From an optimization exercise on the open Yosys and OpenROAD flow, aimed at a short achievable clock period and few clock cycles; shortcuts taken in it are not production practice. Function was checked by simulation only, so behaviour that the tests miss may differ from the original. The series may have gaps, and a smaller design here may also do less where the tests do not look.

Figure 1. Signal wires on met1 (run 1).
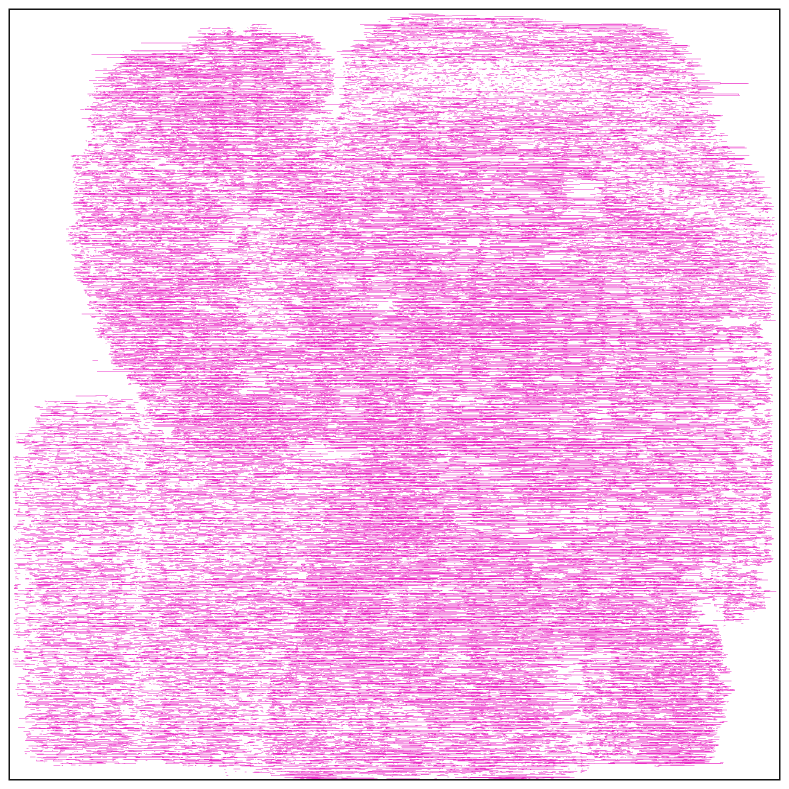
Figure 2. Cell classes on the final placement (run 1).
Scale bar: 200 um.
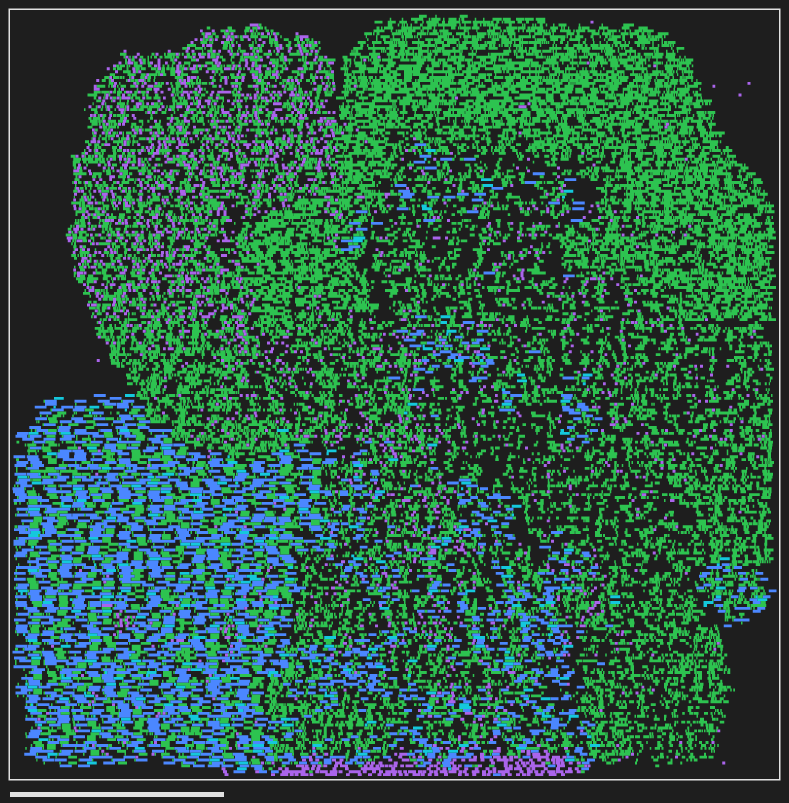
Figure 3. Supply voltage drop heat map (run 1).
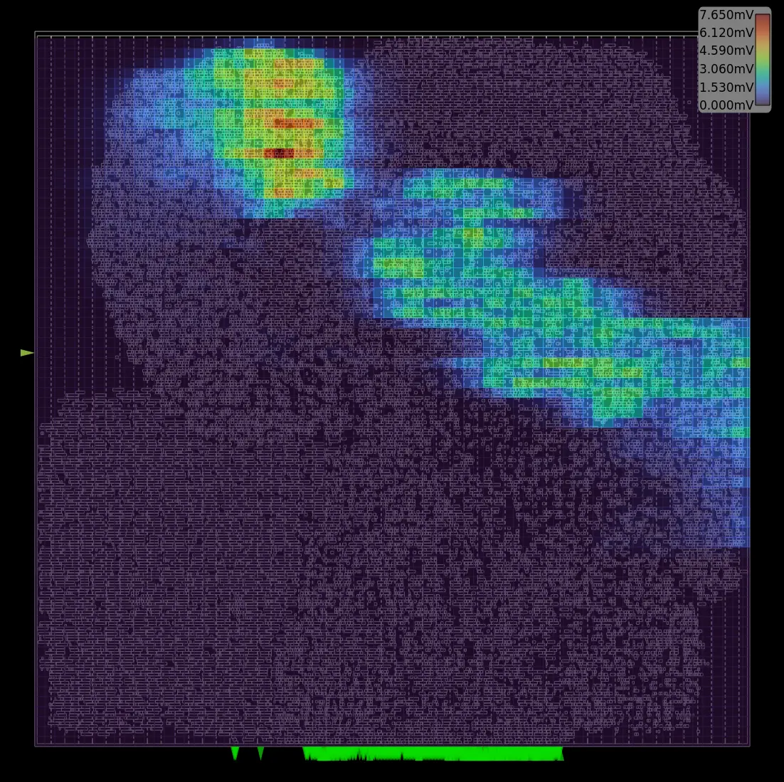
Figure 4. Local utilization (run 1).
The die is cut into 36 by 36 equal tiles; dark blue is low, red is high, 0 to 100% covered.
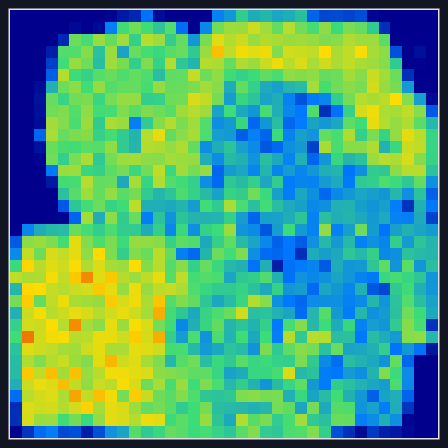
### design.v
`timescale 1ns / 1ps
module CU(
    input [5:0] op,
    input [5:0] funct,
    input [4:0] rt_op,
	 input [1:0] ACmpB,
	 input [1:0] ACmp0,
	 output cal_r,
	 output cal_i,
	 output load,
	 output store,
	 output branch,
	 output j_addr,
	 output j_link,
	 output j_reg,
	 output md,
	 output mf,
	 output mt,
	 output [1:0] NPCOp,
	 output EXTOp,
	 output [1:0] ALUASel,
	 output [1:0] ALUBSel,
	 output [3:0] ALUOp,
	 output [3:0] HILOOp,
	 output [1:0] EYSel,
	 output [2:0] DMOp,
	 output DMWr,
	 output RFWr,
	 output [1:0] GRFA3Sel,
	 output [1:0] GRFWDSel
    );
	parameter special	= 6'b00_0000;
	parameter regimm	= 6'b00_0001;
	parameter ADD		= 6'b10_0000;	 
	parameter ADDU		= 6'b10_0001;	 
	parameter SUB		= 6'b10_0010;	 
	parameter SUBU		= 6'b10_0011;	 
	parameter AND		= 6'b10_0100;	 
	parameter OR		= 6'b10_0101;	 
	parameter XOR		= 6'b10_0110;	 
	parameter NOR		= 6'b10_0111;	 
	parameter SLT		= 6'b10_1010;	 
	parameter SLTU		= 6'b10_1011;	 
	parameter SLL		= 6'b00_0000;	 
	parameter SRL		= 6'b00_0010;	 
	parameter SRA		= 6'b00_0011;	 
	parameter SLLV		= 6'b00_0100;	 
	parameter SRLV		= 6'b00_0110;	 
	parameter SRAV		= 6'b00_0111;	 
	parameter ADDI		= 6'b00_1000;
	parameter ADDIU 	= 6'b00_1001;
	parameter SLTI		= 6'b00_1010;
	parameter SLTIU	= 6'b00_1011;
	parameter ANDI		= 6'b00_1100;
	parameter ORI		= 6'b00_1101;
	parameter XORI		= 6'b00_1110;
	parameter LUI		= 6'b00_1111;
	parameter MULT		= 6'b01_1000;	 
	parameter MULTU	= 6'b01_1001;	 
	parameter DIV		= 6'b01_1010;	 
	parameter DIVU		= 6'b01_1011;	 
	parameter MFHI		= 6'b01_0000;	 
	parameter MTHI		= 6'b01_0001;	 
	parameter MFLO		= 6'b01_0010;	 
	parameter MTLO		= 6'b01_0011;	 
	parameter LB		= 6'b10_0000;
	parameter LH		= 6'b10_0001;
	parameter LW		= 6'b10_0011;
	parameter LBU		= 6'b10_0100;
	parameter LHU		= 6'b10_0101;
	parameter SB		= 6'b10_1000;
	parameter SH		= 6'b10_1001;
	parameter SW		= 6'b10_1011;
	parameter BEQ		= 6'b00_0100;
	parameter BNE		= 6'b00_0101;
	parameter BLEZ 	= 6'b00_0110;
	parameter BGTZ 	= 6'b00_0111;	 
	parameter BGEZ 	= 5'b0_0001;	 
	parameter BLTZ 	= 5'b0_0000;	 
	parameter JAL		= 6'b00_0011;
	parameter J			= 6'b00_0010;
	parameter JR		= 6'b00_1000;	 
	parameter JALR 	= 6'b00_1001;   
	parameter BGEZAL	= 5'b1_0001;    
	assign addu		= (op == special) & (funct == ADDU);
	assign add		= (op == special) & (funct == ADD );
	assign subu		= (op == special) & (funct == SUBU);
	assign sub		= (op == special) & (funct == SUB );
	assign _and		= (op == special) & (funct == AND );
	assign _or		= (op == special) & (funct == OR  );
	assign _xor		= (op == special) & (funct == XOR );
	assign _nor		= (op == special) & (funct == NOR );
	assign slt		= (op == special) & (funct == SLT );
	assign sltu		= (op == special) & (funct == SLTU);
	assign sll		= (op == special) & (funct == SLL );
	assign srl		= (op == special) & (funct == SRL );
	assign sra		= (op == special) & (funct == SRA );
	assign sllv		= (op == special) & (funct == SLLV);
	assign srlv		= (op == special) & (funct == SRLV);
	assign srav		= (op == special) & (funct == SRAV);
	assign addi		= (op == ADDI);
	assign addiu	= (op == ADDIU);
	assign slti		= (op == SLTI);
	assign sltiu	= (op == SLTIU);
	assign andi		= (op == ANDI);
	assign ori		= (op == ORI);
	assign xori		= (op == XORI);
	assign lui		= (op == LUI);
	assign mult		= (op == special) & (funct == MULT );
	assign multu	= (op == special) & (funct == MULTU);
	assign div		= (op == special) & (funct == DIV  );
	assign divu		= (op == special) & (funct == DIVU );
	assign mfhi		= (op == special) & (funct == MFHI );
	assign mthi		= (op == special) & (funct == MTHI );
	assign mflo		= (op == special) & (funct == MFLO );
	assign mtlo		= (op == special) & (funct == MTLO );
	assign lw		= (op == LW	);
	assign lh		= (op == LH	);
	assign lhu		= (op == LHU);
	assign lb		= (op == LB	);
	assign lbu		= (op == LBU);
	assign sw		= (op == SW	);
	assign sh		= (op == SH	);
	assign sb		= (op == SB	);
	assign beq		= (op == BEQ);
	assign bne		= (op == BNE);
	assign bgtz 	= (op == BGTZ);
	assign blez		= (op == BLEZ);
	assign bgez		= (op == regimm)	& (rt_op == BGEZ);
	assign bltz		= (op == regimm)	& (rt_op == BLTZ);
	assign jal		= (op == JAL);
	assign j			= (op == J  );
	assign jr		= (op == special) & (funct == JR	 );
	assign jalr 	= (op == special) & (funct == JALR);
	assign bgezal	= (op == regimm)	& (rt_op == BGEZAL);
	assign cal_r  = add | addu | sub | subu | slt | sltu | _and | _or | _xor | _nor |
						 sll | sllv | srl | srlv | sra | srav ;
	assign cal_i  = addi | addiu | slti | sltiu | andi | ori | xori | lui ;
	assign md	  = mult | multu | div  | divu ;
	assign mt	  = mthi | mtlo ;
	assign mf	  = mfhi | mflo ;
	assign load   = lw | lh | lb | lhu | lbu ;
	assign store  = sw | sh | sb ;
	assign branch = beq | bne | bgtz | blez | bgez | bltz | bgezal ;
	assign j_addr = j | jal ;
	assign j_link = jal | jalr | bgezal ;
	assign j_reg  = jr | jalr ;
	assign NPCOp = ((beq && ACmpB == 2'b00)	| 
						 (bne && ACmpB != 2'b00)	|
						 (bgtz && ACmp0 == 2'b01)|
						 (blez && ACmp0 != 2'b01)|
						 (bltz && ACmp0 == 2'b10)|
						 (bgez && ACmp0 != 2'b10)|
						 (bgezal && ACmp0 != 2'b10)) ? 2'b01 :
						(j | jal)	? 2'b10	:
						(jr | jalr)	? 2'b11	:
						2'b00 ;
	assign EXTOp = (andi | ori | xori | lui) ? 1'b0 : 1'b1 ;
	assign ALUASel = ( sll  | srl  | sra  ) ? 2'b01 : 2'b00 ;
	assign ALUBSel = (cal_i | load | store) ? 2'b01   : 2'b00 ;
	assign ALUOp = (addu | add | addi | addiu) ? 4'b0000 :
						(subu | sub ) ? 4'b0001 :
						(slt  | slti) ? 4'b1010 :
						(sltu | sltiu)? 4'b1011:
						(_and | andi) ? 4'b0100 :
						(_or  | ori ) ? 4'b0010  :
						(_xor | xori) ? 4'b0101 :
						(_nor) ? 4'b0110 : 
						(sll  | sllv) ? 4'b0111 :
						(srl  | srlv) ? 4'b1000 :
						(sra  | srav) ? 4'b1001 :
						(lui)  ? 4'b0011 :
						4'b0000 ;  
	assign HILOOp = (mult ) ? 4'b0000  :
						 (multu) ? 4'b0001 :
						 (div  ) ? 4'b0010   :
						 (divu ) ? 4'b0011  :
						 (mfhi ) ? 4'b0100  :
						 (mthi ) ? 4'b0101  :
						 (mflo ) ? 4'b0110  :
						 (mtlo ) ? 4'b0111  :
							4'b1000;
	assign EYSel = (mf) ? 2'b00 : 2'b01 ;
	assign DMOp  = (lw | sw) ? 3'b000 :
						(lh | sh) ? 3'b001 :
						(lb | sb) ? 3'b010 :
						(lhu)     ? 3'b011:
						(lbu)     ? 3'b100:
						3'b000 ;
	assign DMWr  = store ;
	assign RFWr  = cal_r | cal_i | load | j_link | mf ;
	assign GRFA3Sel = (cal_r | jalr | mf) ? 2'b01 :
							(cal_i | load) ? 2'b00 :
							(bgezal && ACmp0 == 2'b10) ? 2'b11 :
							2'b10 ;
	assign GRFWDSel =	(load)   ? 2'b01  : 
							(j_link) ? 2'b10 :
							2'b00 ;
endmodule
`timescale 1ns / 1ps
module D_CMP(
    input signed [31:0] A,
    input signed [31:0] B,
    output [1:0] ACmpB,
    output [1:0] ACmp0
    );
	assign ACmpB = (A == B) ? 2'b00 : 
						(A > B ) ? 2'b01 :
						(A < B ) ? 2'b10 : -1;
	assign ACmp0 = (A == 0) ? 2'b00 : 
						(A > 0 ) ? 2'b01 :
						(A < 0 ) ? 2'b10 : -1;
endmodule
`timescale 1ns / 1ps
module D_EXT(
    input [15:0] I,
    input EXTOp,
    output [31:0] O
    );
	assign O = (EXTOp == 1'b0) ? {16'h0000,I} : {{16{I[15]}},I} ;
endmodule
`timescale 1ns / 1ps
module D_GRF(
    input [31:0] WPC,
    input Clk,
    input Rst,
    input RFWr,
    input [4:0] A1,
    input [4:0] A2,
    input [4:0] A3,
    input [31:0] WD,
    output [31:0] RD1,
    output [31:0] RD2
    );
	reg [31:0] grf[0:31];  
	integer i;
	wire [31:0] grf4 = grf[4];
	assign RD1 = (A3 == A1 && RFWr == 1 && A1 != 0) ? WD : grf[A1] ;  
	assign RD2 = (A3 == A2 && RFWr == 1 && A2 != 0) ? WD : grf[A2] ;  
	always @(posedge Clk) begin
		if(Rst == 1) begin
			for(i=0;i<32;i=i+1) grf[i] <= 0;
		end else if(RFWr == 1 && A3 != 0) begin
			grf[A3] <= WD;				
		end
	end
endmodule
`timescale 1ns / 1ps
module D_NPC(
    input [31:0] PC,
	 input [31:0] PC_F,
    input [25:0] IMM,
    input [31:0] RA,
    input [1:0] NPCOp,
    output [31:0] NPC
    );
	wire [31:0] PC_b,PC_j;
	assign PC_b = PC + 4 + {{14{IMM[15]}},IMM[15:0],2'b00};
	assign PC_j = {PC[31:28], IMM, 2'b00};
	assign NPC = (NPCOp == 2'b00)  ? PC_F + 4 :  
					 (NPCOp == 2'b01) ? PC_b :
					 (NPCOp == 2'b10 )  ? PC_j :
					 (NPCOp == 2'b11	)  ? RA 	 : 
						PC_F + 4 ;
endmodule
`timescale 1ns / 1ps
module D_REG(
    input Clk,
    input Rst,
    input We,
    input [31:0] IR_in,
    input [31:0] PC_in,
    output reg [31:0] IR_out,
    output reg [31:0] PC_out
    );
	always @(posedge Clk) begin
		if(Rst == 1) begin
			IR_out <= 0;
			PC_out <= 0;
		end else if(We == 1) begin
			IR_out <= IR_in;
			PC_out <= PC_in;
		end
	end
endmodule
`timescale 1ns / 1ps
module D_LEVEL(
    input Clk,
    input Rst,
	 input Reg_Rst,
    input We,  
	 input [31:0] IR_in,
	 input [31:0] PC_in,
	 input [31:0] WPC_in,
    input [31:0] WD_in,
    input [4:0] A3_in,
	 input RFWr_in,
    input [4:0] E_RFA3_in,
	 input [31:0] E_RFWD_in,
	 input E_RFWr_in,
	 input E_Forward_Ready_in,
	 input [4:0] M_RFA3_in,
	 input [31:0] M_RFWD_in,
	 input M_RFWr_in,
	 input M_Forward_Ready_in,
    output [31:0] IR_out,
    output [31:0] PC_out,
    output [31:0] RD1_out,
    output [31:0] RD2_out,
    output [31:0] EXT_out,
	 output [1:0]  ACmpB_out,
	 output [1:0]  ACmp0_out,
	 output [31:0] NPC_out
    );
	 D_REG D_REG (
    .Clk(Clk), 
    .Rst(Rst | Reg_Rst), 
    .We(We), 
    .IR_in(IR_in), 
    .PC_in(PC_in), 
    .IR_out(IR_out), 
    .PC_out(PC_out)
    );
	 wire [1:0] NPCOp;
	 wire EXTOp;
	 CU D_CU (
    .op(IR_out[31:26]), 
    .funct(IR_out[5:0]), 
    .rt_op(IR_out[20:16]), 
    .ACmpB(ACmpB_out), 
    .ACmp0(ACmp0_out), 
    .NPCOp(NPCOp), 
    .EXTOp(EXTOp)
    );
	 wire [31:0] RD1,RD2;
    D_GRF GRF (
    .WPC(WPC_in), 
    .Clk(Clk), 
    .Rst(Rst),  
    .A1(IR_out[25:21]), 
    .A2(IR_out[20:16]), 
    .A3(A3_in),   
    .WD(WD_in),   
	 .RFWr(RFWr_in),  
    .RD1(RD1), 
    .RD2(RD2)
    );
	assign RD1_out = (IR_out[25:21] == 0) ? 0 :
						  (IR_out[25:21] == E_RFA3_in && E_RFWr_in && E_Forward_Ready_in) ? E_RFWD_in :
						  (IR_out[25:21] == M_RFA3_in && M_RFWr_in && M_Forward_Ready_in) ? M_RFWD_in :
							 RD1 ;
	assign RD2_out = (IR_out[20:16] == 0) ? 0 :
						  (IR_out[20:16] == E_RFA3_in && E_RFWr_in && E_Forward_Ready_in) ? E_RFWD_in :
						  (IR_out[20:16] == M_RFA3_in && M_RFWr_in && M_Forward_Ready_in) ? M_RFWD_in :
							 RD2 ;
	 D_CMP CMP (
    .A(RD1_out), 
    .B(RD2_out), 
    .ACmpB(ACmpB_out), 
    .ACmp0(ACmp0_out)
    );
    D_EXT EXT (
    .I(IR_out[15:0]), 
    .EXTOp(EXTOp), 
    .O(EXT_out)
    );
    D_NPC NPC (
    .PC(PC_out), 
	 .PC_F(PC_in),
    .IMM(IR_out[25:0]), 
    .RA(RD1_out), 
    .NPCOp(NPCOp), 
    .NPC(NPC_out)
    );
endmodule
`timescale 1ns / 1ps
module E_ALU(
    input [31:0] A,
    input [31:0] B,
    input [3:0] ALUOp,
    output [31:0] Y
    );
	assign Y = (ALUOp == 4'b0000 ) ? A + B	:  
              (ALUOp == 4'b0001 ) ? A - B	:  
				  (ALUOp == 4'b0100 ) ? A & B 	:  
				  (ALUOp == 4'b0010  ) ? A | B	:  
              (ALUOp == 4'b0101 ) ? A ^ B 	:  
              (ALUOp == 4'b0110 ) ? ~(A|B)	:  
				  (ALUOp == 4'b0011 ) ? B << 16 :  
              (ALUOp == 4'b0111 ) ? B << A[4:0]	:  
              (ALUOp == 4'b1000 ) ? B >> A[4:0]	:  
              (ALUOp == 4'b1001 ) ? $signed($signed(B) >>> A[4:0]):  
              (ALUOp == 4'b1010 ) ? $signed(A) < $signed(B)  :  
              (ALUOp == 4'b1011) ? A < B 	:  
					-1;
endmodule
`timescale 1ns / 1ps
module E_HILO(
    input Clk,
    input Rst,
	 input [3:0] HILOOp,
    input [31:0] D1,
    input [31:0] D2,
	 output IsBusy,
    output [31:0] Out
    );
	reg [31:0] HI,LO;
	reg [31:0] HI_tmp, LO_tmp;
	integer Wait;
	wire Start;
	reg  Busy;
	assign Start = (HILOOp == 4'b0000) | (HILOOp == 4'b0001) |
						(HILOOp == 4'b0010 ) | (HILOOp == 4'b0011 ) ;
	assign IsBusy = Start | Busy ;
	assign Out = (HILOOp == 4'b0100) ? HI :
					 (HILOOp == 4'b0110) ? LO : 0;
	always @(posedge Clk) begin
		if(Rst == 1) begin
			HI <= 0;
			LO <= 0;
			Wait <= 0;
			Busy <= 0;
		end else begin
			if(Wait == 0) begin
				case(HILOOp)
				 4'b0000	: begin
										Busy <= 1;
										Wait <= 5;
										{HI_tmp,LO_tmp} <= $signed(D1) * $signed(D2);
								  end
				 4'b0001: begin
										Busy <= 1;
										Wait <= 5;
										{HI_tmp,LO_tmp} <= D1 * D2 ;
								  end
				 4'b0010	: begin
										Busy <= 1;
										Wait <= 10;
										LO_tmp <= $signed(D1) / $signed(D2);
										HI_tmp <= $signed(D1) % $signed(D2);
								  end
				 4'b0011	: begin
										Busy <= 1;
										Wait <= 10;
										LO_tmp <= D1 / D2 ;
										HI_tmp <= D1 % D2 ;
								  end
				 4'b0101	: begin
										HI <= D1 ;			 
								  end
				 4'b0111	: begin
										LO <= D1 ;
								  end
				 default		: ;
				endcase
			end else if(Wait == 1) begin
				Wait <= 0;
				Busy <= 0;
				HI <= HI_tmp;
				LO <= LO_tmp;
			end else Wait <= Wait - 1;
		end
	end
endmodule
`timescale 1ns / 1ps
module E_REG(
    input Clk,
    input Rst,
    input We,
    input [31:0] IR_in,
    input [31:0] PC_in,
    input [31:0] EXT_in,
    input [31:0] V1_in,
    input [31:0] V2_in,
	 input [1:0] ACmpB_in,
	 input [1:0] ACmp0_in,
    output reg [31:0] IR_out,
    output reg [31:0] PC_out,
    output reg [31:0] EXT_out,
    output reg [31:0] V1_out,
    output reg [31:0] V2_out,
	 output reg [1:0] ACmpB_out,
	 output reg [1:0] ACmp0_out 
    );
    always @(posedge Clk) begin
        if(Rst == 1) begin
            IR_out  <= 0;
            PC_out  <= 0;
            EXT_out <= 0;
            V1_out  <= 0;
            V2_out  <= 0;
				ACmpB_out <= 0;
				ACmp0_out <= 0;
        end else if(We == 1) begin
            IR_out  <= IR_in;
            PC_out  <= PC_in;
            EXT_out <= EXT_in;
            V1_out  <= V1_in;
            V2_out  <= V2_in;
				ACmpB_out <= ACmpB_in;
				ACmp0_out <= ACmp0_in;
        end
    end
endmodule
`timescale 1ns / 1ps
module E_LEVEL(
    input Clk,
    input Rst,
	 input Reg_Rst,
    input We,
    input [31:0] IR_in,
    input [31:0] PC_in,
    input [31:0] RD1_in,
    input [31:0] RD2_in,
    input [31:0] EXT_in,
	 input [1:0] ACmpB_in,
	 input [1:0] ACmp0_in,
    input [4:0] M_RFA3_in,
	 input [31:0] M_RFWD_in,
	 input M_RFWr_in,
	 input M_Forward_Ready_in,
	 input [4:0] W_RFA3_in,
	 input [31:0] W_RFWD_in,
	 input W_RFWr_in,
	 input W_Forward_Ready_in,
    output [31:0] IR_out,
    output [31:0] PC_out,
    output [31:0] Y_out,
    output [31:0] V2_out,
	 output [1:0] ACmpB_out,
	 output [1:0] ACmp0_out,
	 output [31:0] HILO_out,
	 output Busy_out,
	 output [4:0] E_RFA3_out,
	 output [31:0] E_RFWD_out,
	 output E_RFWr_out,
	 output E_Forward_Ready_out
    );
	wire [31:0] V1_out,V2_out0;
	wire [31:0] EXT_out;
	E_REG E_REG (
    .Clk(Clk), 
    .Rst(Rst | Reg_Rst), 
    .We(We), 
	 .IR_in(IR_in), 
    .PC_in(PC_in), 
    .EXT_in(EXT_in), 
    .V1_in(RD1_in), 
    .V2_in(RD2_in),
	 .ACmpB_in(ACmpB_in), 
    .ACmp0_in(ACmp0_in), 
    .IR_out(IR_out), 
    .PC_out(PC_out), 
    .EXT_out(EXT_out), 
    .V1_out(V1_out), 
    .V2_out(V2_out0),  
	 .ACmpB_out(ACmpB_out),
	 .ACmp0_out(ACmp0_out)
    );
	wire [3:0] ALUOp,HILOOp;
	wire [1:0] ALUASel,ALUBSel,EYSel;
	wire [1:0] GRFA3Sel,GRFWDSel;
	wire j_link; 
	CU E_CU (
    .op(IR_out[31:26]), 
    .funct(IR_out[5:0]), 
    .rt_op(IR_out[20:16]),  
	 .ACmpB(ACmpB_out), 
    .ACmp0(ACmp0_out), 
    .ALUOp(ALUOp),
	 .ALUASel(ALUASel),
    .ALUBSel(ALUBSel),
	 .HILOOp(HILOOp),
	 .EYSel(EYSel),
	 .RFWr(E_RFWr_out), 
    .GRFA3Sel(GRFA3Sel), 
    .GRFWDSel(GRFWDSel),
	 .j_link(j_link)
    );
	assign E_RFA3_out = (GRFA3Sel == 2'b00) ? IR_out[20:16] :
							  (GRFA3Sel == 2'b01) ? IR_out[15:11] :
						     (GRFA3Sel == 2'b10) ? 5'd31 :
							  (GRFA3Sel == 2'b11) ? 5'd0  :
							   IR_out[20:16];
	assign E_RFWD_out = (GRFWDSel == 2'b10) ? PC_out + 8 : 
								0 ;
	assign E_Forward_Ready_out = j_link ;
 	wire [31:0] ALU_A, ALU_B;
	wire [31:0] FWD_RS, FWD_RT;
	assign FWD_RS = (IR_out[25:21] == 0) ? 0 :
						 (IR_out[25:21] == M_RFA3_in && M_RFWr_in && M_Forward_Ready_in) ? M_RFWD_in :
						 (IR_out[25:21] == W_RFA3_in && W_RFWr_in && W_Forward_Ready_in) ? W_RFWD_in :
							V1_out ;
	assign FWD_RT = (IR_out[20:16] == 0) ? 0 :
						 (IR_out[20:16] == M_RFA3_in && M_RFWr_in && M_Forward_Ready_in) ? M_RFWD_in :
						 (IR_out[20:16] == W_RFA3_in && W_RFWr_in && W_Forward_Ready_in) ? W_RFWD_in :
							V2_out0 ;
	assign ALU_A = (ALUASel == 2'b00)  ? FWD_RS			:   
						(ALUASel == 2'b01)? IR_out[10:6] : 0 ;
	assign ALU_B = (ALUBSel == 2'b00)  ? FWD_RT 		:
						(ALUBSel == 2'b01)  ? EXT_out	 	: 0 ;
	assign V2_out = FWD_RT; 
	wire [31:0] ALU_out;
	E_ALU ALU (
    .A(ALU_A), 
    .B(ALU_B), 
    .ALUOp(ALUOp), 
    .Y(ALU_out)
    );
	E_HILO HILO (
    .Clk(Clk), 
    .Rst(Rst), 
    .HILOOp(HILOOp), 
    .D1(FWD_RS), 
    .D2(FWD_RT),
    .IsBusy(Busy_out), 
    .Out(HILO_out)
    );
	 assign Y_out = (EYSel == 2'b01) ? ALU_out  :
						 (EYSel == 2'b00)? HILO_out : 
						  ALU_out ;
endmodule
`timescale 1ns / 1ps
module IFU(
    input Clk,
    input Rst,
	 input We,
	 input [31:0] NPC,
    output [31:0] PC_out
    );
	reg [31:0] PC;
	integer i;
	assign PC_out = PC ;
	always @(posedge Clk) begin
		if(Rst == 1) begin
			PC <= 32'h0000_3000;
		end else if(We == 1) begin
			PC <= NPC;
		end
	end
endmodule
`timescale 1ns / 1ps
module M_BE(
    input [1:0] Addr,
    input [31:0] Write,
    input [2:0] DMOp,
	 input DMWr,
    output reg [3:0] ByteEn,
    output reg [31:0] DataWd
    );
	always @(*) begin
		DataWd <= Write;
		ByteEn <= 4'b0000;
		if(DMWr == 1) begin
			case(DMOp)
			 3'b000 : begin
							DataWd <= Write;
							ByteEn <= 4'b1111;
						end
			 3'b001 : begin
							if(Addr[1] == 1'b0) begin
								DataWd <= {16'h0,Write[15:0]};
								ByteEn <= 4'b0011;
							end else if(Addr[1] == 1'b1) begin
								DataWd <= {Write[15:0],16'h0};
								ByteEn <= 4'b1100;
							end
						end
			 3'b010 : begin
							if(Addr == 2'b00) begin
								DataWd <= {24'h0,Write[7:0]};
								ByteEn <= 4'b0001;
							end else if(Addr == 2'b01) begin
								DataWd <= {16'h0,Write[7:0],8'h0};
								ByteEn <= 4'b0010;
							end else if(Addr == 2'b10) begin
								DataWd <= {8'h0,Write[7:0],16'h0};
								ByteEn <= 4'b0100;
							end else if(Addr == 2'b11) begin
								DataWd <= {Write[7:0],24'h0};
								ByteEn <= 4'b1000;
							end
						end
			 default: ;
			endcase
		end else begin
			DataWd <= Write;
			ByteEn <= 4'b0000;
		end
	end
endmodule
`timescale 1ns / 1ps
module M_DEXT(
    input [1:0] Addr,
    input [31:0] Data,
    input [2:0] DMOp,
    output [31:0] Dout
    );
	assign Dout = (DMOp == 3'b000) ? Data :
					  (DMOp == 3'b001) ? {{16{Data[15+16*Addr[1]]}},Data[15+16*Addr[1] -: 16]} :
					  (DMOp == 3'b010) ? {{24{Data[7+8*Addr[1:0]]}},Data[7+8*Addr[1:0] -: 8 ]} :
					  (DMOp == 3'b011)? {16'd0,Data[15+16*Addr[1] -: 16]} :
					  (DMOp == 3'b100)? {24'd0,Data[7+8*Addr[1:0] -: 8 ]} : -1;
endmodule
`timescale 1ns / 1ps
module M_REG(
    input Clk,
    input Rst,
    input We,
    input [31:0] IR_in,
    input [31:0] PC_in,
    input [31:0] Y_in,
    input [31:0] V2_in,
	 input [31:0] HILO_in,
	 input [1:0] ACmpB_in,
	 input [1:0] ACmp0_in,
    output reg [31:0] IR_out,
    output reg [31:0] PC_out,
    output reg [31:0] Y_out,
    output reg [31:0] V2_out,
	 output reg [31:0] HILO_out,
	 output reg [1:0] ACmpB_out,
	 output reg [1:0] ACmp0_out
    );
	always @(posedge Clk) begin
		if(Rst == 1) begin
			IR_out <= 0;
			PC_out <= 0;
			Y_out  <= 0;
			V2_out <= 0;
			HILO_out <= 0;
			ACmpB_out <= 0;
			ACmp0_out <= 0;
		end else if(We == 1) begin
			IR_out <= IR_in;
			PC_out <= PC_in;
			Y_out  <= Y_in ;
			V2_out <= V2_in;
			HILO_out <= HILO_in;
			ACmpB_out <= ACmpB_in;
			ACmp0_out <= ACmp0_in;
		end
	end
endmodule
`timescale 1ns / 1ps
module M_LEVEL(
    input Clk,
    input Rst,
	 input Reg_Rst,
    input We,
    input [31:0] IR_in,
    input [31:0] PC_in,
    input [31:0] Y_in,
    input [31:0] V2_in,
	 input [31:0] HILO_in,
	 input [1:0] ACmpB_in,
	 input [1:0] ACmp0_in,
	 input [4:0] W_RFA3_in,
	 input [31:0] W_RFWD_in,
	 input W_RFWr_in,
	 input W_Forward_Ready_in,
    output [31:0] IR_out,
    output [31:0] PC_out,
    output [31:0] Y_out,
    output [31:0] RD_out,
	 output [31:0] HILO_out,
	 output [1:0] ACmpB_out,
	 output [1:0] ACmp0_out,
	 output [4:0] M_RFA3_out,
	 output [31:0] M_RFWD_out,
	 output M_RFWr_out,
	 output M_Forward_Ready_out,
	 output [31:0] m_data_addr,
	 output [3:0]  m_data_byteen,
	 output [31:0] m_data_wdata,
	 output [31:0] m_inst_addr,
	 input  [31:0] m_data_rdata
    );
	wire [31:0] V2_out;
	M_REG M_REG (
    .Clk(Clk), 
    .Rst(Rst | Reg_Rst), 
    .We(We), 
    .IR_in(IR_in), 
    .PC_in(PC_in), 
    .Y_in(Y_in), 
    .V2_in(V2_in), 
	 .HILO_in(HILO_in),
	 .ACmpB_in(ACmpB_in),
	 .ACmp0_in(ACmp0_in),
    .IR_out(IR_out), 
    .PC_out(PC_out), 
    .Y_out(Y_out), 
    .V2_out(V2_out),
	 .HILO_out(HILO_out),
	 .ACmpB_out(ACmpB_out),
	 .ACmp0_out(ACmp0_out)
    );
	wire [2:0] DMOp;
	wire DMWr;
	wire [1:0] GRFA3Sel,GRFWDSel; 
	wire cal_r, cal_i, j_link; 
	CU M_CU (
    .op(IR_out[31:26]), 
    .funct(IR_out[5:0]), 
    .rt_op(IR_out[20:16]),
	 .ACmpB(ACmpB_out),
	 .ACmp0(ACmp0_out),
    .DMOp(DMOp), 
    .DMWr(DMWr),
	 .RFWr(M_RFWr_out), 
    .GRFA3Sel(GRFA3Sel), 
    .GRFWDSel(GRFWDSel),
	 .cal_r(cal_r),
	 .cal_i(cal_i),
	 .j_link(j_link),
	 .mf(mf)
    );
	assign M_RFA3_out = (GRFA3Sel == 2'b00) ? IR_out[20:16] :
							  (GRFA3Sel == 2'b01) ? IR_out[15:11] :
						     (GRFA3Sel == 2'b10) ? 5'd31 : 
						     (GRFA3Sel == 2'b11) ? 5'd0  : 
							   IR_out[20:16];
	assign M_RFWD_out = (GRFWDSel == 2'b00) ? Y_out :
							  (GRFWDSel == 2'b10) ? PC_out + 8 : 
								0 ;
	assign M_Forward_Ready_out = cal_r | cal_i | j_link | mf ;
	wire [31:0] FWD_RT;
	assign FWD_RT = (IR_out[20:16] == 0) ? 0 :
						 (IR_out[20:16] == W_RFA3_in && W_RFWr_in && W_Forward_Ready_in) ? W_RFWD_in :
						  V2_out ;
	M_BE BE (
	 .Addr(Y_out[1:0]),
	 .Write(FWD_RT),
	 .DMOp(DMOp),
	 .DMWr(DMWr),
	 .ByteEn(m_data_byteen),
	 .DataWd(m_data_wdata)
	 );
	assign m_data_addr = Y_out;
	assign m_inst_addr = PC_out;
	M_DEXT DEXT (
    .Addr(Y_out[1:0]), 
    .Data(m_data_rdata), 
    .DMOp(DMOp), 
    .Dout(RD_out)
    );
endmodule
`timescale 1ns / 1ps
module W_REG(
    input Clk,
    input Rst,
    input We,
    input [31:0] IR_in,
    input [31:0] PC_in,
    input [31:0] DR_in,
    input [31:0] Y_in,
	 input [31:0] HILO_in,
	 input [1:0] ACmpB_in,
	 input [1:0] ACmp0_in,
    output reg [31:0] IR_out,
    output reg [31:0] PC_out,
    output reg [31:0] DR_out,
    output reg [31:0] Y_out,
	 output reg [31:0] HILO_out,
	 output reg [1:0] ACmpB_out,
	 output reg [1:0] ACmp0_out
    );
	always @(posedge Clk) begin
		if(Rst == 1) begin
			IR_out <= 0;
			PC_out <= 0;
			DR_out <= 0;
			Y_out  <= 0;
			HILO_out <= 0;
			ACmpB_out <= 0;
			ACmp0_out <= 0;
		end else if(We == 1) begin
			IR_out <= IR_in;
			PC_out <= PC_in;
			DR_out <= DR_in;
			Y_out  <= Y_in ;
			HILO_out <= HILO_in;
			ACmpB_out <= ACmpB_in;
			ACmp0_out <= ACmp0_in;
		end
	end
endmodule
`timescale 1ns / 1ps
module W_LEVEL(
    input Clk,
    input Rst,
	 input Reg_Rst,
    input We,
    input [31:0] IR_in,
    input [31:0] PC_in,
    input [31:0] DR_in,
    input [31:0] Y_in,
	 input [31:0] HILO_in,
	 input [1:0] ACmpB_in,
	 input [1:0] ACmp0_in,
    output [4:0] A3_out,
	 output [31:0] WD_out,
	 output RFWr_out,	 
	 output [31:0] IR_out,
	 output [31:0] PC_out,
	 output [31:0] HILO_out,
	 output [1:0] ACmpB_out,
	 output [1:0] ACmp0_out,
	 output [4:0] W_RFA3_out,
	 output [31:0] W_RFWD_out,
	 output W_RFWr_out,
	 output W_Forward_Ready_out
    );
	wire [31:0] DR_out, Y_out;
	W_REG W_REG (
    .Clk(Clk), 
    .Rst(Rst | Reg_Rst), 
    .We(We), 
    .IR_in(IR_in), 
    .PC_in(PC_in), 
    .DR_in(DR_in), 
    .Y_in(Y_in), 
	 .HILO_in(HILO_in),
	 .ACmpB_in(ACmpB_in),
	 .ACmp0_in(ACmp0_in),
    .IR_out(IR_out), 
    .PC_out(PC_out), 
    .DR_out(DR_out), 
    .Y_out(Y_out),
	 .HILO_out(HILO_out),
	 .ACmpB_out(ACmpB_out),
	 .ACmp0_out(ACmp0_out)
    );
	wire [1:0] GRFA3Sel,GRFWDSel; 
	CU W_CU (
    .op(IR_out[31:26]), 
    .funct(IR_out[5:0]), 
    .rt_op(IR_out[20:16]), 
	 .ACmpB(ACmpB_out),
	 .ACmp0(ACmp0_out),
    .RFWr(W_RFWr_out), 
    .GRFA3Sel(GRFA3Sel), 
    .GRFWDSel(GRFWDSel),
	 .cal_r(cal_r), 
    .cal_i(cal_i), 
	 .load(load),
	 .j_link(j_link),
	 .mf(mf)
    );
	assign W_RFA3_out = (GRFA3Sel == 2'b00) ? IR_out[20:16] :
							  (GRFA3Sel == 2'b01) ? IR_out[15:11] :
						     (GRFA3Sel == 2'b10) ? 5'd31 : 
						     (GRFA3Sel == 2'b11) ? 5'd0  : 
							   IR_out[20:16];
	assign W_RFWD_out = (GRFWDSel == 2'b00) ? Y_out :
							  (GRFWDSel == 2'b01 ) ? DR_out:
							  (GRFWDSel == 2'b10) ? PC_out + 8 : 
								Y_out;
	assign W_Forward_Ready_out = cal_r | cal_i | load | j_link | mf ;
	assign A3_out = W_RFA3_out;
	assign WD_out = W_RFWD_out;
	assign RFWr_out = W_RFWr_out;
endmodule
`timescale 1ns / 1ps
module SU(
    input [31:0] D_instr,
    input [31:0] E_instr,
    input [31:0] M_instr,
	 input [1:0] E_ACmpB,
	 input [1:0] M_ACmpB,
	 input [1:0] E_ACmp0,
	 input [1:0] M_ACmp0,
	 input E_Busy,
    output stall
    );
	wire [1:0] Tuse_RS, Tuse_RT;
	wire [1:0] Tnew_E, Tnew_M;
	wire stall_rs_e, stall_rs_m, stall_rs;
	wire stall_rt_e, stall_rt_m, stall_rt;
	assign stall_rs_e = (Tuse_RS < Tnew_E) && D_instr[25:21] && (D_instr[25:21] == E_RFA3) && E_RFWr;
	assign stall_rs_m = (Tuse_RS < Tnew_M) && D_instr[25:21] && (D_instr[25:21] == M_RFA3) && M_RFWr;
	assign stall_rs = stall_rs_e | stall_rs_m ;
	assign stall_rt_e = (Tuse_RT < Tnew_E) && D_instr[20:16] && (D_instr[20:16] == E_RFA3) && E_RFWr;
	assign stall_rt_m = (Tuse_RT < Tnew_M) && D_instr[20:16] && (D_instr[20:16] == M_RFA3) && M_RFWr;
	assign stall_rt = stall_rt_e | stall_rt_m ;
	assign stall_hilo = E_Busy && (D_md | D_mf | D_mt) ;
	assign stall = stall_rs | stall_rt | stall_hilo ;
	wire D_cal_r, D_cal_i, D_load, D_store, D_branch, D_j_reg, D_md, D_mf, D_mt;
	CU D_instr_judge (
    .op(D_instr[31:26]), 
    .funct(D_instr[5:0]), 
    .rt_op(D_instr[20:16]), 
    .cal_r(D_cal_r), 
    .cal_i(D_cal_i), 
    .load(D_load), 
    .store(D_store), 
    .branch(D_branch), 
    .j_reg(D_j_reg),
	 .md(D_md),
	 .mf(D_mf),
	 .mt(D_mt)
    );
	assign Tuse_RS = (D_cal_r | D_cal_i | D_load | D_store | D_md | D_mt) ? 2'd1:
						  (D_branch | D_j_reg) ? 2'd0 : 2'd3 ;
	assign Tuse_RT = (D_store) ? 2'd2 :
						  (D_cal_r | D_md) ? 2'd1 :
						  (D_branch)? 2'd0 : 2'd3 ;
	wire E_cal_r, E_cal_i, E_load, E_mf;
	wire E_RFWr;
	wire [1:0] E_GRFA3Sel;
	wire [4:0] E_RFA3;
	CU E_instr_judge (
    .op(E_instr[31:26]), 
    .funct(E_instr[5:0]), 
    .rt_op(E_instr[20:16]), 
	 .ACmpB(E_ACmpB),
	 .ACmp0(E_ACmp0),
    .cal_r(E_cal_r), 
    .cal_i(E_cal_i), 
    .load(E_load), 
	 .mf(E_mf),
    .RFWr(E_RFWr), 
    .GRFA3Sel(E_GRFA3Sel)
    );
	assign E_RFA3 = (E_GRFA3Sel == 2'b00) ? E_instr[20:16] :
						 (E_GRFA3Sel == 2'b01) ? E_instr[15:11] :
						 (E_GRFA3Sel == 2'b10) ? 5'd31 : 
						 (E_GRFA3Sel == 2'b11) ? 5'd0  : 
						   E_instr[20:16];
	assign Tnew_E = (E_load) ? 2'd2 :
						 (E_cal_r | E_cal_i | E_mf) ? 2'd1 :
							2'd0;
	wire M_load;
	wire M_RFWr;
	wire [1:0] M_GRFA3Sel;
	wire [4:0] M_RFA3;
	CU M_instr_judge (
    .op(M_instr[31:26]), 
    .funct(M_instr[5:0]), 
    .rt_op(M_instr[20:16]), 
	 .ACmpB(M_ACmpB),	 
	 .ACmp0(M_ACmp0),	 
    .load(M_load),  
    .RFWr(M_RFWr), 
    .GRFA3Sel(M_GRFA3Sel)
    );
	assign M_RFA3 = (M_GRFA3Sel == 2'b00) ? M_instr[20:16] :
						 (M_GRFA3Sel == 2'b01) ? M_instr[15:11] :
						 (M_GRFA3Sel == 2'b10) ? 5'd31 : 
						 (M_GRFA3Sel == 2'b11) ? 5'd0  : 
						   M_instr[20:16];
	assign Tnew_M = M_load ? 2'd1 : 2'd0 ;
endmodule
`timescale 1ns / 1ps
module mips(
    input clk,
    input reset,
	 output [31:0] i_inst_addr,
	 input  [31:0] i_inst_rdata,
	 output [31:0] m_data_addr,
	 output [3:0]  m_data_byteen,
	 output [31:0] m_data_wdata,
	 output [31:0] m_inst_addr,
	 input  [31:0] m_data_rdata,
	 output w_grf_we,
	 output [4:0]  w_grf_addr,
	 output [31:0] w_grf_wdata,
	 output [31:0] w_inst_addr
    );
	wire stall;
	wire PC_en = !stall;
	wire D_reg_en = !stall, E_reg_en = 1, M_reg_en = 1, W_reg_en = 1;
	wire D_reg_rst = 0, E_reg_rst = stall, M_reg_rst = 0, W_reg_rst = 0;
	wire [4:0]  E2x_RFA3, M2x_RFA3, W2x_RFA3;
	wire [31:0] E2x_RFWD, M2x_RFWD, W2x_RFWD;
	wire 			E2x_RFWr, M2x_RFWr, W2x_RFWr;
	wire 			E2x_Ready, M2x_Ready, W2x_Ready;
	wire [1:0] D_ACmpB, E_ACmpB, M_ACmpB;  
	wire [1:0] D_ACmp0, E_ACmp0, M_ACmp0;  
	wire E_Busy;
	wire [31:0] NPC;
	wire [31:0] F_pc   , D_pc   , E_pc   , M_pc   , W_pc   ;
	wire [31:0] F_instr, D_instr, E_instr, M_instr, W_instr;
	IFU F_IFU (
    .Clk(clk), 
    .Rst(reset), 
	 .We(PC_en),
    .NPC(NPC), 
    .PC_out(F_pc)
    );
	assign i_inst_addr = F_pc;
	assign F_instr = i_inst_rdata;
	 SU SU (
    .D_instr(D_instr), 
    .E_instr(E_instr), 
    .M_instr(M_instr),
	 .E_ACmpB(E_ACmpB),
	 .M_ACmpB(M_ACmpB),
	 .E_ACmp0(E_ACmp0),
	 .M_ACmp0(M_ACmp0),
	 .E_Busy(E_Busy),
    .stall(stall)
    );
	wire [31:0] W_WD;
	wire [4:0] W_A3;
	wire W_RFWr;
	wire [31:0] D_RD1, D_RD2, D_EXT;
	D_LEVEL D (
    .Clk(clk), 
    .Rst(reset), 
	 .Reg_Rst(D_reg_rst),
    .We(D_reg_en), 
    .IR_in(F_instr), 
    .PC_in(F_pc),
	 .WPC_in(W_pc),
    .A3_in(W_A3),
    .WD_in(W_WD),
    .RFWr_in(W_RFWr), 
    .E_RFA3_in(E2x_RFA3), 
    .E_RFWD_in(E2x_RFWD), 
    .E_RFWr_in(E2x_RFWr), 
    .E_Forward_Ready_in(E2x_Ready), 
    .M_RFA3_in(M2x_RFA3), 
    .M_RFWD_in(M2x_RFWD), 
    .M_RFWr_in(M2x_RFWr), 
    .M_Forward_Ready_in(M2x_Ready), 
	 .IR_out(D_instr), 
    .PC_out(D_pc), 
    .RD1_out(D_RD1), 
    .RD2_out(D_RD2), 
    .EXT_out(D_EXT), 
    .NPC_out(NPC),
	 .ACmpB_out(D_ACmpB),
	 .ACmp0_out(D_ACmp0)
    );
	wire [31:0] E_Y, E_V2, E_HILO;
	E_LEVEL E (
    .Clk(clk), 
    .Rst(reset), 
	 .Reg_Rst(E_reg_rst),
    .We(E_reg_en), 
    .IR_in(D_instr), 
    .PC_in(D_pc), 
    .RD1_in(D_RD1), 
    .RD2_in(D_RD2), 
    .EXT_in(D_EXT), 
	 .ACmpB_in(D_ACmpB),
	 .ACmp0_in(D_ACmp0),
    .M_RFA3_in(M2x_RFA3), 
    .M_RFWD_in(M2x_RFWD), 
    .M_RFWr_in(M2x_RFWr), 
    .M_Forward_Ready_in(M2x_Ready), 
    .W_RFA3_in(W2x_RFA3), 
    .W_RFWD_in(W2x_RFWD), 
    .W_RFWr_in(W2x_RFWr), 
    .W_Forward_Ready_in(W2x_Ready),
	 .IR_out(E_instr), 
    .PC_out(E_pc), 
    .Y_out(E_Y), 
    .V2_out(E_V2), 
	 .HILO_out(E_HILO),
	 .ACmpB_out(E_ACmpB),
	 .ACmp0_out(E_ACmp0),
	 .Busy_out(E_Busy),
    .E_RFA3_out(E2x_RFA3), 
    .E_RFWD_out(E2x_RFWD), 
    .E_RFWr_out(E2x_RFWr), 
    .E_Forward_Ready_out(E2x_Ready)
    );
	wire [31:0] M_Y, M_RD, M_HILO;
	M_LEVEL M (
    .Clk(clk), 
    .Rst(reset), 
	 .Reg_Rst(M_reg_rst),
    .We(M_reg_en), 
    .IR_in(E_instr), 
    .PC_in(E_pc), 
    .Y_in(E_Y), 
    .V2_in(E_V2),
	 .HILO_in(E_HILO),
	 .ACmpB_in(E_ACmpB),
	 .ACmp0_in(E_ACmp0),	 
	 .W_RFA3_in(W2x_RFA3), 
    .W_RFWD_in(W2x_RFWD), 
    .W_RFWr_in(W2x_RFWr), 
    .W_Forward_Ready_in(W2x_Ready), 
	 .IR_out(M_instr), 
    .PC_out(M_pc), 
    .Y_out(M_Y), 
    .RD_out(M_RD), 
	 .HILO_out(M_HILO),
	 .ACmpB_out(M_ACmpB),
	 .ACmp0_out(M_ACmp0),
    .M_RFWD_out(M2x_RFWD), 
    .M_RFA3_out(M2x_RFA3), 
    .M_RFWr_out(M2x_RFWr), 
    .M_Forward_Ready_out(M2x_Ready),
	 .m_data_addr(m_data_addr),  
    .m_data_wdata(m_data_wdata),
    .m_data_byteen(m_data_byteen),
    .m_inst_addr(m_inst_addr),
	 .m_data_rdata(m_data_rdata) 
    );
	W_LEVEL W (
    .Clk(clk), 
    .Rst(reset), 
	 .Reg_Rst(W_reg_rst),
    .We(W_reg_en), 
    .IR_in(M_instr), 
    .PC_in(M_pc), 
    .DR_in(M_RD), 
    .Y_in(M_Y), 
	 .HILO_in(M_HILO),
	 .ACmpB_in(M_ACmpB),
	 .ACmp0_in(M_ACmp0),
	 .IR_out(W_instr),
	 .PC_out(W_pc),
	 .A3_out(W_A3), 
	 .WD_out(W_WD), 
    .RFWr_out(W_RFWr), 
	 .W_RFWD_out(W2x_RFWD), 
    .W_RFA3_out(W2x_RFA3), 
    .W_RFWr_out(W2x_RFWr), 
    .W_Forward_Ready_out(W2x_Ready)
    );
	assign w_grf_we = W_RFWr;
	assign w_grf_addr = W_A3;
	assign w_grf_wdata = W_WD;
	assign w_inst_addr = W_pc;
endmodule
### run.sh
#!/bin/bash
# synth_recipe.tcl (not shown) runs the flow's synth.tcl, then flattens the netlist and writes it again
# the make line also repeats each setting of config.mk as NAME=value (left out here)
make -C /OpenROAD-flow-scripts/flow DESIGN_CONFIG=/design/flow/config.mk WORK_HOME=/design/flow/orfs CLKGATE_MAP_FILE= SYNTH_SCRIPT=/design/flow/synth_recipe.tcl finish
### config.mk
export PLATFORM = sky130hd
export DESIGN_NAME = mips
export DESIGN_NICKNAME = mips
export VERILOG_FILES = /design/flow/design.v
export SDC_FILE = /design/flow/constraint.sdc
export NUM_CORES = 4
export LEC_CHECK = 0
export CAP_MARGIN = 20
export CORE_MARGIN = 2
export CORE_UTILIZATION = 40
export SLEW_MARGIN = 20
### constraint.sdc
create_clock -name core_clock -period 110.0 [get_ports {clk}]
set_input_delay 22.0000 -clock core_clock [delete_from_list [all_inputs] [get_ports {clk}]]
set_output_delay 22.0000 -clock core_clock [all_outputs]
set_load 0.01 [all_outputs]
==> reports/metrics.csv, run 1 <==
metric,value,unit
hold path startpoint,D.D_REG.PC_out[31],
sequential cell area fraction in the yosys report,21.71,%
grt ovf,0,
largest family of logic cells by synthesized area,adder cells,
first-pass GRT wire length,1439000,um
WS Path Type,reg -> reg,
simple-gate share of the synthesized area,17.89,%
Startpoint Class,register,
Worst Hold Path Cells,1,
CP Capture Point,E.HILO.HI_tmp[30],
buffering overhead,8.779,%
placed insts,31212,
Post-DRT Antenna Nets,0,
Max Root-Sink Buffers,4,
type of the tightest min-delay check,reg -> reg,
"Slew Viols, Final",0,
final instance area,236300,um^2
Synth Warn #,66,
maxcap violations,0,
Die Wd,717.1,um
initial antenna violation count,83,
FFs & Latches,1662,
DRT met1 WL,396300,um
Filler cells,48900,
r2r endpoint,E.HILO.HI_tmp[30],
final net count,27937,
crit-path max FO,31,
Layout clock area frac,2.561,%
"most common cell after layout, fill and taps aside",nor2_1,
worst slew pin tran,1.400,ns
"Cell Area, Synth",203400,um^2
layout cells sized above 1,16.75,%
Root Buffer,clkbuf_16,
"FF+latch count, synth",1662,
WHS Endpoint,E.E_REG.PC_out[31],
max reg flops,1024,
Global Route Usage Sum,39.10,%
via count,198510,
DR top layer,met5,
Final Worst Setup Slack,6.534,ns
largest cells by area after synthesis,"edfxtp_1 (16%), fa_1 (15%), ha_1 (9.9%)",
DRC viols,0,
worst clock skew,0.1438,ns
Inverters,2065,
syn avg cell area,8.750,um^2
minimum clock period,103.47,ns
row count,261,
Worst Path Arrival,104.11,ns
Max Clk Rate,9.665,MHz
CP max stage cell,a21boi_0,
fraction of area in multi-input gates,63.05,%
Post-CTS Setup Bufs,1,
RePlAce Congestion,1.079,
Post-synth EDFFs,1088,
Post-Synth Adder-Cell Area,24.48,%
hold slack final,0.4584,ns
final setup vio count,0,
R2R cell count,505,
Port Buf Inserts,267,
largest net degree at the start of global routing,113,
TritonCTS buffer count,187,
First-pass DRT Iterations,7,
Synth Flop Type,edfxtp_1,
Slew headroom,6.026,%
met3 Resource Use GR,8.934,%
ys async rst share,0,%
Buf/Inv on CP,56,
most frequent cell after synthesis,nor2_1,
die area,514300,um^2
DP Worst Slack,-1.047,ns
clock sink count,1662,
largest area contributor in the netlist,edfxtp_1,
drt total wl,1033000,um
metal2 WL,441200,um
die height,717.1,um
fraction of area in registers,18.70,%
CP Depth,505,
final period utilization,94.06,%
I/O pin count,268,
CTS resizes,8,
Netlist cell types,133,
Crit path largest cell delay,0.95,ns
Worst R2R Setup Slack,6.53,ns
Area Overhead vs Synth,16.16,%
Detailed Route Iter0 Violations,25717,
Synth top cells by count,"nor2_1 (3110), nand2_1 (2351), inv_1 (2039), ha_1 (1617), fa_1 (1477)",
Non-clk bufs,2628,
Worst EP required,110.64,ns
final hold vios,0,
vias in the first global route,191224,
Synth Area in Compound Gates,15.85,%
met3 routed WL,113600,um
status,timing/DRC/antenna clean,
critical path's top delay family,compound AO/OA/AOI/OAI gates,
CP startpoint,W.W_REG.IR_out[29],
worst reg2reg path startpoint,W.W_REG.IR_out[29],
Testbench counts for the RTL of run 1, summed over its fixed seeds: cycles 80,929.
## Picture notes: Figure 1
share of all routed wire	38%
longest straight run	242 um

## Picture notes: Figure 2
colour	class	cells
purple	other buffers and delay cells	2628
green	combinational and other logic	20298
blue	flops	1662
cyan	clock drivers and dummy loads	329

## Picture notes: Figure 3

## Picture notes: Figure 4
densest ninth of the die	bottom left
fullest tile	86%
nearly empty tiles	8.5%
post-layout util: 46.72%
initial core utilization: 40.22%
placeable core area: 505800 um^2

Figure 5. Pin placement (run 1).
Pins as bars across the die edge, other pins in grey.
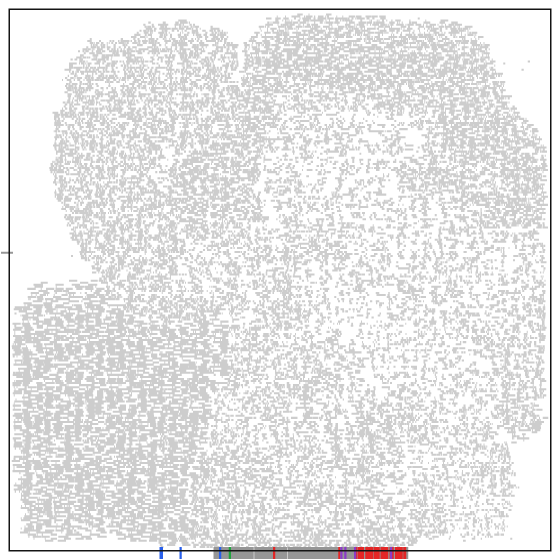

--- run 2 (changed files replaced; the others as in run 1) ---
removed: run.sh
==> design.v <==
`timescale 1ns / 1ps
module mips(
    input clk,
    input reset,
    output [31:0] i_inst_addr,
    input  [31:0] i_inst_rdata,
    output [31:0] m_data_addr,
    output [3:0]  m_data_byteen,
    output [31:0] m_data_wdata,
    output [31:0] m_inst_addr,
    input  [31:0] m_data_rdata,
    output w_grf_we,
    output [4:0]  w_grf_addr,
    output [31:0] w_grf_wdata,
    output [31:0] w_inst_addr
    );
    reg  [31:0] pc;                  
    reg  [31:0] f_ir;                
    reg  [31:0] d_hold, d_pc;        
    reg         d_sel_hold, d_nop;
    wire [31:0] d_ir = d_nop ? 32'd0 : d_sel_hold ? d_hold : f_ir;
    reg  [31:0] x_pc, x_a, x_b;      
    reg  [4:0]  x_dst;
    reg         x_add, x_sub, x_and, x_or, x_xor, x_nor, x_slt, x_sltu;
    reg         x_sll, x_srl, x_sra, x_mfhi, x_mflo;
    reg         x_mul, x_div, x_sgn, x_mthi, x_mtlo;
    reg         x_ld, x_ldb, x_ldh, x_ldu;
    reg         x_fa, x_fb;
    reg  [31:0] x_addr, x_wdata;
    reg  [3:0]  x_be;
    reg  [31:0] w_pc, w_res, w_raw;  
    reg  [4:0]  w_dst;
    reg         w_ld, w_ldb, w_ldh, w_ldu;
    reg  [1:0]  w_al;
    reg         o_we;                
    reg  [4:0]  o_dst;
    reg  [31:0] o_val, o_pc;
    reg  [31:0] hi, lo;              
    reg         hi_n, lo_n;          
    wire [31:0] hi_rd = hi_n ? -hi : hi;
    wire [31:0] lo_rd = lo_n ? -lo : lo;
    reg         rst;
    always @(posedge clk) rst <= reset;
    assign i_inst_addr   = pc;
    assign m_data_addr   = x_addr;
    assign m_data_byteen = x_be;
    assign m_data_wdata  = x_wdata;
    assign m_inst_addr   = x_pc;
    assign w_grf_we      = o_we;
    assign w_grf_addr    = o_dst;
    assign w_grf_wdata   = o_val;
    assign w_inst_addr   = o_pc;
    wire [7:0]  l_byte = w_al[1] ? (w_al[0] ? w_raw[31:24] : w_raw[23:16])
                                 : (w_al[0] ? w_raw[15:8]  : w_raw[7:0]);
    wire [15:0] l_half = w_al[1] ? w_raw[31:16] : w_raw[15:0];
    wire [31:0] w_ldv  = w_ldb ? {{24{~w_ldu & l_byte[7]}}, l_byte} :
                         w_ldh ? {{16{~w_ldu & l_half[15]}}, l_half} : w_raw;
    wire [31:0] w_val  = w_ld ? w_ldv : w_res;
    reg  [31:1] rv;
    wire [31:0] rf [0:31];
    assign rf[0] = 32'd0;
    genvar gi;
    generate
        for (gi = 1; gi < 32; gi = gi + 1) begin : g_rf
            reg [31:0] q;
            always @(posedge clk)
                if (w_dst == gi) q <= w_val;
            assign rf[gi] = rv[gi] ? q : 32'd0;
        end
    endgenerate
    always @(posedge clk) begin
        if (rst) rv <= 31'd0;
        else if (w_dst != 5'd0) rv[w_dst] <= 1'b1;
    end
    wire [5:0]  op = d_ir[31:26];
    wire [5:0]  fn = d_ir[5:0];
    wire [4:0]  rs = d_ir[25:21];
    wire [4:0]  rt = d_ir[20:16];
    wire [4:0]  rd = d_ir[15:11];
    wire [4:0]  sh = d_ir[10:6];
    wire [15:0] imm = d_ir[15:0];
    wire sp     = (op == 6'h00);
    wire ri     = (op == 6'h01);
    wire f_add  = sp & (fn == 6'h20 | fn == 6'h21);
    wire f_sub  = sp & (fn == 6'h22 | fn == 6'h23);
    wire f_and  = sp & (fn == 6'h24);
    wire f_or   = sp & (fn == 6'h25);
    wire f_xor  = sp & (fn == 6'h26);
    wire f_nor  = sp & (fn == 6'h27);
    wire f_slt  = sp & (fn == 6'h2a);
    wire f_sltu = sp & (fn == 6'h2b);
    wire f_sll  = sp & (fn == 6'h00);
    wire f_srl  = sp & (fn == 6'h02);
    wire f_sra  = sp & (fn == 6'h03);
    wire f_sllv = sp & (fn == 6'h04);
    wire f_srlv = sp & (fn == 6'h06);
    wire f_srav = sp & (fn == 6'h07);
    wire f_jr   = sp & (fn == 6'h08);
    wire f_jalr = sp & (fn == 6'h09);
    wire f_mfhi = sp & (fn == 6'h10);
    wire f_mthi = sp & (fn == 6'h11);
    wire f_mflo = sp & (fn == 6'h12);
    wire f_mtlo = sp & (fn == 6'h13);
    wire f_mult = sp & (fn == 6'h18);
    wire f_multu= sp & (fn == 6'h19);
    wire f_div  = sp & (fn == 6'h1a);
    wire f_divu = sp & (fn == 6'h1b);
    wire i_addi = (op == 6'h08) | (op == 6'h09);
    wire i_slti = (op == 6'h0a);
    wire i_sltiu= (op == 6'h0b);
    wire i_andi = (op == 6'h0c);
    wire i_ori  = (op == 6'h0d);
    wire i_xori = (op == 6'h0e);
    wire i_lui  = (op == 6'h0f);
    wire i_lb   = (op == 6'h20);
    wire i_lh   = (op == 6'h21);
    wire i_lw   = (op == 6'h23);
    wire i_lbu  = (op == 6'h24);
    wire i_lhu  = (op == 6'h25);
    wire i_sb   = (op == 6'h28);
    wire i_sh   = (op == 6'h29);
    wire i_sw   = (op == 6'h2b);
    wire i_beq  = (op == 6'h04);
    wire i_bne  = (op == 6'h05);
    wire i_blez = (op == 6'h06);
    wire i_bgtz = (op == 6'h07);
    wire i_bltz = ri & (rt == 5'd0);
    wire i_bgez = ri & (rt == 5'd1);
    wire i_bgezal = ri & (rt == 5'd17);
    wire i_j    = (op == 6'h02);
    wire i_jal  = (op == 6'h03);
    wire c_shi  = f_sll | f_srl | f_sra;
    wire c_calr = f_add | f_sub | f_and | f_or | f_xor | f_nor | f_slt | f_sltu |
                  c_shi | f_sllv | f_srlv | f_srav;
    wire c_cali = i_addi | i_slti | i_sltiu | i_andi | i_ori | i_xori | i_lui;
    wire c_load = i_lb | i_lh | i_lw | i_lbu | i_lhu;
    wire c_store= i_sb | i_sh | i_sw;
    wire c_md   = f_mult | f_multu | f_div | f_divu;
    wire c_mf   = f_mfhi | f_mflo;
    wire c_mt   = f_mthi | f_mtlo;
    wire c_hilo = c_md | c_mf | c_mt;
    wire c_link = i_jal | f_jalr | i_bgezal;
    wire use_rs_d = i_beq | i_bne | i_blez | i_bgtz | i_bltz | i_bgez | i_bgezal |
                    f_jr | f_jalr | c_load | c_store;
    wire use_rt_d = i_beq | i_bne | c_store;
    wire use_rs_x = (c_calr & ~c_shi) | (c_cali & ~i_lui) | c_md | c_mt;
    wire use_rt_x = c_calr | c_md;
    wire [31:0] x_res;
    wire x_hit_rs = (x_dst == rs) & (rs != 5'd0);
    wire x_hit_rt = (x_dst == rt) & (rt != 5'd0);
    wire w_hit_rs = (w_dst == rs) & (rs != 5'd0);
    wire w_hit_rt = (w_dst == rt) & (rt != 5'd0);
    wire [31:0] rsv = x_hit_rs ? x_res : w_hit_rs ? w_val : rf[rs];
    wire [31:0] rtv = x_hit_rt ? x_res : w_hit_rt ? w_val : rf[rt];
    reg        dv_busy, dv_qn, dv_rn;
    reg  [2:0] dv_cnt;
    reg  [31:0] dv_r, dv_q, dv_d;
    reg  [33:0] dv_d3;
    wire st_load = x_ld & ((use_rs_d & x_hit_rs) | (use_rt_d & x_hit_rt));
    wire st_hilo = c_hilo & (x_div | (dv_busy & (dv_cnt != 3'd1)));
    wire stall   = st_load | st_hilo;
    wire rs_eq  = (rsv == rtv);
    wire rs_neg = rsv[31];
    wire rs_z   = (rsv == 32'd0);
    wire taken  = (i_beq & rs_eq) | (i_bne & ~rs_eq) |
                  (i_blez & (rs_neg | rs_z)) | (i_bgtz & ~(rs_neg | rs_z)) |
                  (i_bltz & rs_neg) | ((i_bgez | i_bgezal) & ~rs_neg);
    wire [31:0] t_br = d_pc + 32'd4 + {{14{imm[15]}}, imm, 2'b00};
    wire [31:0] t_j  = {d_pc[31:28], d_ir[25:0], 2'b00};
    wire [31:0] npc  = taken ? t_br :
                       (i_j | i_jal) ? t_j :
                       (f_jr | f_jalr) ? rsv : pc + 32'd4;
    wire [4:0] dst = (c_calr | f_jalr | c_mf) ? rd :
                     (c_cali | c_load) ? rt :
                     (i_jal | (i_bgezal & ~rs_neg)) ? 5'd31 : 5'd0;
    wire [31:0] maddr = rsv + {{16{imm[15]}}, imm};
    wire [3:0]  be = i_sw ? 4'b1111 :
                     i_sh ? (maddr[1] ? 4'b1100 : 4'b0011) :
                     i_sb ? (4'b0001 << maddr[1:0]) : 4'b0000;
    wire [31:0] wdata = i_sw ? rtv : i_sh ? {2{rtv[15:0]}} : {4{rtv[7:0]}};
    wire [31:0] ext = (i_andi | i_ori | i_xori) ? {16'd0, imm} :
                      i_lui ? {imm, 16'd0} : {{16{imm[15]}}, imm};
    wire [31:0] opa = c_shi ? {27'd0, sh} : c_link ? d_pc : i_lui ? 32'd0 : rsv;
    wire [31:0] opb = c_link ? 32'd8 : c_cali ? ext : rtv;
    always @(posedge clk) begin
        f_ir   <= i_inst_rdata;
        d_hold <= d_ir;
        if (rst) begin
            pc         <= 32'h0000_3000;
            d_nop      <= 1'b1;
            d_sel_hold <= 1'b0;
        end else begin
            d_sel_hold <= stall;
            if (!stall) begin
                pc    <= npc;
                d_nop <= 1'b0;
            end
        end
        if (!stall) d_pc <= pc;
    end
    wire bub = rst | stall;
    always @(posedge clk) begin
        x_pc    <= d_pc;
        x_a     <= opa;
        x_b     <= opb;
        x_addr  <= maddr;
        x_wdata <= wdata;
        x_ldb   <= i_lb | i_lbu;
        x_ldh   <= i_lh | i_lhu;
        x_ldu   <= i_lbu | i_lhu;
        x_sgn   <= f_mult | f_div;
        x_fa    <= use_rs_x & x_ld & x_hit_rs;
        x_fb    <= use_rt_x & x_ld & x_hit_rt;
        x_add   <= f_add | i_addi | c_link | i_lui;
        x_sub   <= f_sub;
        x_and   <= f_and | i_andi;
        x_or    <= f_or | i_ori;
        x_xor   <= f_xor | i_xori;
        x_nor   <= f_nor;
        x_slt   <= f_slt | i_slti;
        x_sltu  <= f_sltu | i_sltiu;
        x_sll   <= f_sll | f_sllv;
        x_srl   <= f_srl | f_srlv;
        x_sra   <= f_sra | f_srav;
        x_mfhi  <= f_mfhi;
        x_mflo  <= f_mflo;
        if (bub | reset) x_be <= 4'd0;
        else             x_be <= be;
        if (bub) begin
            x_dst  <= 5'd0;
            x_ld   <= 1'b0;
            x_mul  <= 1'b0;
            x_div  <= 1'b0;
            x_mthi <= 1'b0;
            x_mtlo <= 1'b0;
        end else begin
            x_dst  <= dst;
            x_ld   <= c_load;
            x_mul  <= f_mult | f_multu;
            x_div  <= f_div | f_divu;
            x_mthi <= f_mthi;
            x_mtlo <= f_mtlo;
        end
    end
    wire [31:0] a = x_fa ? w_ldv : x_a;
    wire [31:0] b = x_fb ? w_ldv : x_b;
    wire [4:0]  sa = a[4:0];
    wire [31:0] r_sum = a + b;
    wire [31:0] r_dif = a - b;
    wire        r_slt = $signed(a) < $signed(b);
    wire        r_sltu = a < b;
    wire [31:0] r_sll = b << sa;
    wire [31:0] r_srl = b >> sa;
    wire [31:0] r_sra = $signed(b) >>> sa;
    assign x_res = ({32{x_add}}  & r_sum) |
                   ({32{x_sub}}  & r_dif) |
                   ({32{x_and}}  & (a & b)) |
                   ({32{x_or}}   & (a | b)) |
                   ({32{x_xor}}  & (a ^ b)) |
                   ({32{x_nor}}  & ~(a | b)) |
                   ({32{x_slt}}  & {31'd0, r_slt}) |
                   ({32{x_sltu}} & {31'd0, r_sltu}) |
                   ({32{x_sll}}  & r_sll) |
                   ({32{x_srl}}  & r_srl) |
                   ({32{x_sra}}  & r_sra) |
                   ({32{x_mfhi}} & hi_rd) |
                   ({32{x_mflo}} & lo_rd);
    wire [65:0] prod = $signed({x_sgn & a[31], a}) * $signed({x_sgn & b[31], b});
    wire        dsa = x_sgn & a[31];
    wire        dsb = x_sgn & b[31];
    wire [31:0] ua  = dsa ? -a : a;
    wire [31:0] ub  = dsb ? -b : b;
    wire [3:0]  lt;                   
    genvar gc;
    generate
        for (gc = 0; gc < 4; gc = gc + 1) begin : g_lt
            assign lt[gc] = (ua >> (8 * gc)) < ub;
        end
    endgenerate
    reg  [31:0] s_r, s_q;
    reg  [33:0] s_t;
    reg  [34:0] s_1, s_2, s_3;
    integer k;
    always @(*) begin
        s_r = dv_r;
        s_q = dv_q;
        for (k = 0; k < 4; k = k + 1) begin
            s_t = {s_r, s_q[31:30]};
            s_q = {s_q[29:0], 2'b00};
            s_1 = {1'b0, s_t} - {3'b000, dv_d};
            s_2 = {1'b0, s_t} - {2'b00, dv_d, 1'b0};
            s_3 = {1'b0, s_t} - {1'b0, dv_d3};
            if (!s_3[34]) begin
                s_r = s_3[31:0];
                s_q[1:0] = 2'd3;
            end else if (!s_2[34]) begin
                s_r = s_2[31:0];
                s_q[1:0] = 2'd2;
            end else if (!s_1[34]) begin
                s_r = s_1[31:0];
                s_q[1:0] = 2'd1;
            end else begin
                s_r = s_t[31:0];
            end
        end
    end
    always @(posedge clk) begin
        if (rst) begin
            hi      <= 32'd0;
            lo      <= 32'd0;
            hi_n    <= 1'b0;
            lo_n    <= 1'b0;
            dv_busy <= 1'b0;
            dv_cnt  <= 3'd0;
        end else if (dv_busy) begin
            dv_cnt <= dv_cnt - 3'd1;
            dv_r   <= s_r;
            dv_q   <= s_q;
            if (dv_cnt == 3'd1) begin
                dv_busy <= 1'b0;
                hi   <= s_r;
                lo   <= s_q;
                hi_n <= dv_rn;
                lo_n <= dv_qn;
            end
        end else if (x_mul) begin
            hi   <= prod[63:32];
            lo   <= prod[31:0];
            hi_n <= 1'b0;
            lo_n <= 1'b0;
        end else if (x_div) begin
            dv_d  <= ub;
            dv_d3 <= {2'b00, ub} + {1'b0, ub, 1'b0};
            dv_qn <= dsa ^ dsb;
            dv_rn <= dsa;
            if (lt[0]) begin
                hi   <= a;
                lo   <= 32'd0;
                hi_n <= 1'b0;
                lo_n <= 1'b0;
            end else begin
                dv_busy <= 1'b1;
                casez (lt[3:1])
                    3'b??1:  begin dv_cnt <= 3'd1; dv_r <= ua >> 8;  dv_q <= ua << 24; end
                    3'b?10:  begin dv_cnt <= 3'd2; dv_r <= ua >> 16; dv_q <= ua << 16; end
                    3'b100:  begin dv_cnt <= 3'd3; dv_r <= ua >> 24; dv_q <= ua << 8;  end
                    default: begin dv_cnt <= 3'd4; dv_r <= 32'd0;    dv_q <= ua;       end
                endcase
            end
        end else begin
            if (x_mthi) begin
                hi   <= a;
                hi_n <= 1'b0;
            end
            if (x_mtlo) begin
                lo   <= a;
                lo_n <= 1'b0;
            end
        end
    end
    always @(posedge clk) begin
        w_pc  <= x_pc;
        w_res <= x_res;
        w_raw <= m_data_rdata;
        w_ld  <= x_ld;
        w_ldb <= x_ldb;
        w_ldh <= x_ldh;
        w_ldu <= x_ldu;
        w_al  <= x_addr[1:0];
        w_dst <= rst ? 5'd0 : x_dst;
        o_we  <= ~reset & ~rst & (w_dst != 5'd0);
        o_dst <= w_dst;
        o_val <= w_val;
        o_pc  <= w_pc;
    end
endmodule
==> flow/run.sh <==
#!/bin/bash
# Layout: the standard ORFS flow (standard synthesis unchanged), with
# repair_timing driven by a setup margin.  The clock period and the SDC are
# the design's; the margin only makes the resizer work on the paths that
# set the achieved period (the ports' fixed delays leave ~85 ns of slack at
# the 110 ns clock, so without a margin nothing is repaired).
set -uo pipefail
export SETUP_SLACK_MARGIN=87
bash standard.sh > standard_flow.log 2>&1
status=$?
exit $status
==> standard.sh <==
#!/bin/bash
# synth_recipe.tcl (not shown) runs the flow's synth.tcl, then flattens the netlist and writes it again
# the make line also repeats each setting of config.mk as NAME=value (left out here)
make -C /OpenROAD-flow-scripts/flow DESIGN_CONFIG=/design/flow/config.mk WORK_HOME=/design/flow/orfs CLKGATE_MAP_FILE= SYNTH_SCRIPT=/design/flow/synth_recipe.tcl "${@:-finish}"
==> config.mk <==
export PLATFORM = sky130hd
export DESIGN_NAME = mips
export DESIGN_NICKNAME = mips
export VERILOG_FILES = /design/flow/design.v
export SDC_FILE = /design/flow/constraint.sdc
export NUM_CORES = 4
export LEC_CHECK = 0
export CAP_MARGIN = 20
export CORE_MARGIN = 2
export CORE_UTILIZATION = 35
export PLACE_DENSITY = 0.45
export SLEW_MARGIN = 20
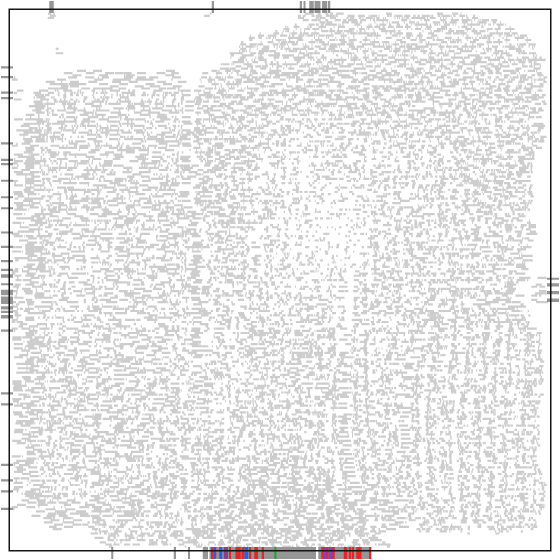
Figure 6: run 2, pin placement.
Pins as bars across the die edge, other pins in grey.
colour	port	pins	direction	edge
red	`m_data_addr`	32	output	bottom
blue	`w_grf_addr`	5	output	bottom
purple	`m_data_byteen`	4	output	bottom
green	`w_grf_we`	1	output	bottom
all pins by edge	209 bottom, 36 left, 16 top, 7 right

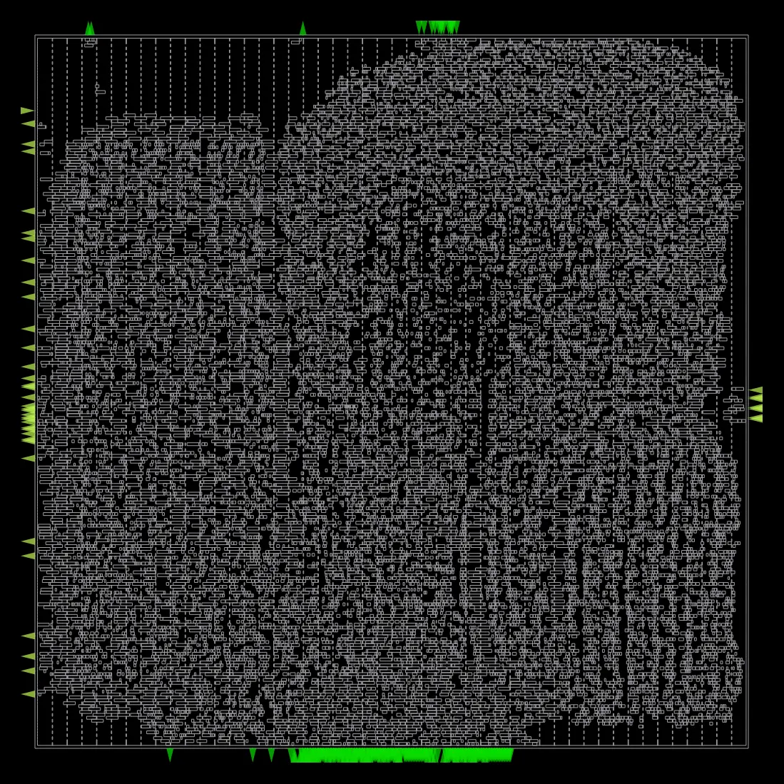
Figure 7: run 2, cell placement.
FFs & Latches: 1725
fin cells: 23356
Tapcells: 5757
post-layout util: 39.83%
placeable core area: 437800 um^2

==> reports/metrics.csv, run 2 <==
metric,value,unit,change
hold slack final,0.3284,ns,was 0.4584 ns
Max Clk Rate,42.57,MHz,was 9.665 MHz
CTS resizes,1078,,was 8
Synth Warn #,1,,was 66
r2r endpoint,dv_r[5],,was E.HILO.HI_tmp[30]
final net count,19441,,was 27937
syn avg cell area,9.000,um^2,was 8.750 um^2
metal2 WL,392700,um,was 441200 um
vias in the first global route,144419,,was 191224
row count,243,,was 261
"Cell Area, Synth",153700,um^2,was 203400 um^2
largest net degree at the start of global routing,79,,was 113
Final Worst Setup Slack,86.51,ns,was 6.534 ns
Area Overhead vs Synth,13.43,%,was 16.16%
Worst Path Arrival,1.49,ns,was 104.11 ns
I/O pin count,268,,unchanged
critical path's top delay family,flip-flops,,was compound AO/OA/AOI/OAI gates
status,timing/DRC/antenna clean,,unchanged
initial antenna violation count,139,,was 83
largest cells by area after synthesis,"edfxtp_1 (23%), fa_1 (15%), ha_1 (7.5%)",,"was edfxtp_1 (16%), fa_1 (15%), ha_1 (9.9%)"
Non-clk bufs,1054,,was 2628
first-pass GRT wire length,1256000,um,was 1439000 um
final instance area,174400,um^2,was 236300 um^2
CP Capture Point,w_grf_wdata[8],,was E.HILO.HI_tmp[30]
final setup vio count,0,,unchanged
met3 routed WL,105100,um,was 113600 um
ys async rst share,0,%,unchanged
Layout clock area frac,3.933,%,was 2.561%
R2R cell count,66,,was 505
Global Route Usage Sum,40.94,%,was 39.10%
simple-gate share of the synthesized area,17.65,%,was 17.89%
die area,444500,um^2,was 514300 um^2
final period utilization,21.35,%,was 94.06%
Inverters,1440,,was 2065
First-pass DRT Iterations,7,,unchanged
DRT met1 WL,343600,um,was 396300 um
Worst EP required,88.00,ns,was 110.64 ns
Startpoint Class,register,,unchanged
CP max stage cell,dfxtp_1,,was a21boi_0
largest family of logic cells by synthesized area,adder cells,,unchanged
Synth top cells by count,"nand2_1 (1972), inv_1 (1391), nor2_1 (1249), edfxtp_1 (1155), fa_1 (1142)",,"was nor2_1 (3110), nand2_1 (2351), inv_1 (2039), ha_1 (1617), fa_1 (1477)"
Die Wd,666.7,um,was 717.1 um
Root Buffer,clkbuf_16,,unchanged
met3 Resource Use GR,12.97,%,was 8.934%
worst reg2reg path startpoint,dv_q[30],,was W.W_REG.IR_out[29]
die height,666.7,um,was 717.1 um
Post-CTS Setup Bufs,33,,was 1
DRC viols,0,,unchanged
Slew headroom,9.403,%,was 6.026%
buffering overhead,4.910,%,was 8.779%
placed insts,22811,,was 31212
worst slew pin tran,1.359,ns,was 1.400 ns
TritonCTS buffer count,206,,was 187
initial core utilization,35.11,%,was 40.22%
Crit path largest cell delay,0.31,ns,was 0.95 ns
max reg flops,992,,was 1024
minimum clock period,23.49,ns,was 103.47 ns
CP Depth,1,,was 505
Buf/Inv on CP,1,,was 56
Post-synth EDFFs,1155,,was 1088
crit-path max FO,1,,was 31
Synth Flop Type,edfxtp_1,,unchanged
hold path startpoint,x_ldh,,was D.D_REG.PC_out[31]
layout cells sized above 1,11.47,%,was 16.75%
"Slew Viols, Final",0,,unchanged
Port Buf Inserts,267,,unchanged
DP Worst Slack,86.56,ns,was -1.047 ns
CP startpoint,o_val[8],,was W.W_REG.IR_out[29]
grt ovf,0,,unchanged
worst clock skew,0.1844,ns,was 0.1438 ns
largest area contributor in the netlist,edfxtp_1,,unchanged
Testbench counts for the RTL of run 2, summed over its fixed seeds: cycles 74,090.
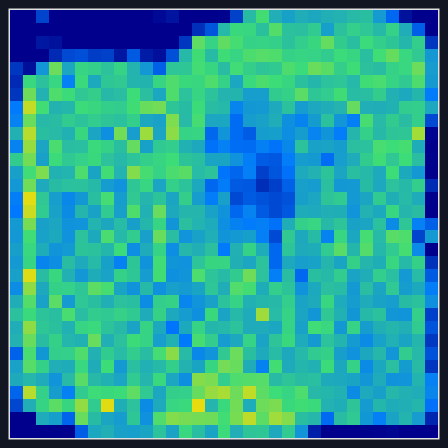
Figure 8: run 2, local utilization.
The die is cut into 33 by 33 equal tiles; dark blue is low, red is high, 0 to 100% covered.
mean over tiles	38%
nearly empty tiles	6.3%
emptiest ninth of the die	top left
densest ninth of the die	bottom middle

## separate check: timing with driven ports
In the flow no input, the clock included, has a driving cell. The finished layouts below were timed again as built, in two steps.
Step 1 sets driving cells, clkbuf_16 on the clock port and buf_2 on the other inputs (assumed; they add their load-dependent delay and slew).
Step 2, shift: input delay + t, output delay - t, t = (earliest + latest rising clock arrival at the registers) / 2. This alone moves slack from input paths to output paths.
a / b / c = no drivers / after step 1 / after step 2; a / b = the first two.
run	t, ns	setup WS [ns]	latest minus earliest clock arrival (ns)	worst register clock-pin slew, ns	cell pins on the clock port's net
run 1	1.040	6.534 / 6.534 / 6.534	0.145 / 0.145	0.08 / 0.08	1
run 2	1.084	86.512 / 86.399 / 86.445	0.194 / 0.194	0.10 / 0.10	1
After both steps setup and hold are still met in every run listed. The setup slack of run 2, which loses most, moves by -0.113 ns with the drivers and by -0.067 ns with both steps.
